Source: an optimization exercise on an open RTL-to-GDS flow (aim: small area and a short achievable clock period). Production flows keep margins and buffers that such runs may drop.
The series may have gaps, and a smaller design here may also do less where the tests do not look.
No functional check of the RTL was part of any run shown here.

Figure 1. A small window of the routed layout (run 1).
Region (195, 195) to (225, 225) µm. Cells in grey, sequential cells in the stronger grey; small squares are vias.
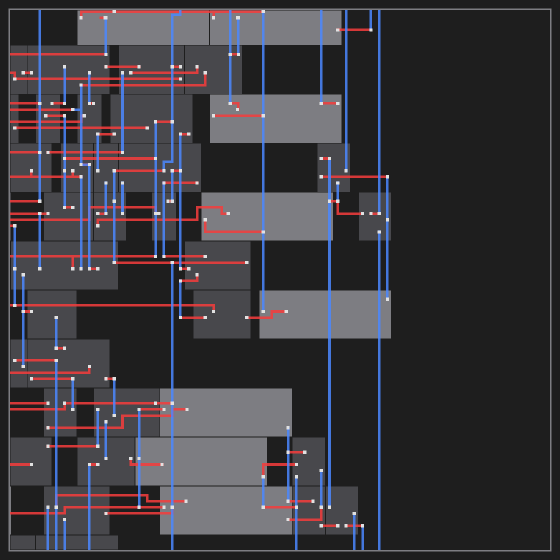
Figure 2. Critical path on the layout (run 1).
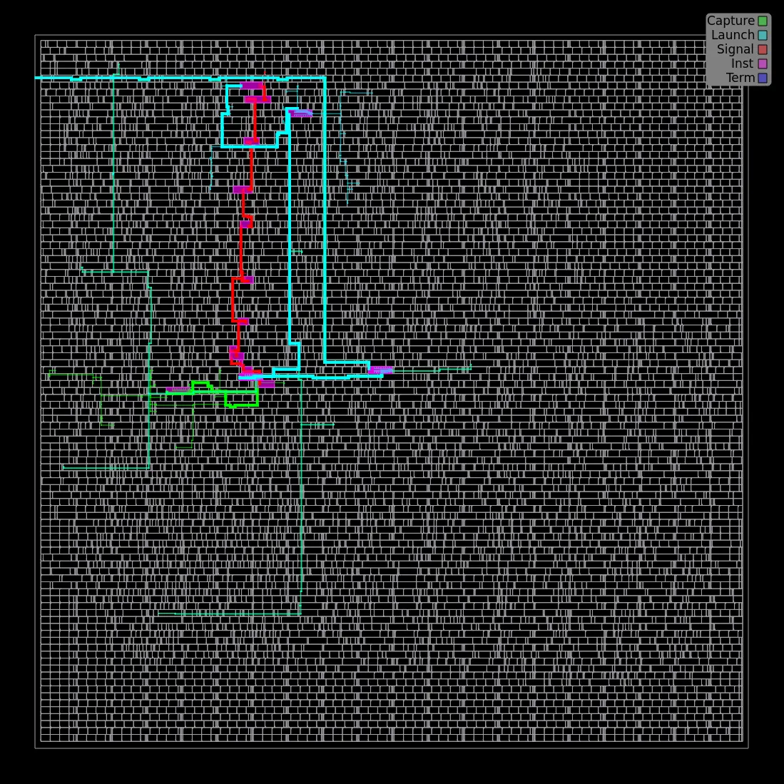
Figure 3. M3 wires (run 1).
The bar under the picture is 100 µm long. Cells faint in the background.
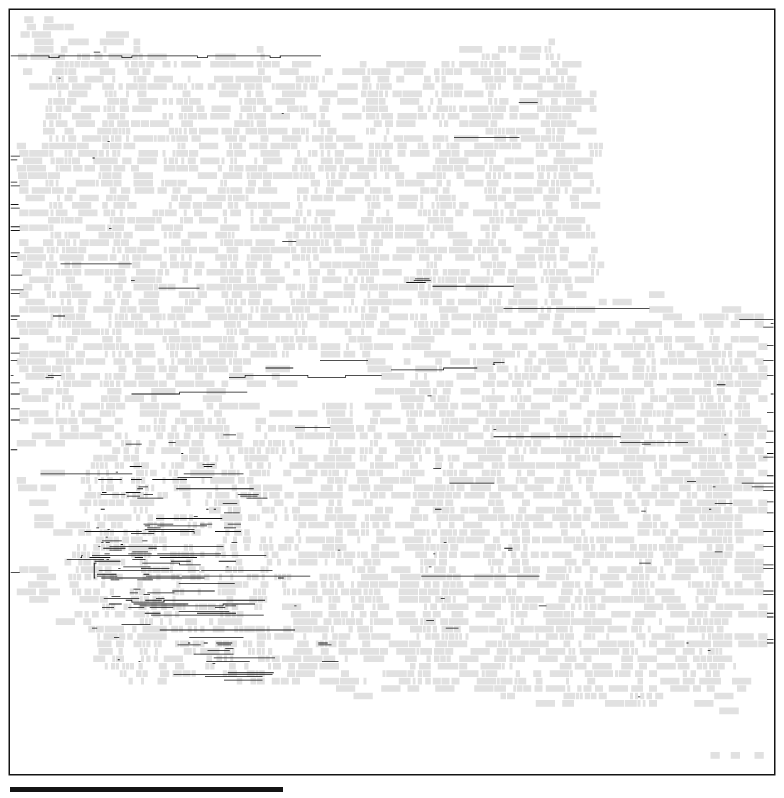
--- flow/design.v: outline only ---
// module cordic: 5004 lines
module cordic(clk, angle, sine, cosine);
  // ...
==> flow/run.sh <==
#!/bin/bash
# synth_recipe.tcl (not shown) runs the flow's synth.tcl, then flattens the netlist and writes it again
# the make line also repeats each setting of config.mk as NAME=value (left out here)
make -C /OpenROAD-flow-scripts/flow DESIGN_CONFIG=/design/flow/config.mk WORK_HOME=/design/flow/orfs CLKGATE_MAP_FILE= SYNTH_SCRIPT=/design/flow/synth_recipe.tcl finish
==> flow/config.mk <==
export PLATFORM = sky130hd
export DESIGN_NAME = cordic
export DESIGN_NICKNAME = cordic
export VERILOG_FILES = /design/flow/design.v
export SDC_FILE = /design/flow/constraint.sdc
export NUM_CORES = 4
export LEC_CHECK = 0
export CAP_MARGIN = 20
export CORE_MARGIN = 2
export CORE_UTILIZATION = 40
export CTS_CLUSTER_DIAMETER = 100
export CTS_CLUSTER_SIZE = 30
export SETUP_SLACK_MARGIN = 1.0
export SLEW_MARGIN = 20
==> flow/constraint.sdc <==
create_clock -name core_clock -period 3.5 [get_ports {clk}]
set_input_delay 0.7000 -clock core_clock [delete_from_list [all_inputs] [get_ports {clk}]]
set_output_delay 0.7000 -clock core_clock [all_outputs]
set_load 0.01 [all_outputs]
==> results.ini, run 1 <==
[outcome]
status = complete, no violations

[layout]
n_fill_cell = 7229
biggestCellCategory = multi-input combinational cells
fin_nets = 3805
register_area_um2 = 10500
buffers = 151
multi_input_area_um2 = 19400
clkbuf_count = 27
final_cell_mix = dfxtp_1, ha_1, inv_1
largest_register_ffs = 32
inverters = 327
final_common_cell = dfxtp_1
layout-drive-gt1-share_pct = 10.1
seq_cell_count = 518
area_growth_pct = 13.9
seq_share_pct = 30.2
multi_input_area_share_pct = 56.0

[route]
ant_nets = 0
first_pass_iters = 6
wl_per_cell_um = 13.1
drcViolationCount = 0
drtIter0Drc = 991
vias = 21400
via_per_inst = 4.95

[yosys]
synth_edf_count = 0
synth_compound_area_share_pct = 14.1
synth.top_cell.area_share_pct = 34.1
avgSynthCellArea_um2 = 9.36
yosys_most_used_dff = dfxtp_1
ys_ff_latch = 518
synthAdderAreaFrac_pct = 19.8
synth_top_family_by_area = adder cells
ys_top_cells_by_area = dfxtp_1, ha_1, xnor2_1
synth_xor_area_share_pct = 11.5
yosys.cell_types.count = 77
ys_seq_area_share_pct = 34.1
synth_mux_area_share_pct = 5.45
synth_fp_nets = 3729
syn_inst = 3245

[sta]
fin_crit_sh_pct = 81.9
clock_skew_ns = 0.0148
worstMarginPinSlew_ns = 1.03
slew_headroom_pct = 31.3
final_max_slew_viol_count = 0
fmax_mhz = 349
finalHoldViolations = 0

[die]
start_util_pct = 40.2
die_w_um = 280
die_h_um = 280
core_um2 = 75600
ios = 65
die_area_um2 = 78200

[clocking]
postCtsSetupRepairBufs = 23
cts.clk_slew.worst_paths_ns = 0.11
clock-sinks = 518
cts_resized = 89
tritoncts = yes
insertion_delay_ns = 0.60
cts_max_level = 1
ctsHoldBuffers = 0

[critical_path]
path_class = reg -> reg
cp_num_cells = 10
critPathMostFrequentCell = a2111o_1
critPathLaunchType = register
cp_top_family = compound AO/OA/AOI/OAI gates
worstRegToRegCells = 10
ff2ff_setup_slack_ns = 0.63
cp.required_ns = 4.03

[global_routing]
grt_pass1_wl_mm = 95.8
grt-ovfl-total = 0

[placed_design]
io_buffers = 64
place_congestion = 0.909

[min_path]
hold_path_class = reg -> reg

[job]
drv_cap = 0

-- Figure 1 (at the start) --
[M2] blue
[M1] red
most frequent: dfxtp_1 (8), ha_1 (6)
sequential cells in the window: 8
cells with their middle in the window: 38

-- Figure 2 (at the start) --
Layout Cells excl Fill: 4,317
Core Util, Final: 45.8%
Final Critical Period: 2.87 ns
setup ws final: 0.634 ns

-- Figure 3 (at the start) --
wire length on this layer: 2,220 µm
share of all routed wire: 3.9%

## run 1: logic make-up after synthesis
kind of cell,Yosys count
buffers and inverters,431
DFF,518
and+or+nand+nor,619
muxes,159
adders and majority gates,451
xor gates and xnor gates,400
AOI/OAI and AO/OA,667
## run 1: routing by layer
layer  vias up  GRT usage [%]  routed length [µm]
met5         -              0                   0
met4         0           4.31                1860
met3       101           1.63                2220
met2       380           25.8               27200
met1      9614           17.7               25400
li1      11300              -                   -
## run 1: per-stage QoR
step | worst slack (ns) | util (%) | cell area (µm²) | std cells
final | 0.634 | 45.8 | 34600 | 4317
after global routing | 0.466 | 45.8 | 34600 | 4317
after CTS | 0.606 | 44.7 | 33700 | 4287
after detailed placement | 0.496 | 42.6 | 32200 | 4217
after global placement | 0.521 | 42.6 | 32200 | 4216
after floorplan | 0.694 | - | 30400 | 3245
## run 1: synth_stat cells (48+ instances only)
master,instances
inv_1,319
xnor2_1,267
nand2_1,142
fa_1,48
a21o_1,73
ha_1,403
a21oi_1,219
o21ai_1,52
xor2_1,133
nand2b_1,49
clkbuf_1,69
o21ai_0,76
mux2i_1,152
dfxtp_1,518
nor2_1,206
Figure 4. Nets reached from selected ports (run 1).
The bar under the picture is 100 µm long.
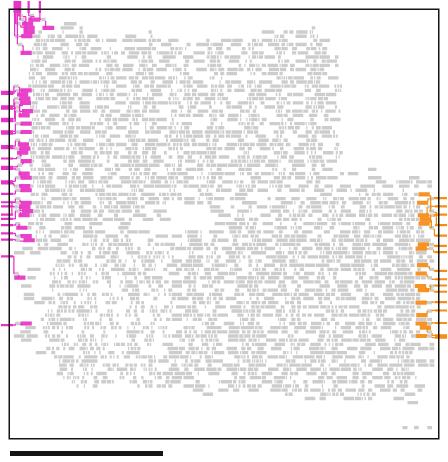

==> run 2: too many edits to list; what changed since run 1 <==
flow/design.v: 5004 -> 5580 lines; modules unchanged: 0
  cordic: edited, 5004 -> 5580 lines
Figure 5. Nets reached from selected ports (run 2).
The bar under the picture is 100 µm long.
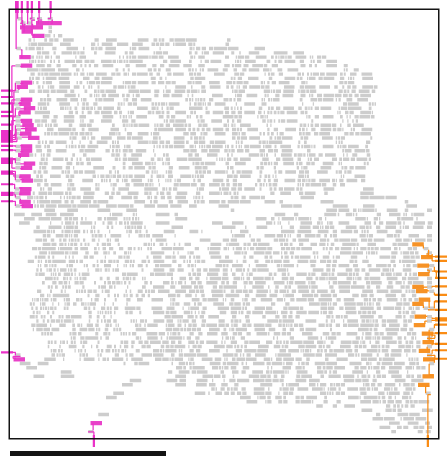
[`sine`] orange | bits: 16 | direction: output | end cells: 16 | buffers: 16 | wire: 178 µm
[`angle`] magenta | bits: 32 | direction: input | end cells: 32 | buffers: 32 | wire: 369 µm
IO Pins: 65
IO Port Bufs: 64

Figure 6. Critical path on the layout (run 2).
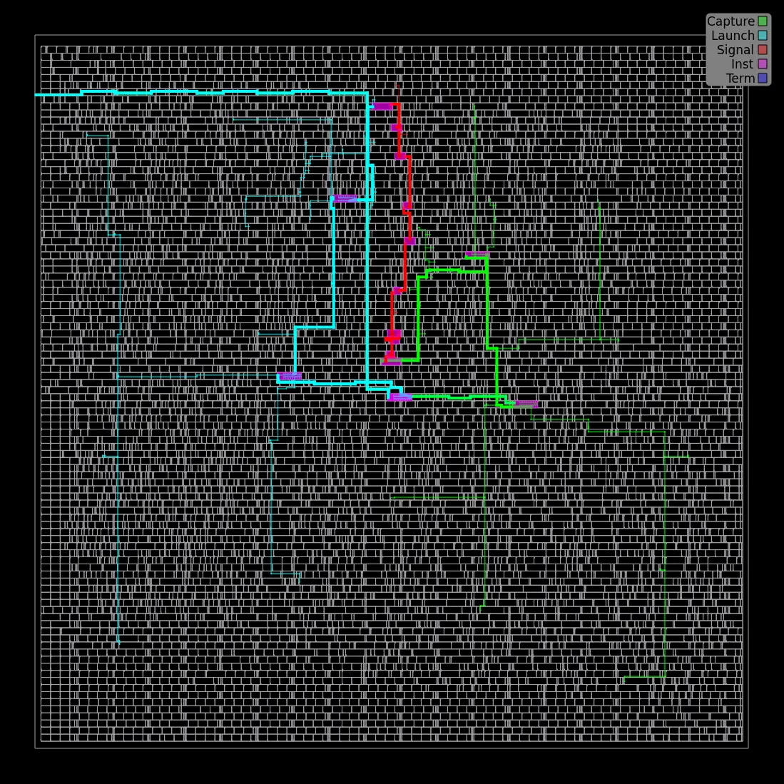
setup tns final: 0 ns
Final Critical Period: 2.62 ns
Layout Cells excl Fill: 4,224

==> run 2 against run 1 <==
Still clean on timing, DRC and antenna. Critical path depth fell by 2. Area after synthesis fell by 4.3%. Count of clock-buffer cells in the layout rose by 2. Critical endpoint is now z7[24].
==> results.ini, run 2 <==
[die]
die_area_um2 = 74800  ; -4.3%
start_util_pct = 40.5  ; +0.31 points
core_um2 = 71700  ; -5.1%

[critical_path]
cp_num_cells = 8  ; -2
cp.required_ns = 4.02  ; about the same
ff2ff_setup_slack_ns = 0.88  ; +0.25 ns
worstRegToRegCells = 8  ; -2
critPathLaunchType = register
path_class = reg -> reg

[sta]
fin_crit_sh_pct = 74.8  ; -7.1 points
fmax_mhz = 382  ; +9.5%
finalHoldViolations = 0  ; unchanged
slew_headroom_pct = 27.4  ; -3.9 points
setup_ws_ns = 0.882  ; +0.248 ns
final_max_slew_viol_count = 0  ; unchanged
worstMarginPinSlew_ns = 1.09  ; +0.0580 ns

[yosys]
ys_ff_latch = 518  ; unchanged
synth_edf_count = 0  ; unchanged
yosys_most_used_dff = dfxtp_1
synth_compound_area_share_pct = 16.6  ; +2.5 points
synth_fp_nets = 3528  ; -5.4%
yosys.cell_types.count = 75  ; -2.6%
synthTopCellsByCount = dfxtp_1, xnor2_1, ha_1, inv_1, a21oi_1
synth_top_family_by_area = compound AO/OA/AOI/OAI gates
avgSynthCellArea_um2 = 9.10  ; -2.8%
ys_seq_area_share_pct = 35.7  ; +1.5 points
ys_top_cells_by_area = dfxtp_1, ha_1, xnor2_1
synth.top_cell.area_share_pct = 35.7  ; +1.5 points
synth_mux_area_share_pct = 2.27  ; -3.2 points
yosysMostFrequentCell = dfxtp_1

[job]
drv_cap = 0  ; unchanged

[clocking]
cts_resized = 110  ; +24%
clock-sinks = 518  ; unchanged
cts.clk_slew.worst_paths_ns = 0.11  ; about the same
postCtsSetupRepairBufs = 24  ; +4.3%
tritoncts = yes

[layout]
n_fill_cell = 6944  ; -3.9%
layout-drive-gt1-share_pct = 10.8  ; +0.75 points
multi_input_area_um2 = 18300  ; -5.8%
final_cell_mix = dfxtp_1, xnor2_1, ha_1
area_growth_pct = 13.7
fin_nets = 3593  ; -5.6%
final_common_cell = dfxtp_1
post-route-util_pct = 46.1  ; +0.27 points

[route]
via_per_inst = 5.04  ; +1.8%
ant_nets = 0  ; unchanged
wl_per_cell_um = 13.6  ; +3.2%
vias = 21300  ; -0.44%
drcViolationCount = 0  ; unchanged
drtIter0Drc = 1350  ; +36%

[placed_design]
dp_slack_ns = 0.478  ; -0.0183 ns
place_congestion = 0.947  ; +4.2%

[global_routing]
grt_pass1_wl_mm = 95.3  ; -0.45%
grt-ovfl-total = 0  ; unchanged

[outcome]
status = complete, no violations

Figure 7. A small window of the routed layout (run 2).
Region (190, 190) to (220, 220) µm. Cells in grey, sequential cells in the stronger grey; small squares are vias.
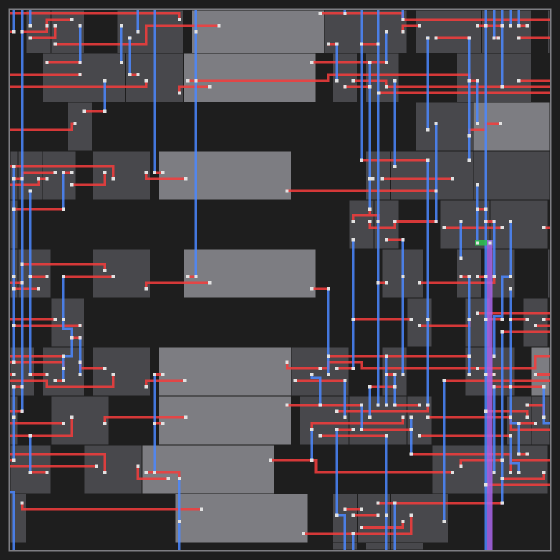
[M4] purple
[M1] red
[M3] green
[M2] blue
sequential cells in the window: 9
most frequent: nor2_1 (9), dfxtp_1 (9), nand2_1 (6)
cells with their middle in the window: 59

-- run 2: changes by cell type after synthesis, sizes merged, moves of 15 or more --
| cell | change |
|---|---|
| xnor2 | +46 |
| ha | -148 |
| clkbuf | +29 |
| mux2i | -94 |
| inv | -104 |
| a31oi | +33 |
| o21ai | +27 |
| nor3 | +38 |
| nand2 | +37 |
| a311o | +15 |
| o21a | -16 |
| xor2 | +30 |
| or3 | +21 |
| nand2b | -19 |
-- run 2: layout make-up --
class	instances	share of cell area, %
clock buffers	29	2.10
clock inverters	16	0.625
inverters	222	2.57
multi-input cells	2332	55.2
flip-flops and latches	518	31.6
well taps	950	3.60
repair buffers	156	4.21
repair inverters	1	0.0151
-- run 2: kinds of logic after synthesis --
kind of cell | count (synthesis)
fa+ha+maj | 304
compound gates | 746
mux | 62
simple gates | 744
flops | 518
buf+inv | 342
xor+xnor | 476
-- run 2: routing by layer --
metal / global-route usage (%) / vias to the layer above / part of all wire (%)
met5: 0 / - / 0
met4: 4.64 / 0 / 3.3
met2: 25.8 / 439 / 47
li1: - / 11200 / -
met3: 1.99 / 110 / 4.4
met1: 19.1 / 9517 / 45
Figure 8. Supply network (run 2).
The bar under the picture is 100 µm long. Pins as bars on the die edge.
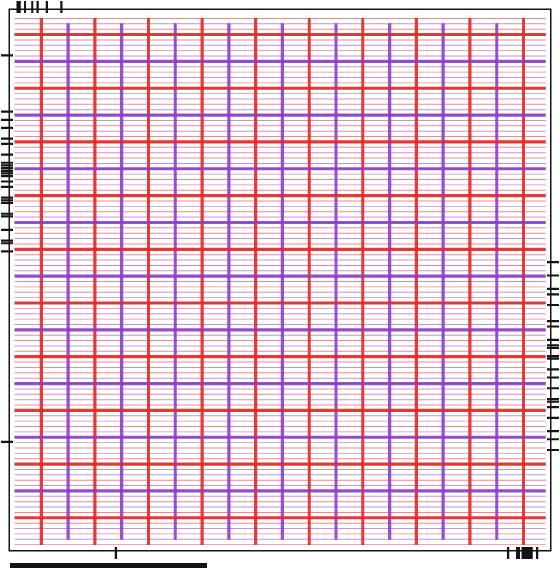

## Run 3: large edit since run 2, in outline
flow/design.v: 5580 -> 7737 lines; modules unchanged: 0
  cordic: edited, 5580 -> 7737 lines
--- a/flow/config.mk
+++ b/flow/config.mk
@@ -9,6 +9,3 @@
 export CORE_MARGIN = 2
 export CORE_UTILIZATION = 40
-export CTS_CLUSTER_DIAMETER = 100
-export CTS_CLUSTER_SIZE = 30
-export SETUP_SLACK_MARGIN = 1.0
 export SLEW_MARGIN = 20
Figure 9. Supply network (run 3).
The bar under the picture is 100 µm long. Pins as bars on the die edge.
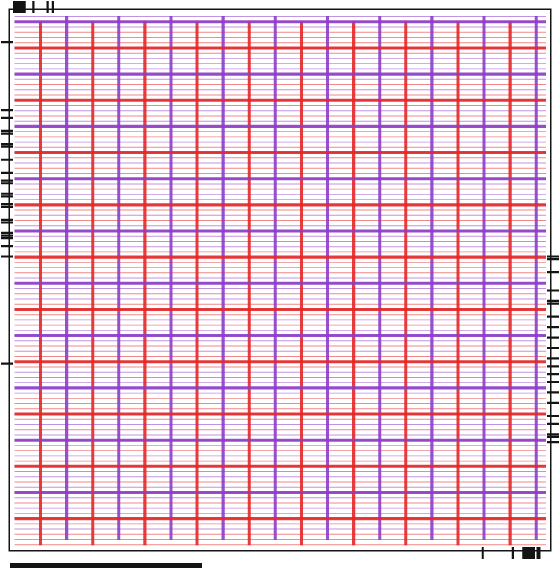
[VSS] red
[VDD] purple
signal pins: 65
rows: 101
met4 straps: 20

Figure 10. Nets reached from selected ports (run 3).
The bar under the picture is 100 µm long.
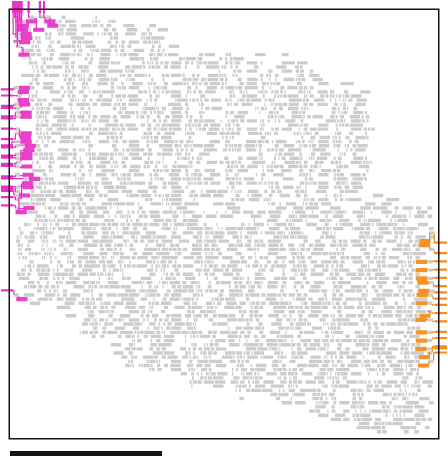
[`angle`] magenta | bits: 32 | direction: input | end cells: 32 | buffers: 32 | wire: 347 µm
[`sine`] orange | bits: 16 | direction: output | end cells: 16 | buffers: 16 | wire: 92.9 µm

Figure 11. A small window of the routed layout (run 3).
Region (196, 196) to (226, 226) µm. Cells in grey, sequential cells in the stronger grey; small squares are vias.
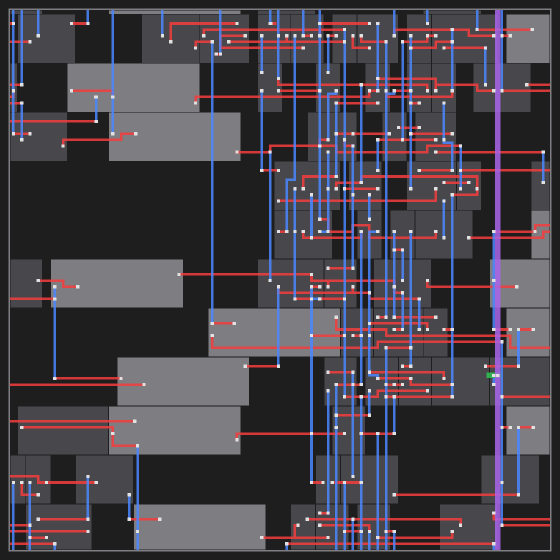

==> run 3 against run 2 <==
Still clean. Via count fell by 0.73%. Fmax fell by 8.2%. First-iteration DRC count fell by 40%. Sequential cell count grew 51. Clock skew is essentially flat. Die area increased by 5.4%. Synthesized cell count increased by 2.9%. Largest cell class unchanged.
==> results.ini, run 3 <==
[sta]
finalHoldViolations = 0  ; unchanged
fin_crit_sh_pct = 81.5  ; +6.7 points
slew_headroom_pct = 30.5  ; +3.1 points
rsz0062_at_grt = false
setup_ws_ns = 0.647  ; -0.235 ns
final_max_slew_viol_count = 0  ; unchanged
fmax_mhz = 350  ; -8.2%
fin_crit_ns = 2.85  ; +0.235 ns
totalNegativeSetupSlack_ns = 0  ; unchanged
worstMarginPinSlew_ns = 1.04  ; -0.0461 ns
hold_slack_ns = 0.323

[layout]
final_cell_mix = dfxtp_1, xnor2_1, inv_1
finalNonFillerCells = 4432  ; +4.9%
layout-drive-gt1-share_pct = 5.32  ; -5.5 points
fin_nets = 3683  ; +2.5%
post-route-util_pct = 45.7  ; -0.40 points
area_growth_pct = 13.1
final_common_cell = dfxtp_1
n_fill_cell = 7358  ; +6.0%

[critical_path]
crit_fanout = 3
ff2ff_setup_slack_ns = 0.65  ; -0.24 ns
worstRegToRegCells = 9  ; +1
cpPeakStageDelay_ns = 0.56
critPathLaunchType = register
cp_num_cells = 9  ; +1
cp.required_ns = 3.99  ; -0.03 ns
path_class = reg -> reg
path_cells = fa_1 > nor2b_1 > o211ai_1 > a21boi_0 > o41ai_1 > a211oi_1 > o32a_1 > a21o_1 > xnor2_1

[route]
drcViolationCount = 0  ; unchanged
wl_per_cell_um = 12.2  ; -10%
ant_nets = 0  ; unchanged
via_per_inst = 4.77  ; -5.4%
first_pass_iters = 5
vias = 21100  ; -0.73%
drtIter0Drc = 816  ; -40%

[placed_design]
place_congestion = 0.794  ; -16%
io_buffers = 64  ; unchanged
dp_slack_ns = 0.619  ; +0.141 ns

[job]
drv_cap = 0  ; unchanged

[yosys]
ys_top_cells_by_area = dfxtp_1, xnor2_1, ha_1
yosys.area.top_type = dfxtp_1
synth_compound_area_share_pct = 14.2  ; -2.5 points
synthTopCellsByCount = dfxtp_1, xnor2_1, inv_1, ha_1, nand2_1
syn_inst = 3286
yosys.area_share.simple_pct = 12.5
yosys.cell_types.count = 88  ; +17%
synth.top_cell.area_share_pct = 37.2  ; +1.5 points
synth_warnings = 1
synth_fp_nets = 3618  ; +2.6%
avgSynthCellArea_um2 = 9.33  ; +2.5%
synth_edf_count = 0  ; unchanged
yosys_most_used_dff = dfxtp_1
synth_mux_area_share_pct = 1.55  ; -0.71 points
ys_ff_latch = 569  ; +9.8%
yosysMostFrequentCell = dfxtp_1
synth_top_family_by_area = XOR/XNOR gates
synthAdderAreaFrac_pct = 13.6
ys_seq_area_share_pct = 37.2  ; +1.5 points

[outcome]
status = complete, no violations

[clocking]
postCtsSetupRepairBufs = 0  ; -100%
tritoncts = yes
cts_max_level = 3
cts_resized = 0  ; -100%
clock-sinks = 569  ; +9.8%
cts.clk_slew.worst_paths_ns = 0.06  ; -0.05 ns

[die]
die_area_um2 = 78900  ; +5.4%
core_um2 = 75900  ; +5.9%
ios = 65  ; unchanged
start_util_pct = 40.4  ; -0.15 points

[global_routing]
grt_pass1_wl_mm = 92.1  ; -3.4%
grt-ovfl-total = 0  ; unchanged

[run 3: kinds of logic (layout without fill, tap and decap cells)]
family / after synthesis / in the layout
flops: 569 / 569
xor+xnor: 581 / 581
buf+inv: 355 / 471
fa+ha+maj: 299 / 299
simple gates: 782 / 782
mux: 45 / 45
compound gates: 655 / 655
[run 3: layer usage]
metal | GRT usage, % | part of all wire, %
met5 | 0 | 0
met4 | 5.54 | 3.5
met3 | 2.51 | 2.9
met2 | 25.0 | 48
met1 | 16.0 | 45
[run 3: cell type report]
class | count | area, µm² | share of cell area [%]
Clock buffer | 101 | 1960 | 5.66
Clock inverter | 19 | 241 | 0.696
Inverter | 263 | 987 | 2.85
Multi-Input combinational cell | 2362 | 18000 | 51.9
Sequential cell | 569 | 11400 | 32.8
Tap cell | 1030 | 1290 | 3.71
Timing Repair Buffer | 88 | 825 | 2.38
Figure 12. M3 wires (run 3).
The bar under the picture is 100 µm long. Cells faint in the background.
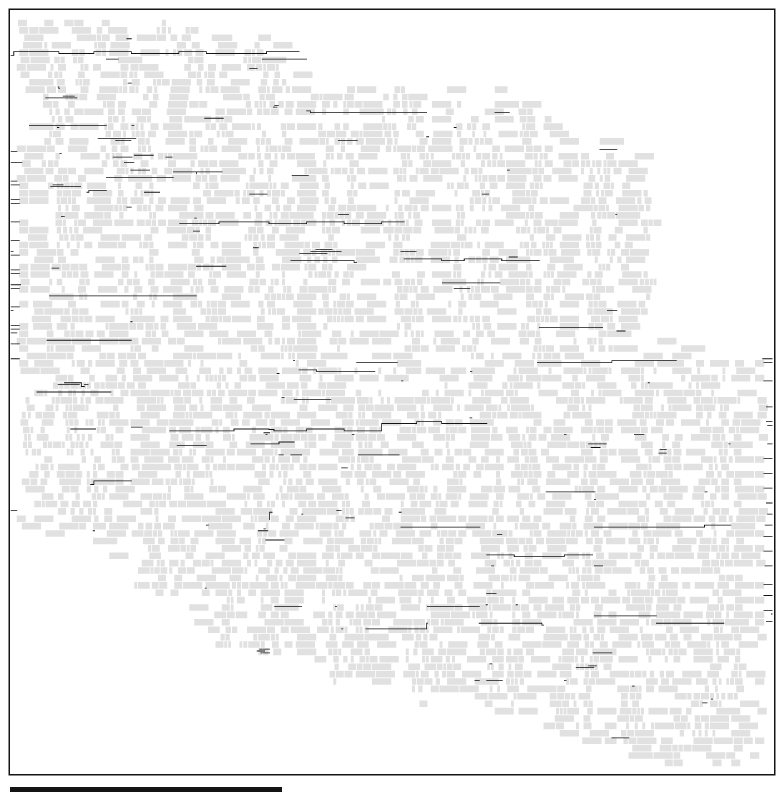

==> run 4: too many edits to list; what changed since run 3 <==
flow/design.v: 7737 -> 7865 lines; modules unchanged: 0
  cordic: edited, 7737 -> 7865 lines
Figure 13. M3 wires (run 4).
The bar under the picture is 100 µm long. Cells faint in the background.
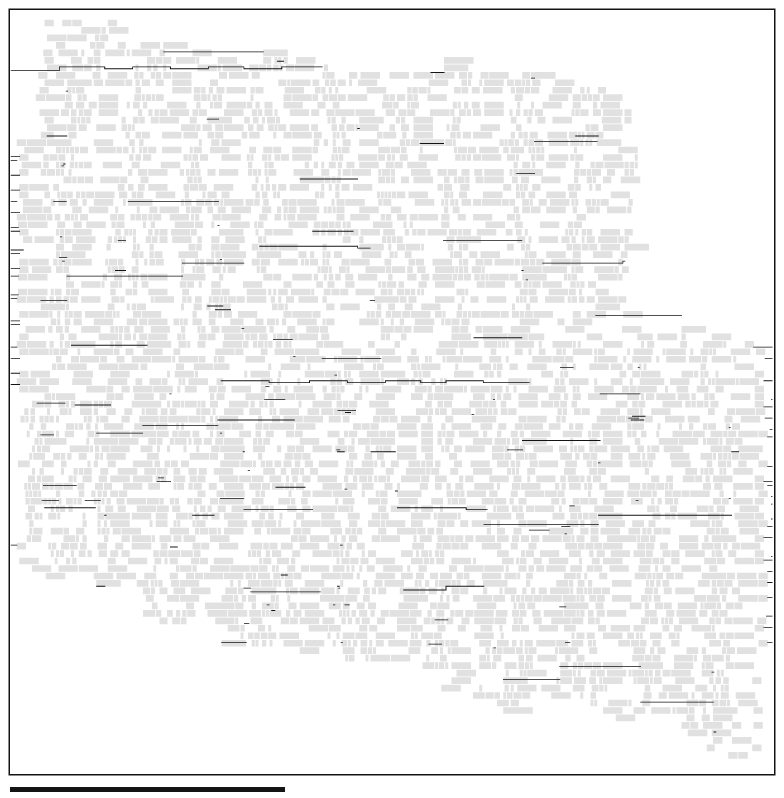
detailed-route via count: 20,600
final wirelength: 51.0 mm

Figure 14. Nets reached from selected ports (run 4).
The bar under the picture is 100 µm long.
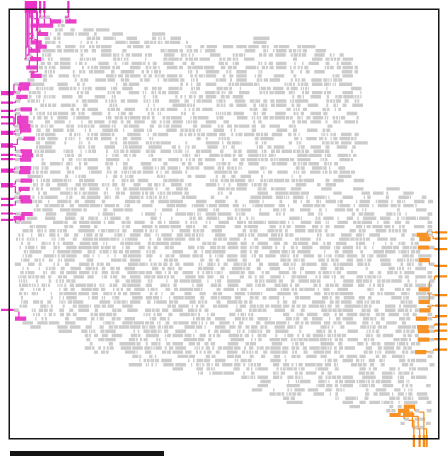
[`sine`] orange | bits: 16 | direction: output | end cells: 16 | buffers: 16 | wire: 141 µm
[`angle`] magenta | bits: 32 | direction: input | end cells: 32 | buffers: 32 | wire: 407 µm

==> run 4 against run 3 <==
Wire length down 5.5%. Fmax up 3.6%. Via count down 2.5%. Largest cell class unchanged.
==> results.ini, run 4 <==
[critical_path]
worstRegToRegCells = 9  ; unchanged
cp_num_cells = 9  ; unchanged
ff2ff_setup_slack_ns = 0.75  ; +0.10 ns
cpPeakStageDelay_ns = 0.64  ; +0.08 ns
crit_fanout = 12  ; +9
critPathLaunchType = register
path_cells = ha_1 > o21ai_0 > or3_1 > a21oi_1 > nor4_1 > a21oi_1 > a41oi_1 > o21bai_1 > xor2_1

[global_routing]
use_met3_pct = 1.94  ; -0.57 points
grt-ovfl-total = 0  ; unchanged
top_usage_layer = met2
gr-usage-met2_pct = 23.6  ; -1.4 points

[yosys]
synth_warnings = 1  ; unchanged
synthTopCellsByCount = dfxtp_1, xnor2_1, ha_1, inv_1, a21oi_1
ys_ff_latch = 569  ; unchanged
avgSynthCellArea_um2 = 9.25  ; -0.91%
yosys.cell_types.count = 88  ; unchanged
yosys_most_used_dff = dfxtp_1
synth_fp_nets = 3558  ; -1.7%
synth_edf_count = 0  ; unchanged
synth.top_cell.area_share_pct = 37.9  ; +0.76 points

[route]
dr_wl_met3_mm = 1.43  ; -9.6%
met2_wirelength_mm = 24.5  ; -6.0%
drtIter0Drc = 645  ; -21%
via_per_inst = 4.77  ; about the same
drcViolationCount = 0  ; unchanged
dr.max_layer_used = met4
first_pass_iters = 5  ; unchanged
wl_per_cell_um = 11.8  ; -3.1%
drt-met1-wl_mm = 23.1  ; -5.2%

[layout]
multi_input_area_um2 = 17500  ; -2.8%
final_cell_mix = dfxtp_1, xnor2_1, ha_1
fin_nets = 3612  ; -1.9%
register_area_um2 = 11400  ; about the same
layout-drive-gt1-share_pct = 4.60  ; -0.72 points
area_growth_pct = 12.5
finalNonFillerCells = 4318  ; -2.6%

[clocking]
tritoncts = yes
cts_max_level = 2  ; -1
cts.clk_slew.worst_paths_ns = 0.06  ; about the same
cts_resized = 0  ; unchanged
clock-sinks = 569  ; unchanged
postCtsSetupRepairBufs = 0  ; unchanged

[sta]
hold_slack_ns = 0.324  ; +0.00125 ns
fin_crit_sh_pct = 78.7  ; -2.9 points
fin_crit_ns = 2.75  ; -0.100 ns
totalNegativeSetupSlack_ns = 0  ; unchanged
final_max_slew_viol_count = 0  ; unchanged
setup_ws_ns = 0.747  ; +0.100 ns
worstMarginPinSlew_ns = 0.909  ; -0.133 ns
finalHoldViolations = 0  ; unchanged
fmax_mhz = 363  ; +3.6%
rsz0062_at_grt = false

[placed_design]
place_congestion = 0.814  ; +2.5%
dp_slack_ns = 0.717  ; +0.0981 ns
io_buffers = 64  ; unchanged

[die]
ios = 65  ; unchanged
die_area_um2 = 77300  ; -2.0%
start_util_pct = 40.4  ; about the same
core_um2 = 74400  ; -2.0%

[job]
drv_cap = 0  ; unchanged

[outcome]
status = complete, no violations

Figure 15. A small window of the routed layout (run 4).
Region (194, 194) to (224, 224) µm. Cells in grey, sequential cells in the stronger grey; small squares are vias.
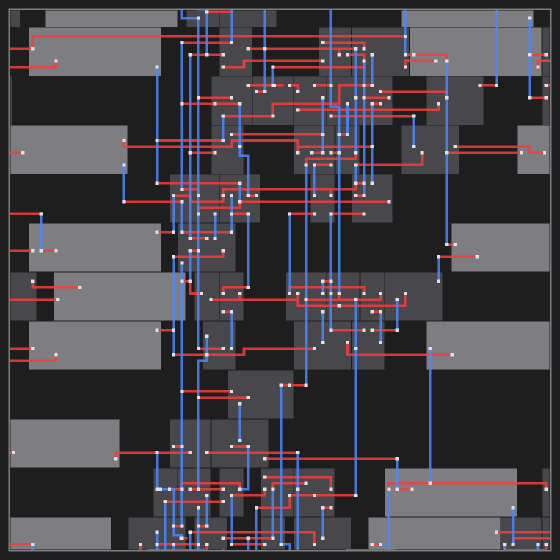
[M2] blue
[M1] red
most frequent: dfxtp_1 (12), nor3_1 (5), xnor2_1 (5)
sequential cells in the window: 12
cells with their middle in the window: 51

## run 4: cell types whose count changed in the layout (fill, tap and decap cells not counted), moves of 27 or more
cell      previous run  this run
o21ai_1              2        84
a21oi_1            176       214
nand3_1             79        52
nand2b_1            22        69
inv_1              262       219
o21ai_0            117        80
nand2_1            183       148
## run 4: cell type report
cell class | instances | area share (%)
clock buffers | 91 | 5.33
clock inverters | 17 | 0.729
inverters | 224 | 2.49
multi-input cells | 2359 | 51.7
flip-flops and latches | 569 | 33.7
well taps | 969 | 3.59
repair buffers | 89 | 2.45
## run 4: cells by family after synthesis
group / count (synthesis) / share of synthesized area (%)
xor gates and xnor gates: 598 / 17.4
and+or+nand+nor: 759 / 12.7
AOI/OAI and AO/OA: 695 / 14.5
DFF: 569 / 37.9
muxes: 32 / 1.11
buffers and inverters: 322 / 4.07
adders and majority gates: 275 / 12.3
Figure 16. Critical path on the layout (run 4).
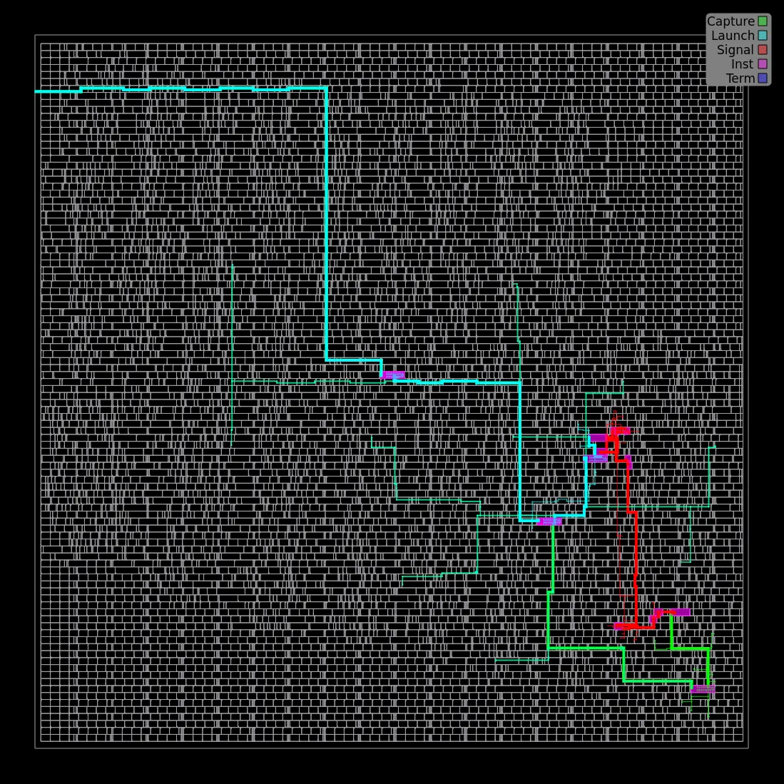

## Run 5: large edit since run 4, in outline
flow/design.v: 7865 -> 7377 lines; modules unchanged: 0
  cordic: edited, 7865 -> 7377 lines
==> flow/flow/run.sh (new file) <==
#!/bin/bash
# Own layout flow: the standard flow (standard.sh) with these changes to how
# the layout is made:
#  1. synthesis is the standard synthesis script (synth_recipe.tcl), but ABC
#     maps the logic without the slow 4-high stacked cells and a few slow two-stage cells (patch_abc.py) and
#     without first mapping adders to fa/ha cells (ADDER_MAP_FILE empty);
#     registers are mapped before ABC, so they are the standard synthesis's;
#  2. port buffers are buf_2 cells instead of the delay cell buffer_ports picks;
#  3. the resizer may swap a cell for any cell of the same function.
# Each step's full output goes to a log file in this folder.
set -uo pipefail
here=$(pwd)
rm -rf "$here/myscripts"
cp -r "$FLOW_HOME/scripts" "$here/myscripts"
python3 flow/patch_abc.py "$here/myscripts/synth_preamble.tcl" > patch.log 2>&1 || exit 1
bash standard.sh SCRIPTS_DIR="$here/myscripts" ADDER_MAP_FILE= synth > synth.log 2>&1 || exit 1
export BUFFER_PORTS_ARGS="-buffer_cell sky130_fd_sc_hd__buf_2"
bash standard.sh MATCH_CELL_FOOTPRINT=0 finish > layout.log 2>&1
==> flow/flow/patch_abc.py (new file) <==
# Adds -dont_use for the slow 4-high stacked cells to ABC's arguments only.
import sys
p = sys.argv[1]
s = open(p).read()
anchor = 'set abc_args [list -script $abc_script \\\n  {*}$lib_args {*}$lib_dont_use_args -constr $::env(OBJECTS_DIR)/abc.constr]\n'
assert anchor in s, "anchor not found"
cells = ("a2111o a2111oi o2111a o2111ai a311o a311oi o311a o311ai a41o a41oi o41a o41ai "
         "or4 or4b or4bb nor4 nor4b nor4bb and4 and4b and4bb a221o a221oi o221a o221ai "
         "a222oi a32o a32oi o32a o32ai maj3 or3 or3b and3b o31a a31o o2bb2a a2bb2o").split()
extra = "foreach c {%s} {\n  lappend abc_args -dont_use sky130_fd_sc_hd__${c}_*\n}\n" % " ".join(cells)
open(p, "w").write(s.replace(anchor, anchor + extra))
print("patched", p)
==> flow/standard.sh (new file) <==
#!/bin/bash
# synth_recipe.tcl (not shown) runs the flow's synth.tcl, then flattens the netlist and writes it again
# the make line also repeats each setting of config.mk as NAME=value (left out here)
make -C /OpenROAD-flow-scripts/flow DESIGN_CONFIG=/design/flow/config.mk WORK_HOME=/design/flow/orfs CLKGATE_MAP_FILE= SYNTH_SCRIPT=/design/flow/synth_recipe.tcl "${@:-finish}"
--- a/flow/config.mk
+++ b/flow/config.mk
@@ -9,3 +9,6 @@
 export CORE_MARGIN = 2
 export CORE_UTILIZATION = 40
+export CTS_CLUSTER_DIAMETER = 100
+export CTS_CLUSTER_SIZE = 30
+export SETUP_SLACK_MARGIN = 1.3
 export SLEW_MARGIN = 20
removed: flow/run.sh
Figure 17. Critical path on the layout (run 5).
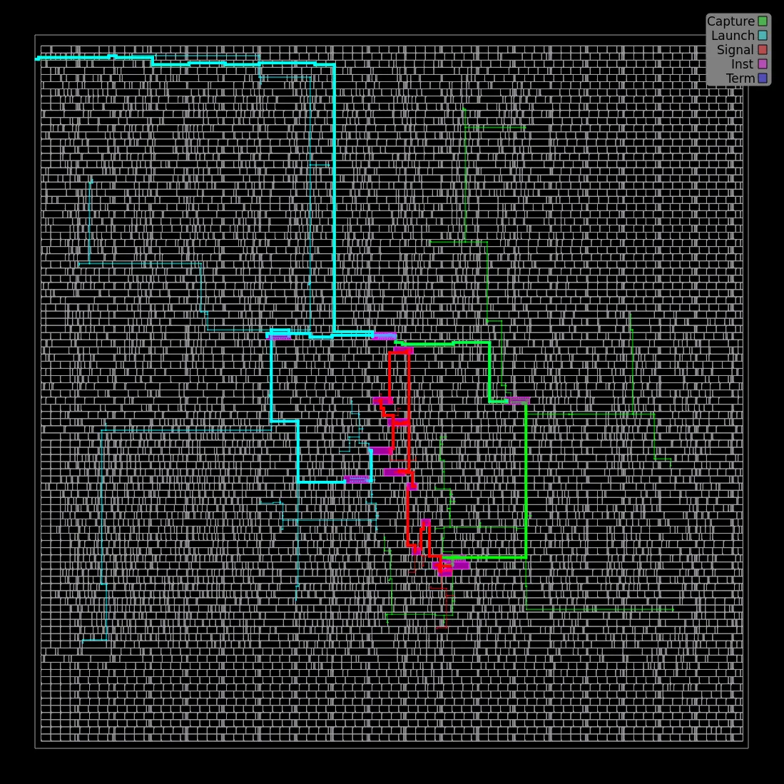
Final Critical Period: 2.29 ns
Core Util, Final: 47.7%

Figure 18. Nets reached from selected ports (run 5).
The bar under the picture is 100 µm long.
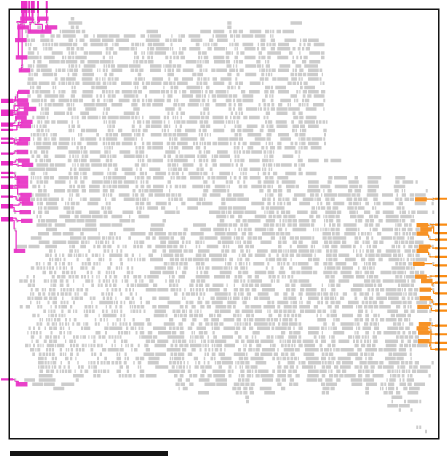
[`angle`] magenta | bits: 32 | direction: input | end cells: 32 | buffers: 32 | wire: 371 µm
[`sine`] orange | bits: 16 | direction: output | end cells: 16 | buffers: 16 | wire: 106 µm

==> run 5 against run 4 <==
Critical path depth did not move. Synthesized cell count is 8.6% higher. Core utilization up 2.3 points. Clock skew increased by 0.031 ns. Largest cell class unchanged.
==> results.ini, run 5 <==
[sta]
rsz0062_at_grt = true
hold_slack_ns = 0.175  ; -0.149 ns
final_max_slew_viol_count = 0  ; unchanged
totalNegativeSetupSlack_ns = 0  ; unchanged
fin_crit_sh_pct = 65.5  ; -13 points
setup_ws_ns = 1.21  ; +0.460 ns

[route]
met2_wirelength_mm = 30.4  ; +24%
dr.max_layer_used = met4
dr_wl_met3_mm = 3.88  ; +170%

[critical_path]
crit_fanout = 8  ; -4
critPathLaunchType = register
cpPeakStageDelay_ns = 0.41  ; -0.23 ns

[placed_design]
io_buffers = 64  ; unchanged
dp_slack_ns = 0.845  ; +0.128 ns

[yosys]
synth.top_cell.area_share_pct = 36.4  ; -1.5 points
synthTopCellsByCount = dfxtp_1, xnor2_1, nor2_1, nand2_1, a21oi_1
yosys.cell_types.count = 68  ; -23%
synth_warnings = 1  ; unchanged
synth_fp_nets = 3562  ; +0.11%
synth_edf_count = 0  ; unchanged
ys_ff_latch = 518  ; -9.0%
yosys_most_used_dff = dfxtp_1

[outcome]
status = complete, no violations

[clocking]
tritoncts = yes
cts_max_level = 1  ; -1
clock-sinks = 518  ; -9.0%

[layout]
fin_nets = 3630  ; +0.50%
layout-drive-gt1-share_pct = 19.9  ; +15 points
finalNonFillerCells = 4553  ; +5.4%

[job]
drv_cap = 0  ; unchanged

[die]
core_um2 = 70300  ; -5.6%

[global_routing]
top_usage_layer = met2

Figure 19. M3 wires (run 5).
The bar under the picture is 100 µm long. Cells faint in the background.
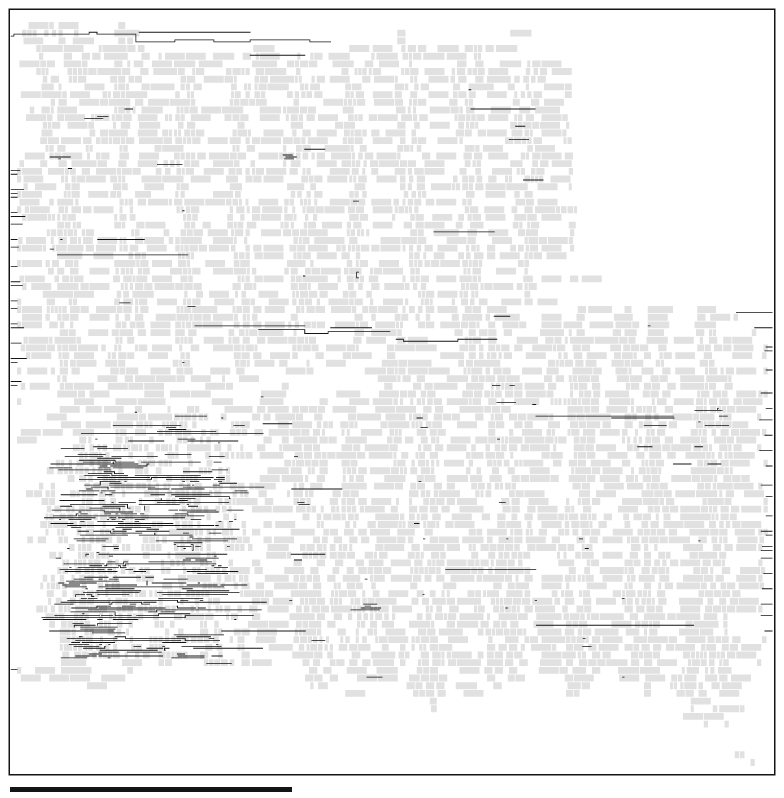
final wirelength: 63.1 mm
GR Util met3: 2.50%
detailed-route via count: 23,500

## run 5: cell types whose count changed in the layout (fill, tap and decap cells not counted), moves of 43 or more
cell	change
clkdlybuf4s50_1	-64
dfxtp_2	+55
dfxtp_1	-159
inv_1	-128
nor2_1	+118
buf_4	+151
nand2_1	+127
nand3_1	+45
buf_2	+65
ha_1	-243
o21ai_0	+99
o21ai_1	-61
dfxtp_4	+53
a21o_1	-43
## run 5: logic make-up (layout without fill, tap and decap cells)
family,count (synthesis),count (layout),synth area share (%)
flip-flops,518,518,36.5
AND/OR/NAND/NOR,1163,1163,19.5
buffers and inverters,320,403,4.48
multiplexers,50,50,1.77
XOR/XNOR,613,613,18.9
AO/OA/AOI/OAI,865,866,19.0
## run 5: timing repair
item                                    4_1_cts  5_1_grt
buffers inserted                             51      103
endpoints found under the setup margin      156      163
hold buffers                                  0        0
cloned                                        0        3
resized for setup                           209      330
pin swaps                                    70      145
## run 5: cell type report
cell class,instances,area (µm²)
Clock buffer,26,639
Multi-Input combinational cell,2692,18400
Tap cell,940,1180
Clock inverter,17,285
Timing Repair Buffer,259,1940
Fill cell,6685,36800
Inverter,101,393
Sequential cell,518,10600
Figure 20. Supply network (run 5).
The bar under the picture is 100 µm long. Pins as bars on the die edge.
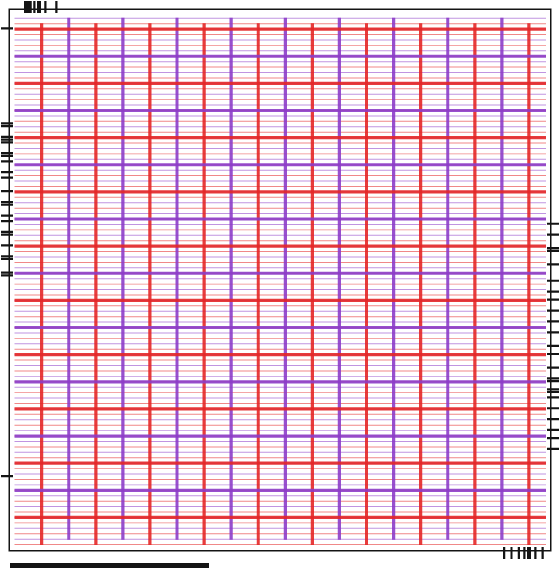

==> run 6: too many edits to list; what changed since run 5 <==
flow/design.v: 7377 -> 7673 lines; modules unchanged: 0
  cordic: edited, 7377 -> 7673 lines
==> flow/run.sh (new file) <==
#!/bin/bash
# synth_recipe.tcl (not shown) runs the flow's synth.tcl, then flattens the netlist and writes it again
# the make line also repeats each setting of config.mk as NAME=value (left out here)
make -C /OpenROAD-flow-scripts/flow DESIGN_CONFIG=/design/flow/config.mk WORK_HOME=/design/flow/orfs CLKGATE_MAP_FILE= SYNTH_SCRIPT=/design/flow/synth_recipe.tcl finish
--- a/flow/config.mk
+++ b/flow/config.mk
@@ -9,6 +9,3 @@
 export CORE_MARGIN = 2
 export CORE_UTILIZATION = 40
-export CTS_CLUSTER_DIAMETER = 100
-export CTS_CLUSTER_SIZE = 30
-export SETUP_SLACK_MARGIN = 1.3
 export SLEW_MARGIN = 20
removed: flow/flow/run.sh
removed: flow/flow/patch_abc.py
removed: flow/standard.sh
Figure 21. Supply network (run 6).
The bar under the picture is 100 µm long. Pins as bars on the die edge.
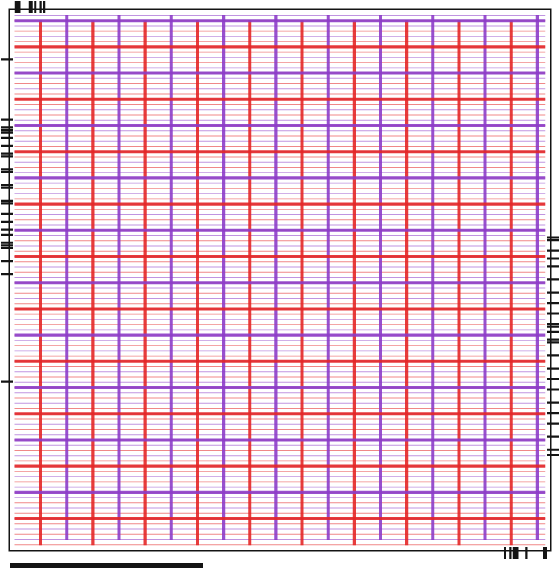
[VDD] purple
[VSS] red
met1 rails: 102
signal pins: 65
met5 straps: 20
met4 straps: 20
Die Ht: 280 µm
core area: 75,700 µm²

Figure 22. Critical path on the layout (run 6).
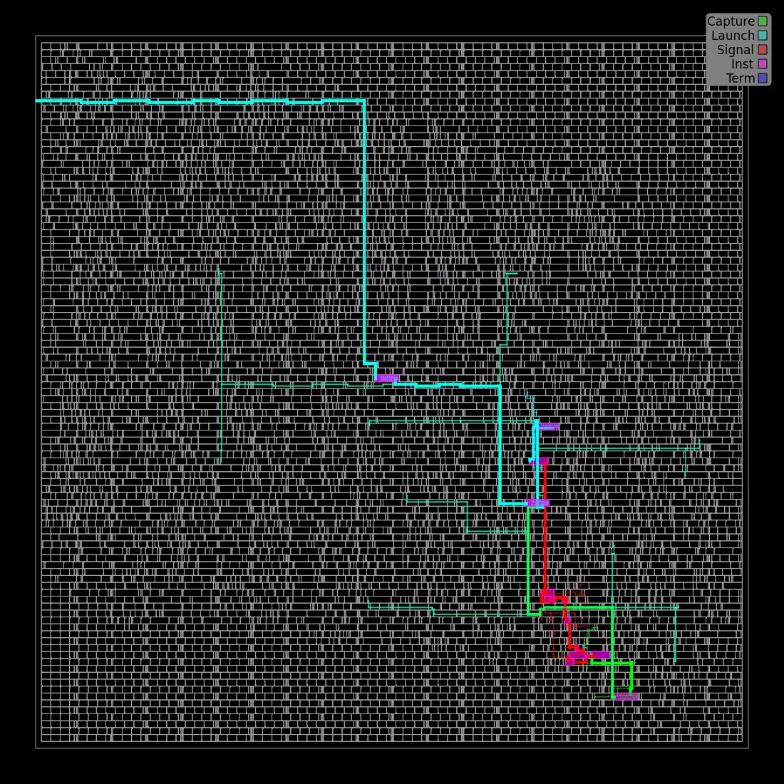
setup ws final: 0.825 ns
Layout Cells excl Fill: 4,278

Figure 23. M3 wires (run 6).
The bar under the picture is 100 µm long. Cells faint in the background.
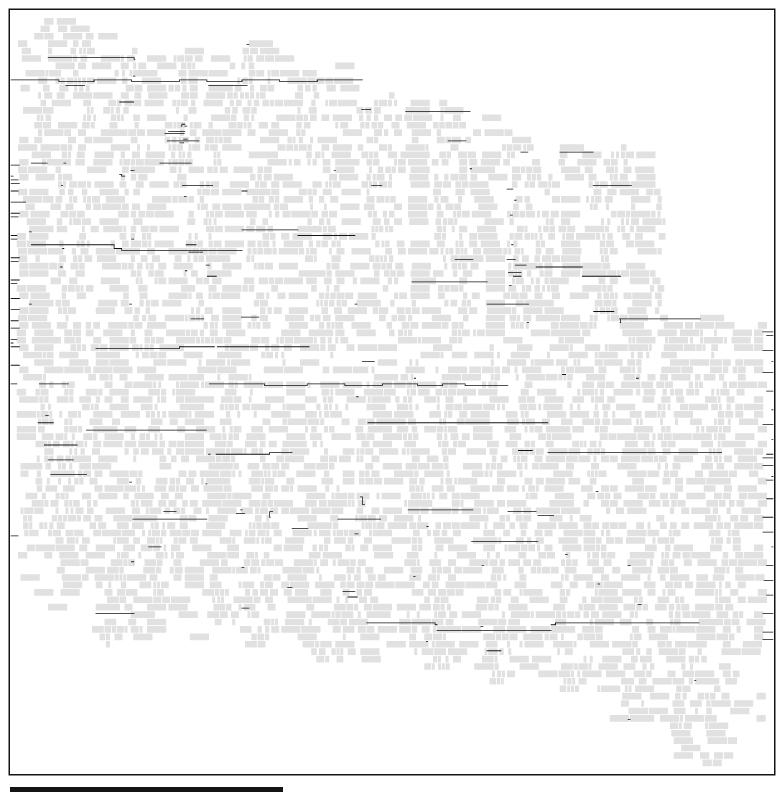
final wirelength: 54.2 mm
GR Util met3: 1.94%

==> run 6 against run 5 <==
First-iteration DRC count is 53% lower. Design area is 2.3% higher. Sequential cell count is 51 higher. Count of clock-buffer cells in the layout is 53 higher. Hold slack better by 0.15 ns. Register-to-register slack worse by 0.38 ns. Synthesized cell count is 9.3% lower. Sequential share of layout area is 1.5 points higher. Clock skew is 0.015 ns lower.
==> results.ini, run 6 <==
[outcome]
status = complete, no violations

[yosys]
synth_top_family_by_area = XOR/XNOR gates
synth_mux_area_share_pct = 1.29  ; -0.49 points
syn_inst = 3202
ys_seq_area_share_pct = 37.3
yosysMostFrequentCell = dfxtp_1
yosys.cell_types.count = 86  ; +26%
synth_compound_area_share_pct = 14.4  ; -4.6 points
synth_fp_nets = 3541  ; -0.59%
ys_top_cells_by_area = dfxtp_1, xnor2_1, ha_1
yosys.area_share.simple_pct = 12.1  ; -7.4 points
synthAdderAreaFrac_pct = 14.1  ; +14 points
synth.top_cell.area_share_pct = 37.3  ; +0.86 points
ys_ff_latch = 569  ; +9.8%
synth_edf_count = 0  ; unchanged
synth_xor_area_share_pct = 16.6  ; -2.3 points
synthTopCellsByCount = dfxtp_1, xnor2_1, ha_1, inv_1, xor2_1
yosys_most_used_dff = dfxtp_1
synth_warnings = 1  ; unchanged

[sta]
fin_crit_ns = 2.68  ; +0.382 ns
totalNegativeSetupSlack_ns = 0  ; unchanged
finalHoldViolations = 0
worstMarginPinSlew_ns = 1.08
fin_crit_sh_pct = 76.4  ; +11 points
final_max_slew_viol_count = 0  ; unchanged
rsz0062_at_grt = false
clock_skew_ns = 0.0343
hold_slack_ns = 0.324  ; +0.149 ns

[layout]
n_fill_cell = 7232  ; +8.2%
biggestCellCategory = multi-input combinational cells
seq_cell_count = 569  ; +9.8%
inverters = 241  ; +140%
buffers = 84  ; -68%
final_common_cell = dfxtp_1
fin_nets = 3590  ; -1.1%
seq_share_pct = 33.3  ; +1.5 points
clkbuf_count = 79  ; +200%
layout-drive-gt1-share_pct = 5.55  ; -14 points
diodes = 0
multi_input_cells = 2295  ; -15%
clockNetworkAreaShare_pct = 5.98  ; +3.2 points
multi_input_area_share_pct = 52.2  ; -2.7 points
nonClkBufAreaFrac_pct = 2.31  ; -3.5 points
register_area_um2 = 11400  ; +7.1%
multi_input_area_um2 = 17900  ; -2.9%

[route]
drtIter0Drc = 768
vias = 20800  ; -12%
drcViolationCount = 0
wl_per_cell_um = 12.7
first_pass_iters = 5
ant_nets = 0

[job]
drv_cap = 0  ; unchanged

[global_routing]
grtUsageTotal_pct = 13.8
first_global_vias = 19900
grt-ovfl-total = 0
antenna_found_initial = 0

[clocking]
cts_resized = 0  ; -100%
cts.clk_slew.worst_paths_ns = 0.06
tritoncts = yes
ctsHoldBuffers = 0  ; unchanged
postCtsSetupRepairBufs = 0  ; -100%
clock-sinks = 569  ; +9.8%
cts_max_level = 2  ; +1

[critical_path]
crit_fanout = 14  ; +6
ff2ff_setup_slack_ns = 0.82
cp.arrival_ns = 3.19
critPathLaunchType = register
end_kind = register

[min_path]
worst_hold_path.num_cells = 0

[die]
n_tap_cell = 978  ; +4.0%
die_w_um = 280
core.rowCount = 101

[placed_design]
io_buffers = 64  ; unchanged

run 6: cell count changes after synthesis, sizes merged, moves of 37 or more:
cell    before  now
ha           0  242
nor2       344  163
nand2      288  124
inv         95  240
o21ai      226  126
a21oi      247  171
clkbuf     141   74
fa           0   64
buf         78   23
xnor2      451  396
dfxtp      518  569
nand3      101   53
or3          0   45
o22ai       49   12
run 6: per-stage QoR:
stage	setup WS, ns	cell area [µm²]	instances	util (%)
global route	0.612	34300	4278	45.3
floorplan	1.07	30500	3202	-
detailed placement	0.830	32200	4167	42.6
global placement	0.874	32200	4167	42.6
finish	0.825	34300	4278	45.3
CTS	0.821	34300	4278	45.3
run 6: routing by layer:
| layer | track usage, % | wire, µm | vias up |
|---|---|---|---|
| li1 | - | - | 11200 |
| met1 | 15.9 | 24000 | 9272 |
| met2 | 25.6 | 27000 | 231 |
| met3 | 1.94 | 1490 | 98 |
| met4 | 4.99 | 1700 | 0 |
| met5 | 0 | 0 | - |
run 6: critical path, stage by stage (launching register included):
cell     delay, ns
dfxtp_1       0.75
ha_1          0.40
and3_1        0.16
a21oi_1       0.17
a31oi_1       0.16
a31oi_1       0.29
inv_1         0.09
fa_1          0.38
xor2_1        0.17
==> run 7, diff against run 6 <==
--- a/flow/config.mk
+++ b/flow/config.mk
@@ -9,3 +9,4 @@
 export CORE_MARGIN = 2
 export CORE_UTILIZATION = 40
+export SETUP_SLACK_MARGIN = 0.5
 export SLEW_MARGIN = 20
Figure 24. Nets reached from selected ports (run 7).
The bar under the picture is 100 µm long.
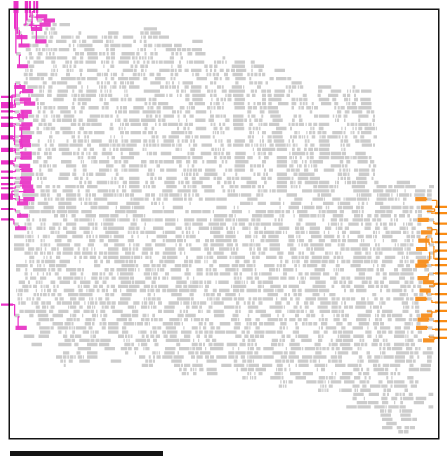

Figure 25. A small window of the routed layout (run 7).
Region (195, 195) to (225, 225) µm. Cells in grey, sequential cells in the stronger grey; small squares are vias.
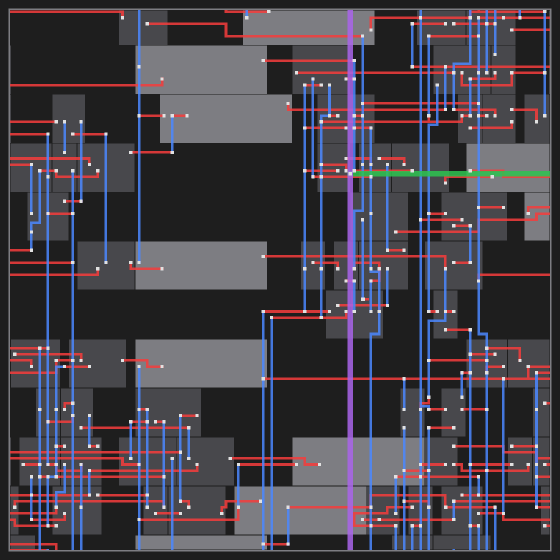

==> run 7 against run 6 <==
Non-clock buffer count unchanged. Final cell count unchanged. First-iteration DRC count unchanged. Core utilization unchanged. Register-to-register slack about the same. Hold slack unchanged. Still clean. Via count unchanged. Critical path depth unchanged.
==> results.ini, run 7 <==
[outcome]
status = complete, no violations

[critical_path]
critPathMostFrequentCell = a31oi_1
critPathLaunchType = register
cp_num_cells = 8  ; unchanged
path_cells = ha_1 > and3_1 > a21oi_1 > a31oi_1 > a31oi_1 > inv_1 > fa_1 > xor2_1
cpPeakStageDelay_ns = 0.75  ; about the same
cp.arrival_ns = 3.19  ; about the same
critical-path-slowest-cell = dfxtp_1
crit_fanout = 14  ; unchanged
end_kind = register

[sta]
worstMarginPinSlew_ns = 1.08  ; unchanged
final_max_slew_viol_count = 0  ; unchanged
fin_crit_sh_pct = 76.4  ; unchanged
rsz0062_at_grt = false
totalNegativeSetupSlack_ns = 0  ; unchanged
hold_slack_ns = 0.324  ; unchanged
fin_crit_ns = 2.68  ; unchanged
finalHoldViolations = 0  ; unchanged
clock_skew_ns = 0.0343  ; unchanged

[layout]
register_area_um2 = 11400  ; unchanged
final_area_um2 = 34300  ; unchanged
final_common_cell = dfxtp_1
layout-drive-gt1-share_pct = 5.55  ; unchanged
fin_nets = 3590  ; unchanged
n_fill_cell = 7232  ; unchanged
multi_input_area_um2 = 17900  ; unchanged

[route]
first_pass_iters = 5  ; unchanged
drt-met1-wl_mm = 24.0  ; unchanged
met2_wirelength_mm = 27.0  ; unchanged
drt-total-wl_mm = 54.2  ; unchanged
dr_wl_met3_mm = 1.49  ; unchanged
wl_per_cell_um = 12.7  ; unchanged
ant_nets = 0  ; unchanged
vias = 20800  ; unchanged

[die]
die_w_um = 280  ; unchanged
die_h_um = 280  ; unchanged
core_um2 = 75700  ; unchanged
core.rowCount = 101  ; unchanged

[global_routing]
gr-usage-met2_pct = 25.6  ; unchanged
antenna_found_initial = 0  ; unchanged
grtUsageMet1_pct = 15.9  ; unchanged
top_usage_layer = met2
first_global_vias = 19900  ; unchanged
use_met3_pct = 1.94  ; unchanged

[yosys]
synthAdderAreaFrac_pct = 14.1  ; unchanged
synth_compound_area_share_pct = 14.4  ; unchanged
synth_top_family_by_area = XOR/XNOR gates
synth_fp_nets = 3541  ; unchanged
synth.top_cell.area_share_pct = 37.3  ; unchanged
synth_mux_area_share_pct = 1.29  ; unchanged
synth_edf_count = 0  ; unchanged
synth_xor_area_share_pct = 16.6  ; unchanged
synthTopCellsByCount = dfxtp_1, xnor2_1, ha_1, inv_1, xor2_1
yosys_most_used_dff = dfxtp_1
ys_top_cells_by_area = dfxtp_1, xnor2_1, ha_1
syn_inst = 3202  ; unchanged
yosys.area_share.simple_pct = 12.1  ; unchanged
synth_warnings = 1  ; unchanged
ys_seq_area_share_pct = 37.3  ; unchanged

[clocking]
ctsHoldBuffers = 0  ; unchanged
tritoncts = yes
cts_resized = 0  ; unchanged
cts.clk_slew.worst_paths_ns = 0.06  ; about the same
cts_max_level = 2  ; unchanged
clock-sinks = 569  ; unchanged
postCtsSetupRepairBufs = 0  ; unchanged

[min_path]
worst_hold_path.num_cells = 0  ; unchanged

[placed_design]
place_area_um2 = 32200  ; unchanged
io_buffers = 64  ; unchanged

## run 7: cell counts after synthesis
No cell type changed its count.
## run 7: per-stage QoR
step / setup WS (ns) / util, % / std cells
after floorplan: 1.07 / - / 3202
after global routing: 0.612 / 45.3 / 4278
after detailed placement: 0.830 / 42.6 / 4167
after CTS: 0.821 / 45.3 / 4278
final: 0.825 / 45.3 / 4278
after global placement: 0.874 / 42.6 / 4167
## run 7: cell type report
type	instances	share of cell area [%]
Clock buffer	79	4.82
Clock inverter	32	1.15
Inverter	241	2.64
Multi-Input combinational cell	2295	52.2
Sequential cell	569	33.3
Tap cell	978	3.57
Timing Repair Buffer	84	2.31
## run 7: kinds of logic (layout without fill, tap and decap cells)
logic type,after synthesis,count (layout)
AO/OA/AOI/OAI,654,654
XOR/XNOR,578,578
adder cells (fa/ha/maj),307,307
buffers and inverters,338,436
flip-flops,569,569
multiplexers,38,38
AND/OR/NAND/NOR,718,718
==> run 8, diff against run 7 <==
--- a/flow/config.mk
+++ b/flow/config.mk
@@ -9,4 +9,4 @@
 export CORE_MARGIN = 2
 export CORE_UTILIZATION = 40
-export SETUP_SLACK_MARGIN = 0.5
+export SETUP_SLACK_MARGIN = 1.0
 export SLEW_MARGIN = 20
Figure 26. A small window of the routed layout (run 8).
Region (195, 195) to (225, 225) µm. Cells in grey, sequential cells in the stronger grey; small squares are vias.
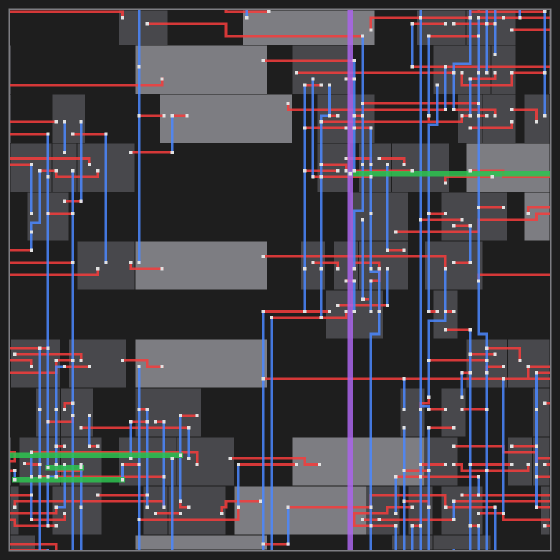
[M3] green
[M4] purple
[M2] blue
[M1] red
most frequent: nand2_1 (9), dfxtp_1 (8), xor2_1 (7)
sequential cells in the window: 8
cells with their middle in the window: 58

Figure 27. Critical path on the layout (run 8).
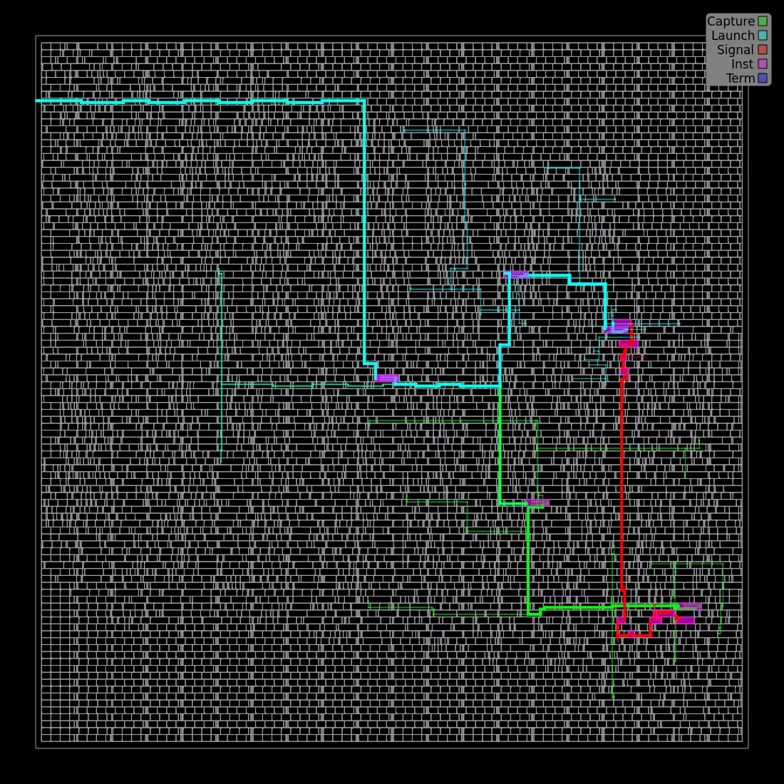
setup ws final: 1.02 ns
Layout Cells excl Fill: 4,284
Final Critical Period: 2.48 ns
Core Util, Final: 46.0%

==> run 8 against run 7 <==
Via count grew 0.57%. Count of clock-buffer cells in the layout is the same. Non-clock buffer count grew 6. Wire length grew 1.4%. Sequential cell count is the same. Hold slack is essentially flat. Sequential share of layout area shrank 0.47 points. Die area is the same.
==> results.ini, run 8 <==
[sta]
totalNegativeSetupSlack_ns = 0  ; unchanged
worstMarginPinSlew_ns = 1.08  ; +0.00164 ns
fin_crit_sh_pct = 70.9  ; -5.5 points
hold_slack_ns = 0.324  ; -0.0000190 ns
clock_skew_ns = 0.0339  ; -0.000438 ns
rsz0062_at_grt = true
final_max_slew_viol_count = 0  ; unchanged

[route]
ant_nets = 0  ; unchanged
wl_per_cell_um = 12.8  ; +1.3%
met2_wirelength_mm = 27.7  ; +2.5%
first_pass_iters = 5  ; unchanged
drt-met1-wl_mm = 24.1  ; +0.43%

[layout]
final_common_cell = dfxtp_1
fin_nets = 3596  ; +0.17%
layout-drive-gt1-share_pct = 7.96  ; +2.4 points
n_fill_cell = 7166  ; -0.91%

[outcome]
status = complete, no violations

[placed_design]
dp_slack_ns = 0.830  ; unchanged

[global_routing]
gr-usage-met2_pct = 25.7  ; +0.095 points
top_usage_layer = met2
antenna_found_initial = 0  ; unchanged
first_global_vias = 20000  ; +0.27%

[yosys]
synth_edf_count = 0  ; unchanged
synth_fp_nets = 3541  ; unchanged
synth_warnings = 1  ; unchanged
synth_compound_area_share_pct = 14.4  ; unchanged
synth_mux_area_share_pct = 1.29  ; unchanged
synth.top_cell.area_share_pct = 37.3  ; unchanged
syn_inst = 3202  ; unchanged
yosys_most_used_dff = dfxtp_1
synthAdderAreaFrac_pct = 14.1  ; unchanged
ys_top_cells_by_area = dfxtp_1, xnor2_1, ha_1
synth_xor_area_share_pct = 16.6  ; unchanged

[clocking]
clock-sinks = 569  ; unchanged
cts.clk_slew.worst_paths_ns = 0.06  ; about the same
cts_max_level = 2  ; unchanged

[die]
die_w_um = 280  ; unchanged
core_um2 = 75700  ; unchanged
die_h_um = 280  ; unchanged

[critical_path]
cp_num_cells = 8  ; unchanged
critPathLaunchType = register
end_kind = register
critical-path-slowest-cell = fa_1
cp.arrival_ns = 2.99  ; -0.20 ns
critPathMostFrequentCell = fa_1

[min_path]
worst_hold_path.num_cells = 0  ; unchanged

Figure 28. M3 wires (run 8).
The bar under the picture is 100 µm long. Cells faint in the background.
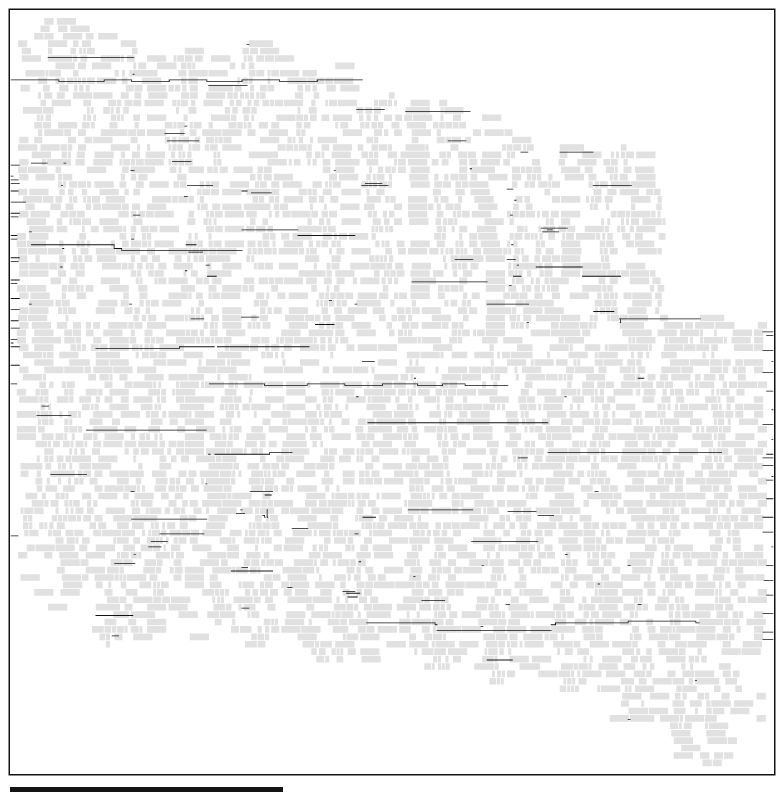
detailed-route via count: 20,900
final wirelength: 54.9 mm

-- run 8: cell count changes in the layout (fill, tap and decap cells not counted), sizes merged --
cell,before,now
clkinvlp,2,5
inv,242,239
buf,20,26
-- run 8: area by class of cell --
class                   count  area (µm²)  area share [%]
inverters                 241         916            2.63
repair buffers             90         836            2.40
clock inverters            32         395            1.14
clock buffers              79        1650            4.75
multi-input cells        2295       18400            52.8
well taps                 978        1220            3.52
flip-flops and latches    569       11400            32.8
-- run 8: what timing repair did --
item / 4_1_cts / 5_1_grt
setup buffers: 2 / 4
pin swaps: 0 / 14
resized for setup: 27 / 68
setup endpoints to repair: 24 / 46
-- run 8: per-stage QoR --
step | cell area, µm² | util, %
6_report | 34800 | 46.0
5_1_grt | 34800 | 46.0
4_1_cts | 34400 | 45.4
3_5_place_dp | 32200 | 42.6
3_3_place_gp | 32200 | 42.6
2_1_floorplan | 30500 | -
Figure 29. Nets reached from selected ports (run 8).
The bar under the picture is 100 µm long.
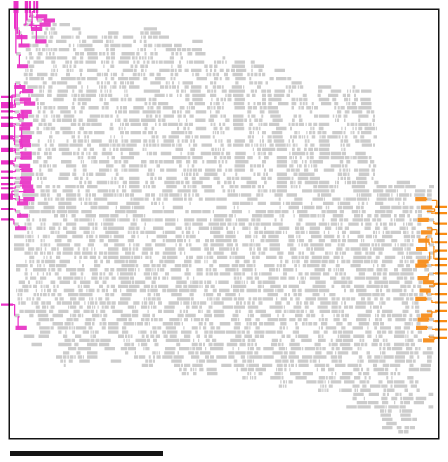

==> run 9, diff against run 8 <==
--- a/flow/config.mk
+++ b/flow/config.mk
@@ -9,4 +9,4 @@
 export CORE_MARGIN = 2
 export CORE_UTILIZATION = 40
-export SETUP_SLACK_MARGIN = 1.0
+export SETUP_SLACK_MARGIN = 1.6
 export SLEW_MARGIN = 20
Figure 30. Nets reached from selected ports (run 9).
The bar under the picture is 100 µm long.
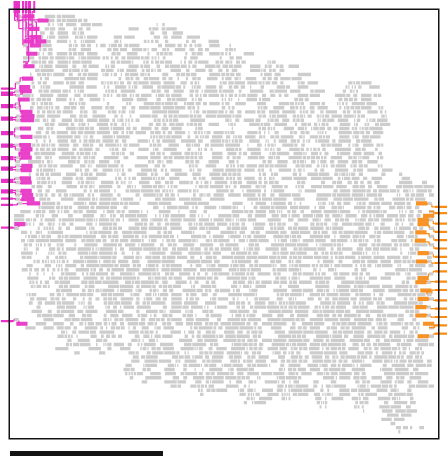
[`angle`] magenta | bits: 32 | direction: input | end cells: 32 | buffers: 32 | wire: 357 µm
[`sine`] orange | bits: 16 | direction: output | end cells: 16 | buffers: 16 | wire: 97.3 µm

Figure 31. A small window of the routed layout (run 9).
Region (195, 195) to (225, 225) µm. Cells in grey, sequential cells in the stronger grey; small squares are vias.
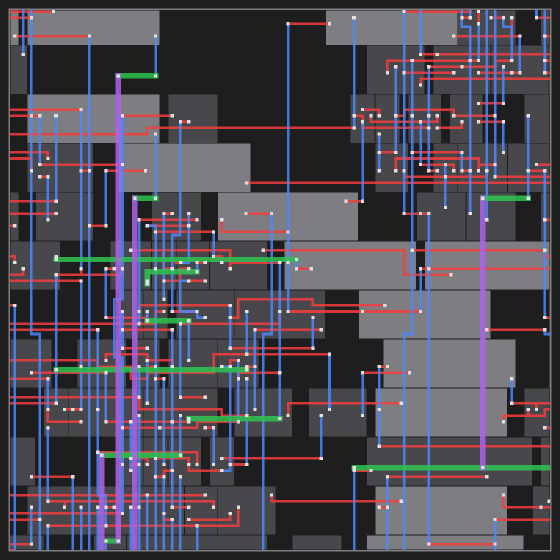
[M2] blue
[M4] purple
[M3] green
[M1] red
sequential cells in the window: 11
cells with their middle in the window: 59
most frequent: dfxtp_1 (10), buf_4 (7)

==> run 9 against run 8 <==
Sequential cell count unchanged. Count of clock-buffer cells in the layout up 11. Fmax up 9.8%. Core utilization up 8.6 points. Critical endpoint is now x12[13]. Largest cell class unchanged.
==> results.ini, run 9 <==
[critical_path]
critPathLaunchType = register
path_class = reg -> reg
critPathMostFrequentCell = fa_2
ff2ff_setup_slack_ns = 1.24
cpPeakStageDelay_ns = 0.44
end_kind = register
critical-path-slowest-cell = fa_2
cp.arrival_ns = 2.74  ; -0.25 ns
cp_num_cells = 7  ; -1

[clocking]
cts_max_level = 3  ; +1
cts_buffer_depth = 3
postCtsSetupRepairBufs = 190  ; +188
clock-sinks = 569  ; unchanged
tritoncts = yes
ctsHoldBuffers = 0
cts.clk_slew.worst_paths_ns = 0.06  ; about the same
numCtsBuffers = 66
cts_resized = 568  ; +2000%

[layout]
multi_input_area_um2 = 22100  ; +21%
n_fill_cell = 6412  ; -11%
layout-drive-gt1-share_pct = 34.2  ; +26 points
fin_nets = 3864  ; +7.5%
largest_register_ffs = 32
register_area_um2 = 11800  ; +3.1%
final_common_cell = dfxtp_1

[yosys]
synthArstFlopShare_pct = 0
yosysMostFrequentCell = dfxtp_1
synth_xor_area_share_pct = 16.6  ; unchanged
synthAdderAreaFrac_pct = 14.1  ; unchanged
synth_compound_area_share_pct = 14.4  ; unchanged
ys_top_cells_by_area = dfxtp_1, xnor2_1, ha_1
synth_mux_area_share_pct = 1.29  ; unchanged
syn_inst = 3202  ; unchanged
synth_warnings = 1  ; unchanged
yosys_most_used_dff = dfxtp_1
synth.top_cell.area_share_pct = 37.3  ; unchanged
synth_fp_nets = 3541  ; unchanged
synth_edf_count = 0  ; unchanged

[die]
die_w_um = 280  ; unchanged
core_um2 = 75700  ; unchanged
die_h_um = 280  ; unchanged

[sta]
fin_crit_sh_pct = 64.6  ; -6.4 points
totalNegativeSetupSlack_ns = 0  ; unchanged
rsz0062_at_grt = true
clock_skew_ns = 0.0288  ; -0.00513 ns
fin_crit_ns = 2.26  ; -0.222 ns
final_max_slew_viol_count = 0  ; unchanged
worstMarginPinSlew_ns = 0.984  ; -0.0950 ns

[route]
first_pass_iters = 5  ; unchanged
ant_nets = 0  ; unchanged
wl_per_cell_um = 14.0  ; +9.4%

[outcome]
status = complete, no violations

[global_routing]
grt_pass1_wl_mm = 106
first_global_vias = 22500  ; +13%
antenna_found_initial = 0  ; unchanged

[min_path]
worst_hold_path.num_cells = 0  ; unchanged

[placed_design]
detailed_place_hpwl_mm = 44.1
io_buffers = 64

Figure 32. M3 wires (run 9).
The bar under the picture is 100 µm long. Cells faint in the background.
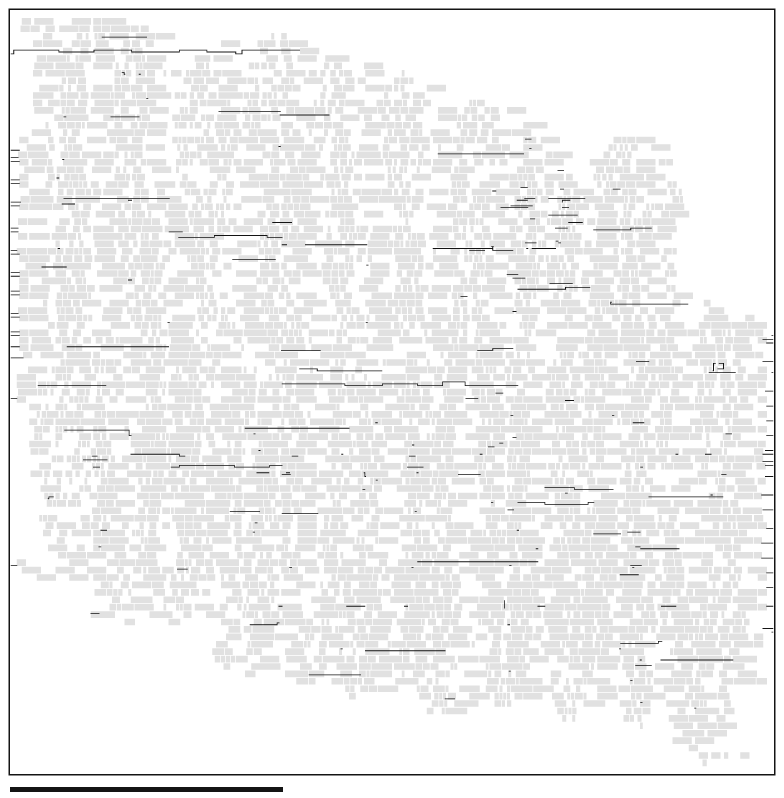
longest straight run: 44.2 µm
share of all routed wire: 2.3%
main direction: horizontal
detailed-route via count: 22,600
final wirelength: 63.9 mm
GR Util met3: 2.29%

## run 9: changes by cell type in the layout (fill, tap and decap cells not counted), sizes merged
cell           before  now
buf                26  288
bufinv              7    2
clkdlybuf4s50      64   32
clkbuf             79   92
clkinv             22   23
dlygate4sd2         0    9
clkdlybuf4s15       0   21
## run 9: routing by layer
metal  GRT usage (%)  routed length [µm]  vias to the layer above
met4            5.53                2000                        0
met1            17.6               26500                    10400
met3            2.29                1490                      132
li1                -                   -                    11800
met5               0                   0                        -
met2            30.7               33900                      261
## run 9: cell type report
cell class,count,area share (%)
Clock buffer,90,4.51
Timing Repair Buffer,352,7.38
Tap cell,978,2.96
Sequential cell,569,28.5
Inverter,241,2.31
Clock inverter,28,0.715
Multi-Input combinational cell,2295,53.6
## run 9: per-stage QoR
stage	area (µm²)	instances	hold WS, ns	worst slack, ns	util [%]
6_report	41300	4553	0.312	1.24	54.5
5_1_grt	41300	4553	0.322	1.16	54.5
4_1_cts	39300	4473	0.310	1.25	51.9
3_5_place_dp	33500	4165	0.312	0.940	44.3
3_3_place_gp	33500	4165	0.310	1.00	44.3
2_1_floorplan	31900	3202	0.310	1.33	-
Figure 33. Supply network (run 9).
The bar under the picture is 100 µm long. Pins as bars on the die edge.
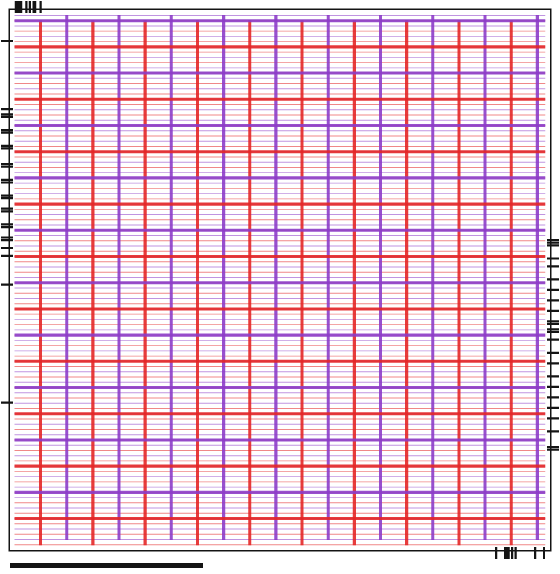

==> run 10, diff against run 9 <==
--- a/flow/config.mk
+++ b/flow/config.mk
@@ -9,4 +9,4 @@
 export CORE_MARGIN = 2
 export CORE_UTILIZATION = 40
-export SETUP_SLACK_MARGIN = 1.6
+export SETUP_SLACK_MARGIN = 1.3
 export SLEW_MARGIN = 20
Figure 34. Supply network (run 10).
The bar under the picture is 100 µm long. Pins as bars on the die edge.
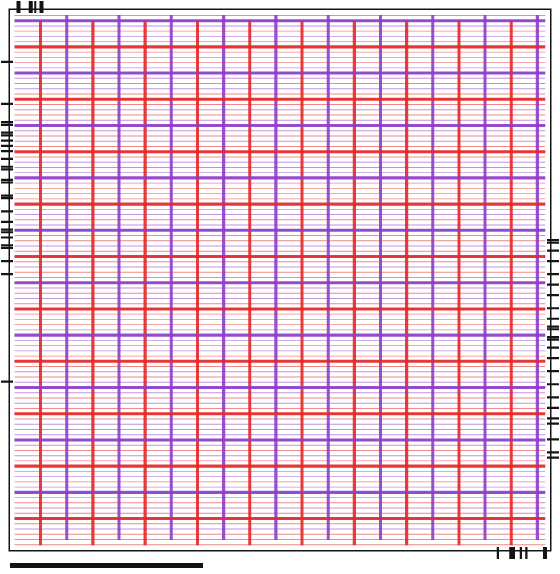
[VSS] red
[VDD] purple
met4 straps: 20
met5 straps: 20

Figure 35. Nets reached from selected ports (run 10).
The bar under the picture is 100 µm long.
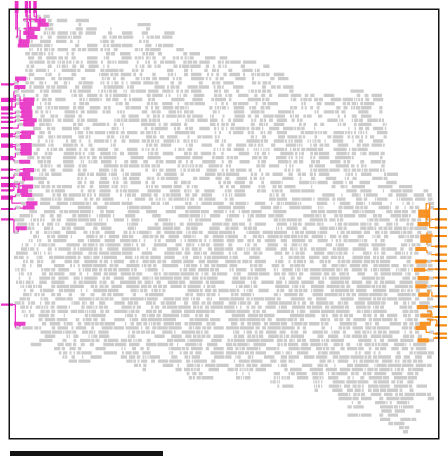
[`angle`] magenta | bits: 32 | direction: input | end cells: 32 | buffers: 32 | wire: 331 µm
[`sine`] orange | bits: 16 | direction: output | end cells: 16 | buffers: 16 | wire: 140 µm

==> run 10 against run 9 <==
Still clean. Design area down 8.3%. Core utilization down 4.6 points. Setup slack worse by 0.0090 ns. Die area unchanged. Sequential cell count unchanged. Count of clock-buffer cells in the layout up 4.
==> results.ini, run 10 <==
[outcome]
status = complete, no violations

[layout]
diodes = 0
final_common_cell = dfxtp_1
layout-drive-gt1-share_pct = 20.4  ; -14 points
n_fill_cell = 6826  ; +6.5%
final_area_um2 = 37800  ; -8.3%
largest_register_ffs = 32  ; unchanged
area_growth_pct = 24.0
fin_nets = 3707  ; -4.1%

[sta]
worstMarginPinSlew_ns = 0.982  ; -0.00150 ns
final_max_slew_viol_count = 0  ; unchanged
rsz0062_at_grt = true
clock_skew_ns = 0.0323  ; +0.00355 ns
totalNegativeSetupSlack_ns = 0  ; unchanged
fin_crit_ns = 2.27  ; +0.00904 ns
fmax_mhz = 441
finalHoldViolations = 0
fin_crit_sh_pct = 64.9  ; +0.26 points

[yosys]
ys_top_cells_by_area = dfxtp_1, xnor2_1, ha_1
synth_area_um2 = 30500
yosys.cell_types.count = 86
yosys.area_share.simple_pct = 12.1
avgSynthCellArea_um2 = 9.53
synthTopCellsByCount = dfxtp_1, xnor2_1, ha_1, inv_1, xor2_1
synth_xor_area_share_pct = 16.6  ; unchanged
yosys_most_used_dff = dfxtp_1
synth.top_cell.area_share_pct = 37.3  ; unchanged
synth_compound_area_share_pct = 14.4  ; unchanged
synthArstFlopShare_pct = 0  ; unchanged
synth_warnings = 1  ; unchanged
synth_edf_count = 0  ; unchanged
synth_mux_area_share_pct = 1.29  ; unchanged
yosysMostFrequentCell = dfxtp_1
synth_fp_nets = 3541  ; unchanged
ys_seq_area_share_pct = 37.3
syn_inst = 3202  ; unchanged
yosys.area.top_type = dfxtp_1
synthAdderAreaFrac_pct = 14.1  ; unchanged

[placed_design]
dp_slack_ns = 0.825  ; -0.114 ns
detailed_place_hpwl_mm = 42.8  ; -3.0%
io_buffers = 64  ; unchanged
place_area_um2 = 32300  ; -3.7%
place_congestion = 0.815

[route]
via_per_inst = 4.95
met2_wirelength_mm = 30.6  ; -9.9%
drt-total-wl_mm = 59.5  ; -6.9%
vias = 21800  ; -3.5%
wl_per_cell_um = 13.5  ; -3.5%
drt-met1-wl_mm = 25.4  ; -4.0%
dr_wl_met3_mm = 1.60  ; +7.1%
drtIter0Drc = 722
drcViolationCount = 0
first_pass_iters = 4  ; -1
dr.max_layer_used = met4
ant_nets = 0  ; unchanged

[clocking]
cts.clk_slew.worst_paths_ns = 0.06  ; about the same
numCtsBuffers = 66  ; unchanged
cts_max_level = 3  ; unchanged
insertion_delay_ns = 0.62
clock-sinks = 569  ; unchanged
ctsHoldBuffers = 0  ; unchanged
tritoncts = yes
ctsRootBufferMaster = clkbuf_16
cts_buffer_depth = 3  ; unchanged

[critical_path]
critical-path-slowest-cell = fa_2
cp.arrival_ns = 2.75  ; about the same
critPathLaunchType = register
cp_num_cells = 8  ; +1
cpPeakStageDelay_ns = 0.42  ; -0.02 ns
end_kind = register
worstRegToRegCells = 8
ff2ff_setup_slack_ns = 1.23  ; about the same
critPathMostFrequentCell = fa_2
path_class = reg -> reg
crit_fanout = 2

[min_path]
worst_hold_path.num_cells = 0  ; unchanged
hold_path_class = reg -> reg

[global_routing]
grt-ovfl-total = 0
gr-usage-met2_pct = 27.4  ; -3.3 points
grtUsageMet1_pct = 16.5  ; -1.1 points
use_met3_pct = 2.59  ; +0.30 points
first_global_vias = 20800  ; -7.3%
top_usage_layer = met2
antenna_found_initial = 0  ; unchanged
grt_pass1_wl_mm = 97.1  ; -8.1%

[die]
start_util_pct = 40.3
core.rowCount = 101
die_w_um = 280  ; unchanged
core_um2 = 75700  ; unchanged
die_h_um = 280  ; unchanged

[job]
drv_cap = 0

Figure 36. Critical path on the layout (run 10).
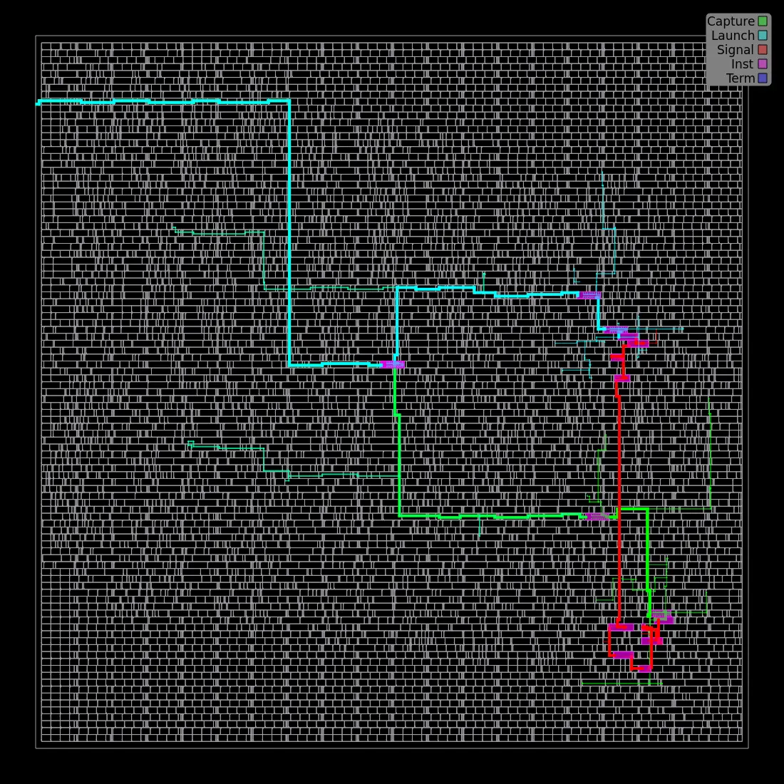
setup ws final: 1.23 ns
Core Util, Final: 50.0%
Layout Cells excl Fill: 4,393

run 10: cell counts after synthesis:
Identical to the previous run, type by type.
run 10: final cells by class:
| cell class | count | area [µm²] | area share [%] |
|---|---|---|---|
| multi-input cells | 2295 | 20200 | 53.5 |
| flip-flops and latches | 569 | 11600 | 30.6 |
| clock buffers | 94 | 1890 | 4.99 |
| repair buffers | 195 | 1670 | 4.41 |
| well taps | 978 | 1220 | 3.23 |
| inverters | 241 | 933 | 2.47 |
| clock inverters | 21 | 324 | 0.856 |
run 10: stage by stage:
| step | util [%] | hold WS, ns | instances |
|---|---|---|---|
| after floorplan | - | 0.310 | 3202 |
| after global placement | 42.7 | 0.311 | 4167 |
| after detailed placement | 42.7 | 0.312 | 4167 |
| after CTS | 47.8 | 0.316 | 4328 |
| after global routing | 50.0 | 0.316 | 4393 |
| final | 50.0 | 0.308 | 4393 |
run 10: what timing repair did:
action,in CTS,in global routing
setup endpoints to repair,131,152
hold endpoints to repair,0,0
pin swaps,90,164
resized for setup,270,252
setup buffers,46,64
Figure 37. A small window of the routed layout (run 10).
Region (195, 195) to (225, 225) µm. Cells in grey, sequential cells in the stronger grey; small squares are vias.
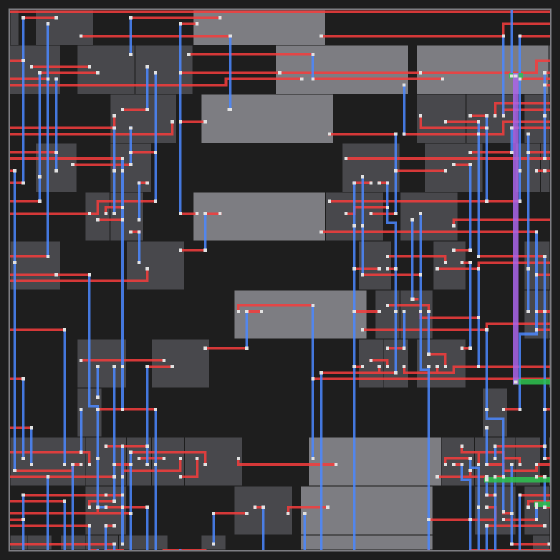

==> run 11, diff against run 10 <==
--- a/flow/config.mk
+++ b/flow/config.mk
@@ -9,4 +9,6 @@
 export CORE_MARGIN = 2
 export CORE_UTILIZATION = 40
-export SETUP_SLACK_MARGIN = 1.3
+export CTS_CLUSTER_DIAMETER = 100
+export CTS_CLUSTER_SIZE = 30
+export SETUP_SLACK_MARGIN = 1.0
 export SLEW_MARGIN = 20
Figure 38. A small window of the routed layout (run 11).
Region (195, 195) to (225, 225) µm. Cells in grey, sequential cells in the stronger grey; small squares are vias.
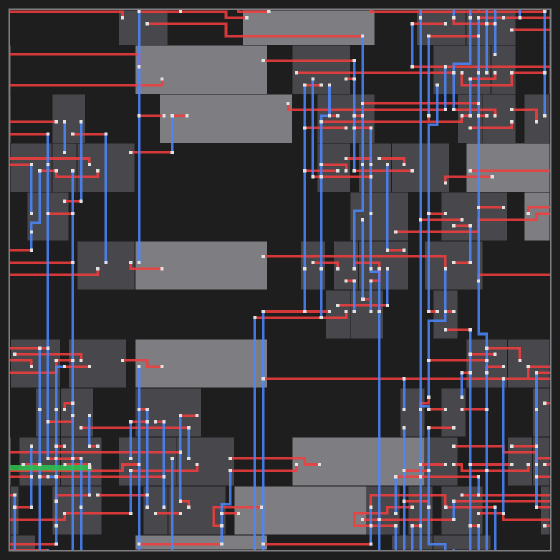

Figure 39. Nets reached from selected ports (run 11).
The bar under the picture is 100 µm long.
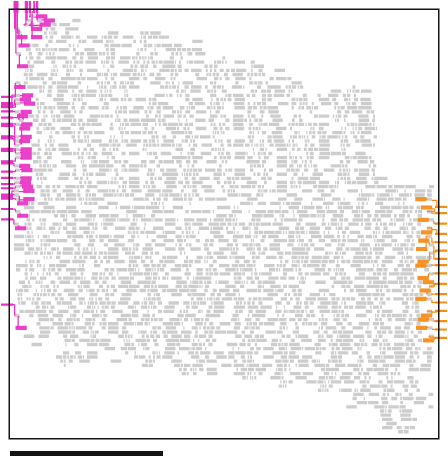
[`sine`] orange | bits: 16 | direction: output | end cells: 16 | buffers: 16 | wire: 135 µm
[`angle`] magenta | bits: 32 | direction: input | end cells: 32 | buffers: 32 | wire: 355 µm

Figure 40. M3 wires (run 11).
The bar under the picture is 100 µm long. Cells faint in the background.
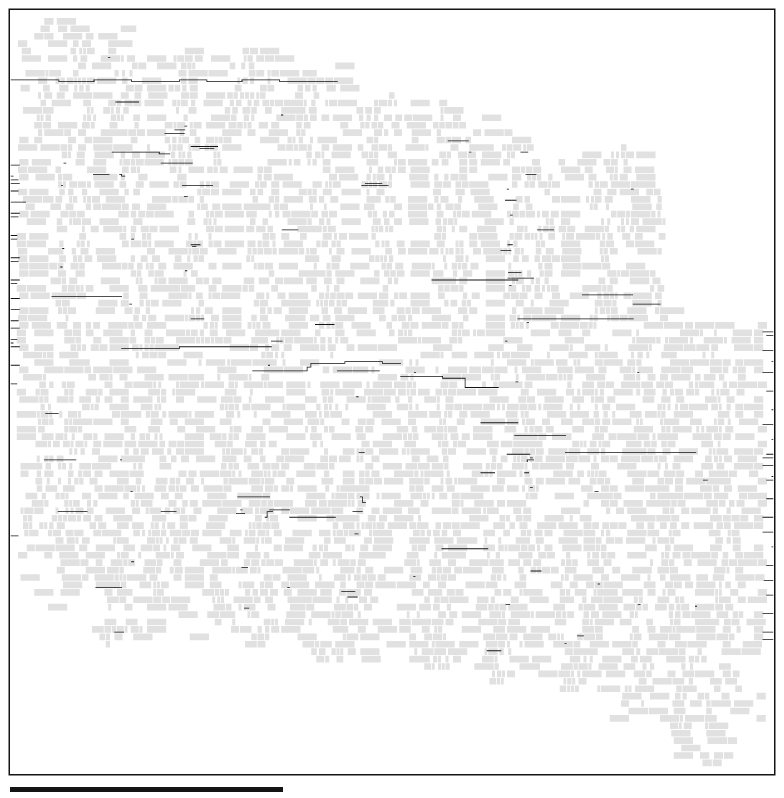
main direction: horizontal
wire length on this layer: 970 µm

==> run 11 against run 10 <==
Setup slack got worse by 0.13 ns. Still clean on timing, DRC and antenna. Critical path depth unchanged. Critical endpoint is now x10[13]. Sequential share of layout area rose by 3.3 points.
==> results.ini, run 11 <==
[clocking]
insertion_delay_ns = 0.60  ; -0.02 ns
tritoncts = yes
cts_buffer_depth = 3  ; unchanged
cts_max_level = 1  ; -2
cts_resized = 31  ; -89%
postCtsSetupRepairBufs = 3  ; -93%
ctsHoldBuffers = 0  ; unchanged
ctsRootBufferMaster = clkbuf_16
numCtsBuffers = 26  ; -61%
clock-sinks = 569  ; unchanged
cts.clk_slew.worst_paths_ns = 0.10  ; +0.04 ns

[yosys]
synth.top_cell.area_share_pct = 37.3  ; unchanged
synthAdderAreaFrac_pct = 14.1  ; unchanged
synth_fp_nets = 3541  ; unchanged
synth_warnings = 1  ; unchanged
yosysMostFrequentCell = dfxtp_1
yosys.area_share.simple_pct = 12.1  ; unchanged
ys_seq_area_share_pct = 37.3  ; unchanged
synth_top_family_by_area = XOR/XNOR gates
synth_area_um2 = 30500  ; unchanged
synth_xor_area_share_pct = 16.6  ; unchanged
yosys_most_used_dff = dfxtp_1
synthArstFlopShare_pct = 0  ; unchanged
synth_mux_area_share_pct = 1.29  ; unchanged
ys_top_cells_by_area = dfxtp_1, xnor2_1, ha_1
synth_compound_area_share_pct = 14.4  ; unchanged
synthTopCellsByCount = dfxtp_1, xnor2_1, ha_1, inv_1, xor2_1
synth_edf_count = 0  ; unchanged
syn_inst = 3202  ; unchanged
yosys.cell_types.count = 86  ; unchanged
avgSynthCellArea_um2 = 9.53  ; unchanged
yosys.area.top_type = dfxtp_1

[sta]
hold_slack_ns = 0.333  ; +0.0251 ns
worstMarginPinSlew_ns = 1.07  ; +0.0851 ns
final_max_slew_viol_count = 0  ; unchanged
fmax_mhz = 416  ; -5.6%
final-setup-viol-count = 0
finalHoldViolations = 0  ; unchanged
fin_crit_sh_pct = 68.7  ; +3.8 points
setup_ws_ns = 1.10  ; -0.135 ns
rsz0062_at_grt = true
totalNegativeSetupSlack_ns = 0  ; unchanged
clock_skew_ns = 0.0201  ; -0.0122 ns
fin_crit_ns = 2.40  ; +0.135 ns

[route]
first_pass_iters = 5  ; +1
drcViolationCount = 0  ; unchanged
drtIter0Drc = 755  ; +4.6%
drt-total-wl_mm = 53.6  ; -9.9%
wl_per_cell_um = 12.7  ; -6.2%
via_per_inst = 4.90  ; -1.1%
ant_nets = 0  ; unchanged
vias = 20700  ; -5.0%

[layout]
final_cell_mix = dfxtp_1, xnor2_1, ha_1
n_fill_cell = 7264  ; +6.4%
diodes = 0  ; unchanged
largest_register_ffs = 32  ; unchanged
multi_input_area_um2 = 18400  ; -9.1%
final_common_cell = dfxtp_1
layout-drive-gt1-share_pct = 6.69  ; -14 points
finalNonFillerCells = 4220  ; -3.9%
register_area_um2 = 11400  ; -1.3%
post-route-util_pct = 44.6  ; -5.4 points
area_growth_pct = 10.5
fin_nets = 3563  ; -3.9%

[outcome]
status = complete, no violations

[critical_path]
cp_top_family = adder cells
critPathBufInv = 1
critPathMostFrequentCell = fa_1
cp.arrival_ns = 2.88  ; +0.13 ns
cp.required_ns = 3.98
worstRegToRegCells = 8  ; unchanged
cp_num_cells = 8  ; unchanged
crit_fanout = 3  ; +1
critPathLaunchType = register
critical-path-slowest-cell = fa_1
path_class = reg -> reg
ff2ff_setup_slack_ns = 1.10  ; -0.13 ns
cpPeakStageDelay_ns = 0.47  ; +0.05 ns
end_kind = register

[placed_design]
dp_slack_ns = 0.830  ; +0.00479 ns
place_congestion = 0.825  ; +1.2%
dp_cells = 4167  ; unchanged
io_buffers = 64  ; unchanged
detailed_place_hpwl_mm = 42.4  ; -0.86%

[die]
start_util_pct = 40.3  ; unchanged
die_h_um = 280  ; unchanged
die_w_um = 280  ; unchanged
core_um2 = 75700  ; unchanged
core.rowCount = 101  ; unchanged

[global_routing]
grt-ovfl-total = 0  ; unchanged
grt_pass1_wl_mm = 90.3  ; -7.0%
antenna_found_initial = 0  ; unchanged
first_global_vias = 19600  ; -6.1%

[min_path]
hold_path_class = reg -> reg
worst_hold_path.num_cells = 0  ; unchanged

[job]
drv_cap = 0  ; unchanged

[run 11: cell families (layout without fill, tap and decap cells)]
| family | after synthesis | in the layout |
|---|---|---|
| mux | 38 | 38 |
| flops | 569 | 569 |
| xor+xnor | 578 | 578 |
| buf+inv | 338 | 378 |
| simple gates | 718 | 718 |
| compound gates | 654 | 654 |
| fa+ha+maj | 307 | 307 |
[run 11: routing by layer]
layer | routed length (µm) | track usage, % | up-vias | share of wire, %
met4 | 1540 | 3.80 | 0 | 2.9
met3 | 970 | 1.27 | 76 | 1.8
met1 | 23800 | 15.8 | 9279 | 44
met5 | 0 | 0 | - | 0
li1 | - | - | 11100 | -
met2 | 27300 | 25.5 | 195 | 51
[run 11: final cells by class]
class	instances	area share, %
Multi-Input combinational cell	2295	54.5
Sequential cell	569	33.8
Tap cell	978	3.63
Inverter	241	2.71
Timing Repair Buffer	91	2.50
Clock buffer	30	2.07
Clock inverter	16	0.734
[run 11: metrics by stage]
stage          area, µm²
6_report           33700
5_1_grt            33700
4_1_cts            33300
3_5_place_dp       32200
3_3_place_gp       32200
2_1_floorplan      30500
Figure 41. Critical path on the layout (run 11).
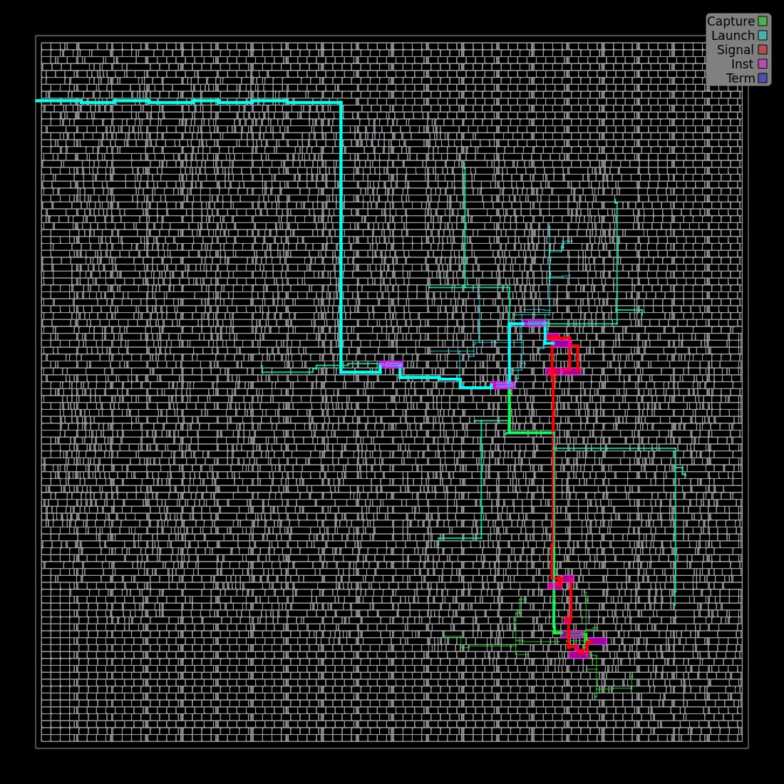

==> run 12, diff against run 11 <==
==> flow/flow/run.sh (new file) <==
#!/bin/bash
# The standard layout (standard.sh, standard synthesis unchanged), with two
# changes to how the layout is made:
#  - port buffers are buf_2 cells instead of the delay cell buffer_ports picks by default;
#  - the resizer may swap a cell for any cell of the same function, not only one
#    of the same footprint.
set -uo pipefail
export BUFFER_PORTS_ARGS="-buffer_cell sky130_fd_sc_hd__buf_2"
bash standard.sh MATCH_CELL_FOOTPRINT=0 finish > standard.log 2>&1
status=$?
exit $status
==> flow/standard.sh (new file) <==
#!/bin/bash
# synth_recipe.tcl (not shown) runs the flow's synth.tcl, then flattens the netlist and writes it again
# the make line also repeats each setting of config.mk as NAME=value (left out here)
make -C /OpenROAD-flow-scripts/flow DESIGN_CONFIG=/design/flow/config.mk WORK_HOME=/design/flow/orfs CLKGATE_MAP_FILE= SYNTH_SCRIPT=/design/flow/synth_recipe.tcl "${@:-finish}"
--- a/flow/config.mk
+++ b/flow/config.mk
@@ -9,6 +9,4 @@
 export CORE_MARGIN = 2
 export CORE_UTILIZATION = 40
-export CTS_CLUSTER_DIAMETER = 100
-export CTS_CLUSTER_SIZE = 30
-export SETUP_SLACK_MARGIN = 1.0
+export SETUP_SLACK_MARGIN = 1.3
 export SLEW_MARGIN = 20
removed: flow/run.sh
Figure 42. Critical path on the layout (run 12).
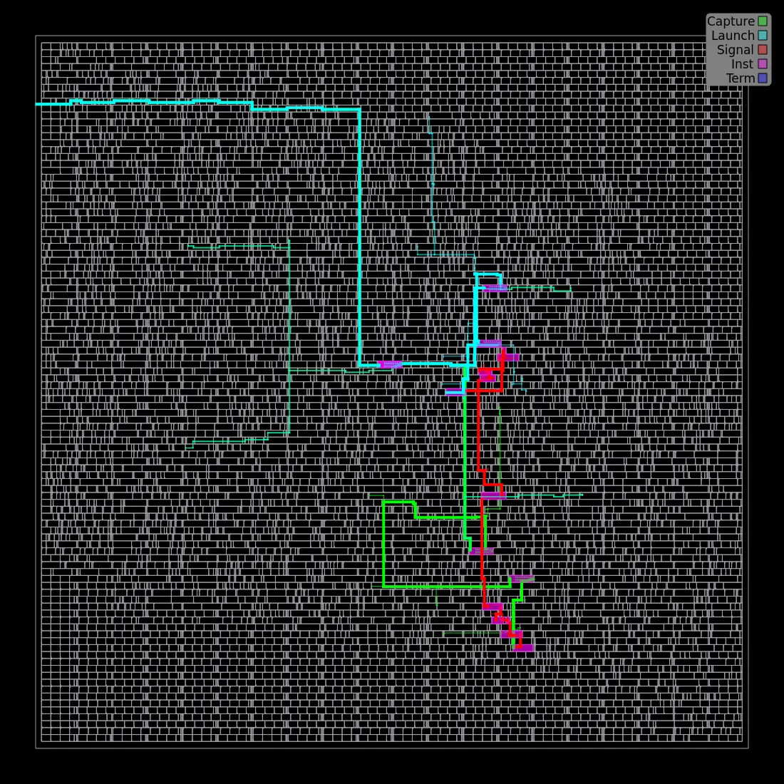
setup ws final: 1.27 ns
Layout Cells excl Fill: 4,391
Core Util, Final: 49.4%
Final Critical Period: 2.23 ns

Figure 43. M3 wires (run 12).
The bar under the picture is 100 µm long. Cells faint in the background.
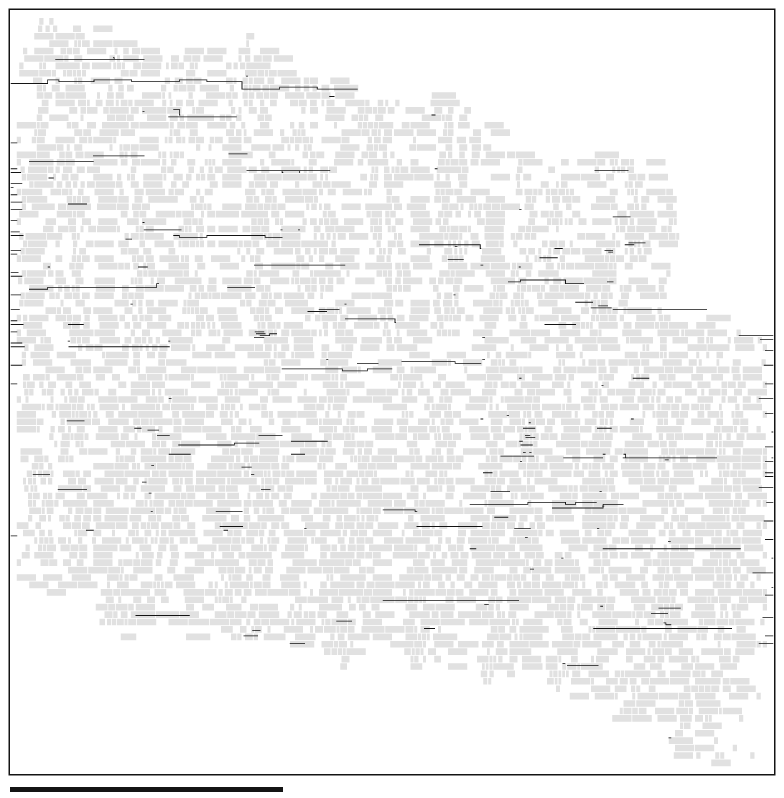
wire length on this layer: 1,530 µm
share of all routed wire: 2.6%

==> run 12 against run 11 <==
First-iteration DRC count fell by 2.3%. Register-to-register slack better by 0.17 ns. Die area did not move. Global-route usage is 1.3 points higher. Design area rose by 11%. Fmax grew 7.7%. Non-clock buffer count increased by 99.
==> results.ini, run 12 <==
[route]
via_per_inst = 4.95  ; +1.1%
wl_per_cell_um = 13.6  ; +6.8%
first_pass_iters = 7  ; +2
vias = 21800  ; +5.2%
dr.max_layer_used = met4
drt-met1-wl_mm = 25.5  ; +7.2%

[critical_path]
critPathBufInv = 2  ; +1
cp.arrival_ns = 2.69  ; -0.19 ns
critical-path-slowest-cell = fa_2
crit_fanout = 3  ; unchanged
critPathMostFrequentCell = fa_2
cp_top_family = adder cells
cp.required_ns = 3.96  ; -0.02 ns
worstRegToRegCells = 9  ; +1

[yosys]
yosysMostFrequentCell = dfxtp_1
synth_warnings = 1  ; unchanged
ys_seq_area_share_pct = 37.3  ; unchanged
yosys.cell_types.count = 86  ; unchanged
yosys.area_share.simple_pct = 12.1  ; unchanged
synth_edf_count = 0  ; unchanged
synth_xor_area_share_pct = 16.6  ; unchanged
avgSynthCellArea_um2 = 9.53  ; unchanged

[die]
die_h_um = 280  ; unchanged

[clocking]
ctsHoldBuffers = 0  ; unchanged
cts_buffer_depth = 3  ; unchanged
clock-sinks = 569  ; unchanged
cts_resized = 263  ; +750%

[outcome]
status = complete, no violations

[min_path]
worst_hold_path.num_cells = 1  ; +1

[sta]
fmax_mhz = 448  ; +7.7%
rsz0062_at_grt = true
totalNegativeSetupSlack_ns = 0  ; unchanged
clock_skew_ns = 0.0242  ; +0.00404 ns
final-setup-viol-count = 0  ; unchanged

[global_routing]
grtUsageMet1_pct = 16.9  ; +1.2 points
use_met3_pct = 2.30  ; +1.0 points
gr-usage-met2_pct = 27.7  ; +2.2 points
grt-ovfl-total = 0  ; unchanged
top_usage_layer = met2

[layout]
area_growth_pct = 22.6

[placed_design]
dp_cells = 4165  ; -0.048%

Figure 44. A small window of the routed layout (run 12).
Region (195, 195) to (225, 225) µm. Cells in grey, sequential cells in the stronger grey; small squares are vias.
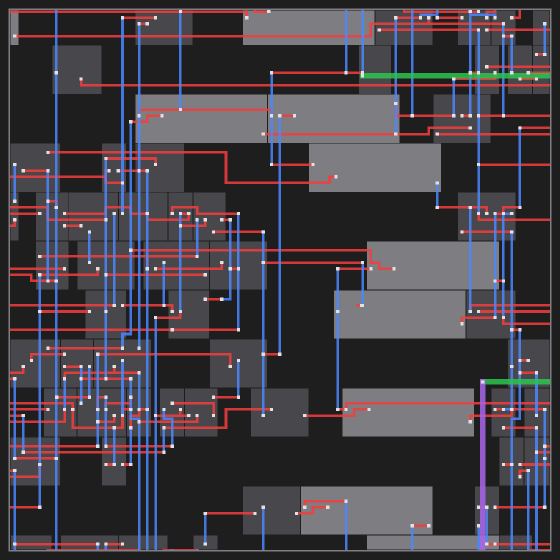
[M2] blue
[M3] green
[M4] purple
[M1] red
most frequent: dfxtp_1 (8), nand2_1 (6), xnor2_1 (5)
cells with their middle in the window: 51
sequential cells in the window: 8

==> run 12: changes by cell type in the layout (fill, tap and decap cells not counted), sizes merged <==
cell / before / now
buf: 27 / 190
clkbuf: 30 / 96
clkdlybuf4s50: 64 / 0
clkinv: 6 / 13
clkinvlp: 5 / 3
bufinv: 4 / 5
==> run 12: logic make-up after synthesis <==
kind of cell | after synthesis
AOI/OAI and AO/OA | 654
xor gates and xnor gates | 578
adders and majority gates | 307
buffers and inverters | 338
DFF | 569
muxes | 38
and+or+nand+nor | 718
==> run 12: through the flow <==
stage                     setup slack [ns]  hold slack, ns
final                                 1.27           0.206
after global placement               0.874           0.310
after CTS                             1.20           0.162
after floorplan                       1.24           0.310
after detailed placement             0.862           0.313
after global routing                  1.17           0.173
==> run 12: area by class of cell <==
| cell class | instances | area (µm²) | area share (%) |
|---|---|---|---|
| multi-input combinational | 2295 | 20200 | 54.0 |
| sequential | 569 | 11600 | 30.9 |
| clock buffer | 96 | 1940 | 5.17 |
| timing repair buffer | 190 | 1270 | 3.40 |
| tap | 978 | 1220 | 3.27 |
| inverter | 241 | 930 | 2.48 |
| clock inverter | 22 | 294 | 0.786 |

[static timing again, ports no longer ideal]
The results above use ideal ports. As a check the final layouts listed here were re-extracted and re-timed, cells and wires unchanged. Step 1 assumes that a clkbuf_16 drives the clock port and a buf_2 every other input. Step 2 also shifts input and output timing later by t, the mid clock arrival at the registers, as if the neighbouring blocks saw the same clock. Three values: no drivers, after step 1, after step 2; two values: the first two.
run | t (ns) | setup slack, ns | worst hold slack (ns) | worst data-port slew with drivers (ns)
run 1 | 0.649 | 0.634 / 0.634 / 0.634 | 0.327 / 0.327 / 0.327 | 0.03
run 2 | 0.649 | 0.882 / 0.882 / 0.882 | 0.318 / 0.318 / 0.318 | 0.03
run 3 | 0.665 | 0.647 / 0.647 / 0.647 | 0.323 / 0.323 / 0.323 | 0.04
run 4 | 0.680 | 0.747 / 0.747 / 0.747 | 0.324 / 0.324 / 0.324 | 0.05
run 5 | 0.652 | 1.207 / 1.207 / 1.207 | 0.175 / 0.138 / 0.320 | 0.04
run 6 | 0.679 | 0.825 / 0.825 / 0.825 | 0.324 / 0.324 / 0.324 | 0.04
run 7 | 0.679 | 0.825 / 0.825 / 0.825 | 0.324 / 0.324 / 0.324 | 0.04
run 8 | 0.679 | 1.017 / 1.017 / 1.017 | 0.324 / 0.324 / 0.324 | 0.04
run 9 | 0.661 | 1.239 / 1.239 / 1.239 | 0.312 / 0.312 / 0.312 | 0.04
run 10 | 0.666 | 1.230 / 1.230 / 1.230 | 0.308 / 0.308 / 0.308 | 0.03
run 11 | 0.650 | 1.095 / 1.095 / 1.095 | 0.333 / 0.333 / 0.333 | 0.04
run 12 | 0.642 | 1.267 / 1.267 / 1.267 | 0.206 / 0.167 / 0.326 | 0.03
After both steps every run listed still meets setup and hold.
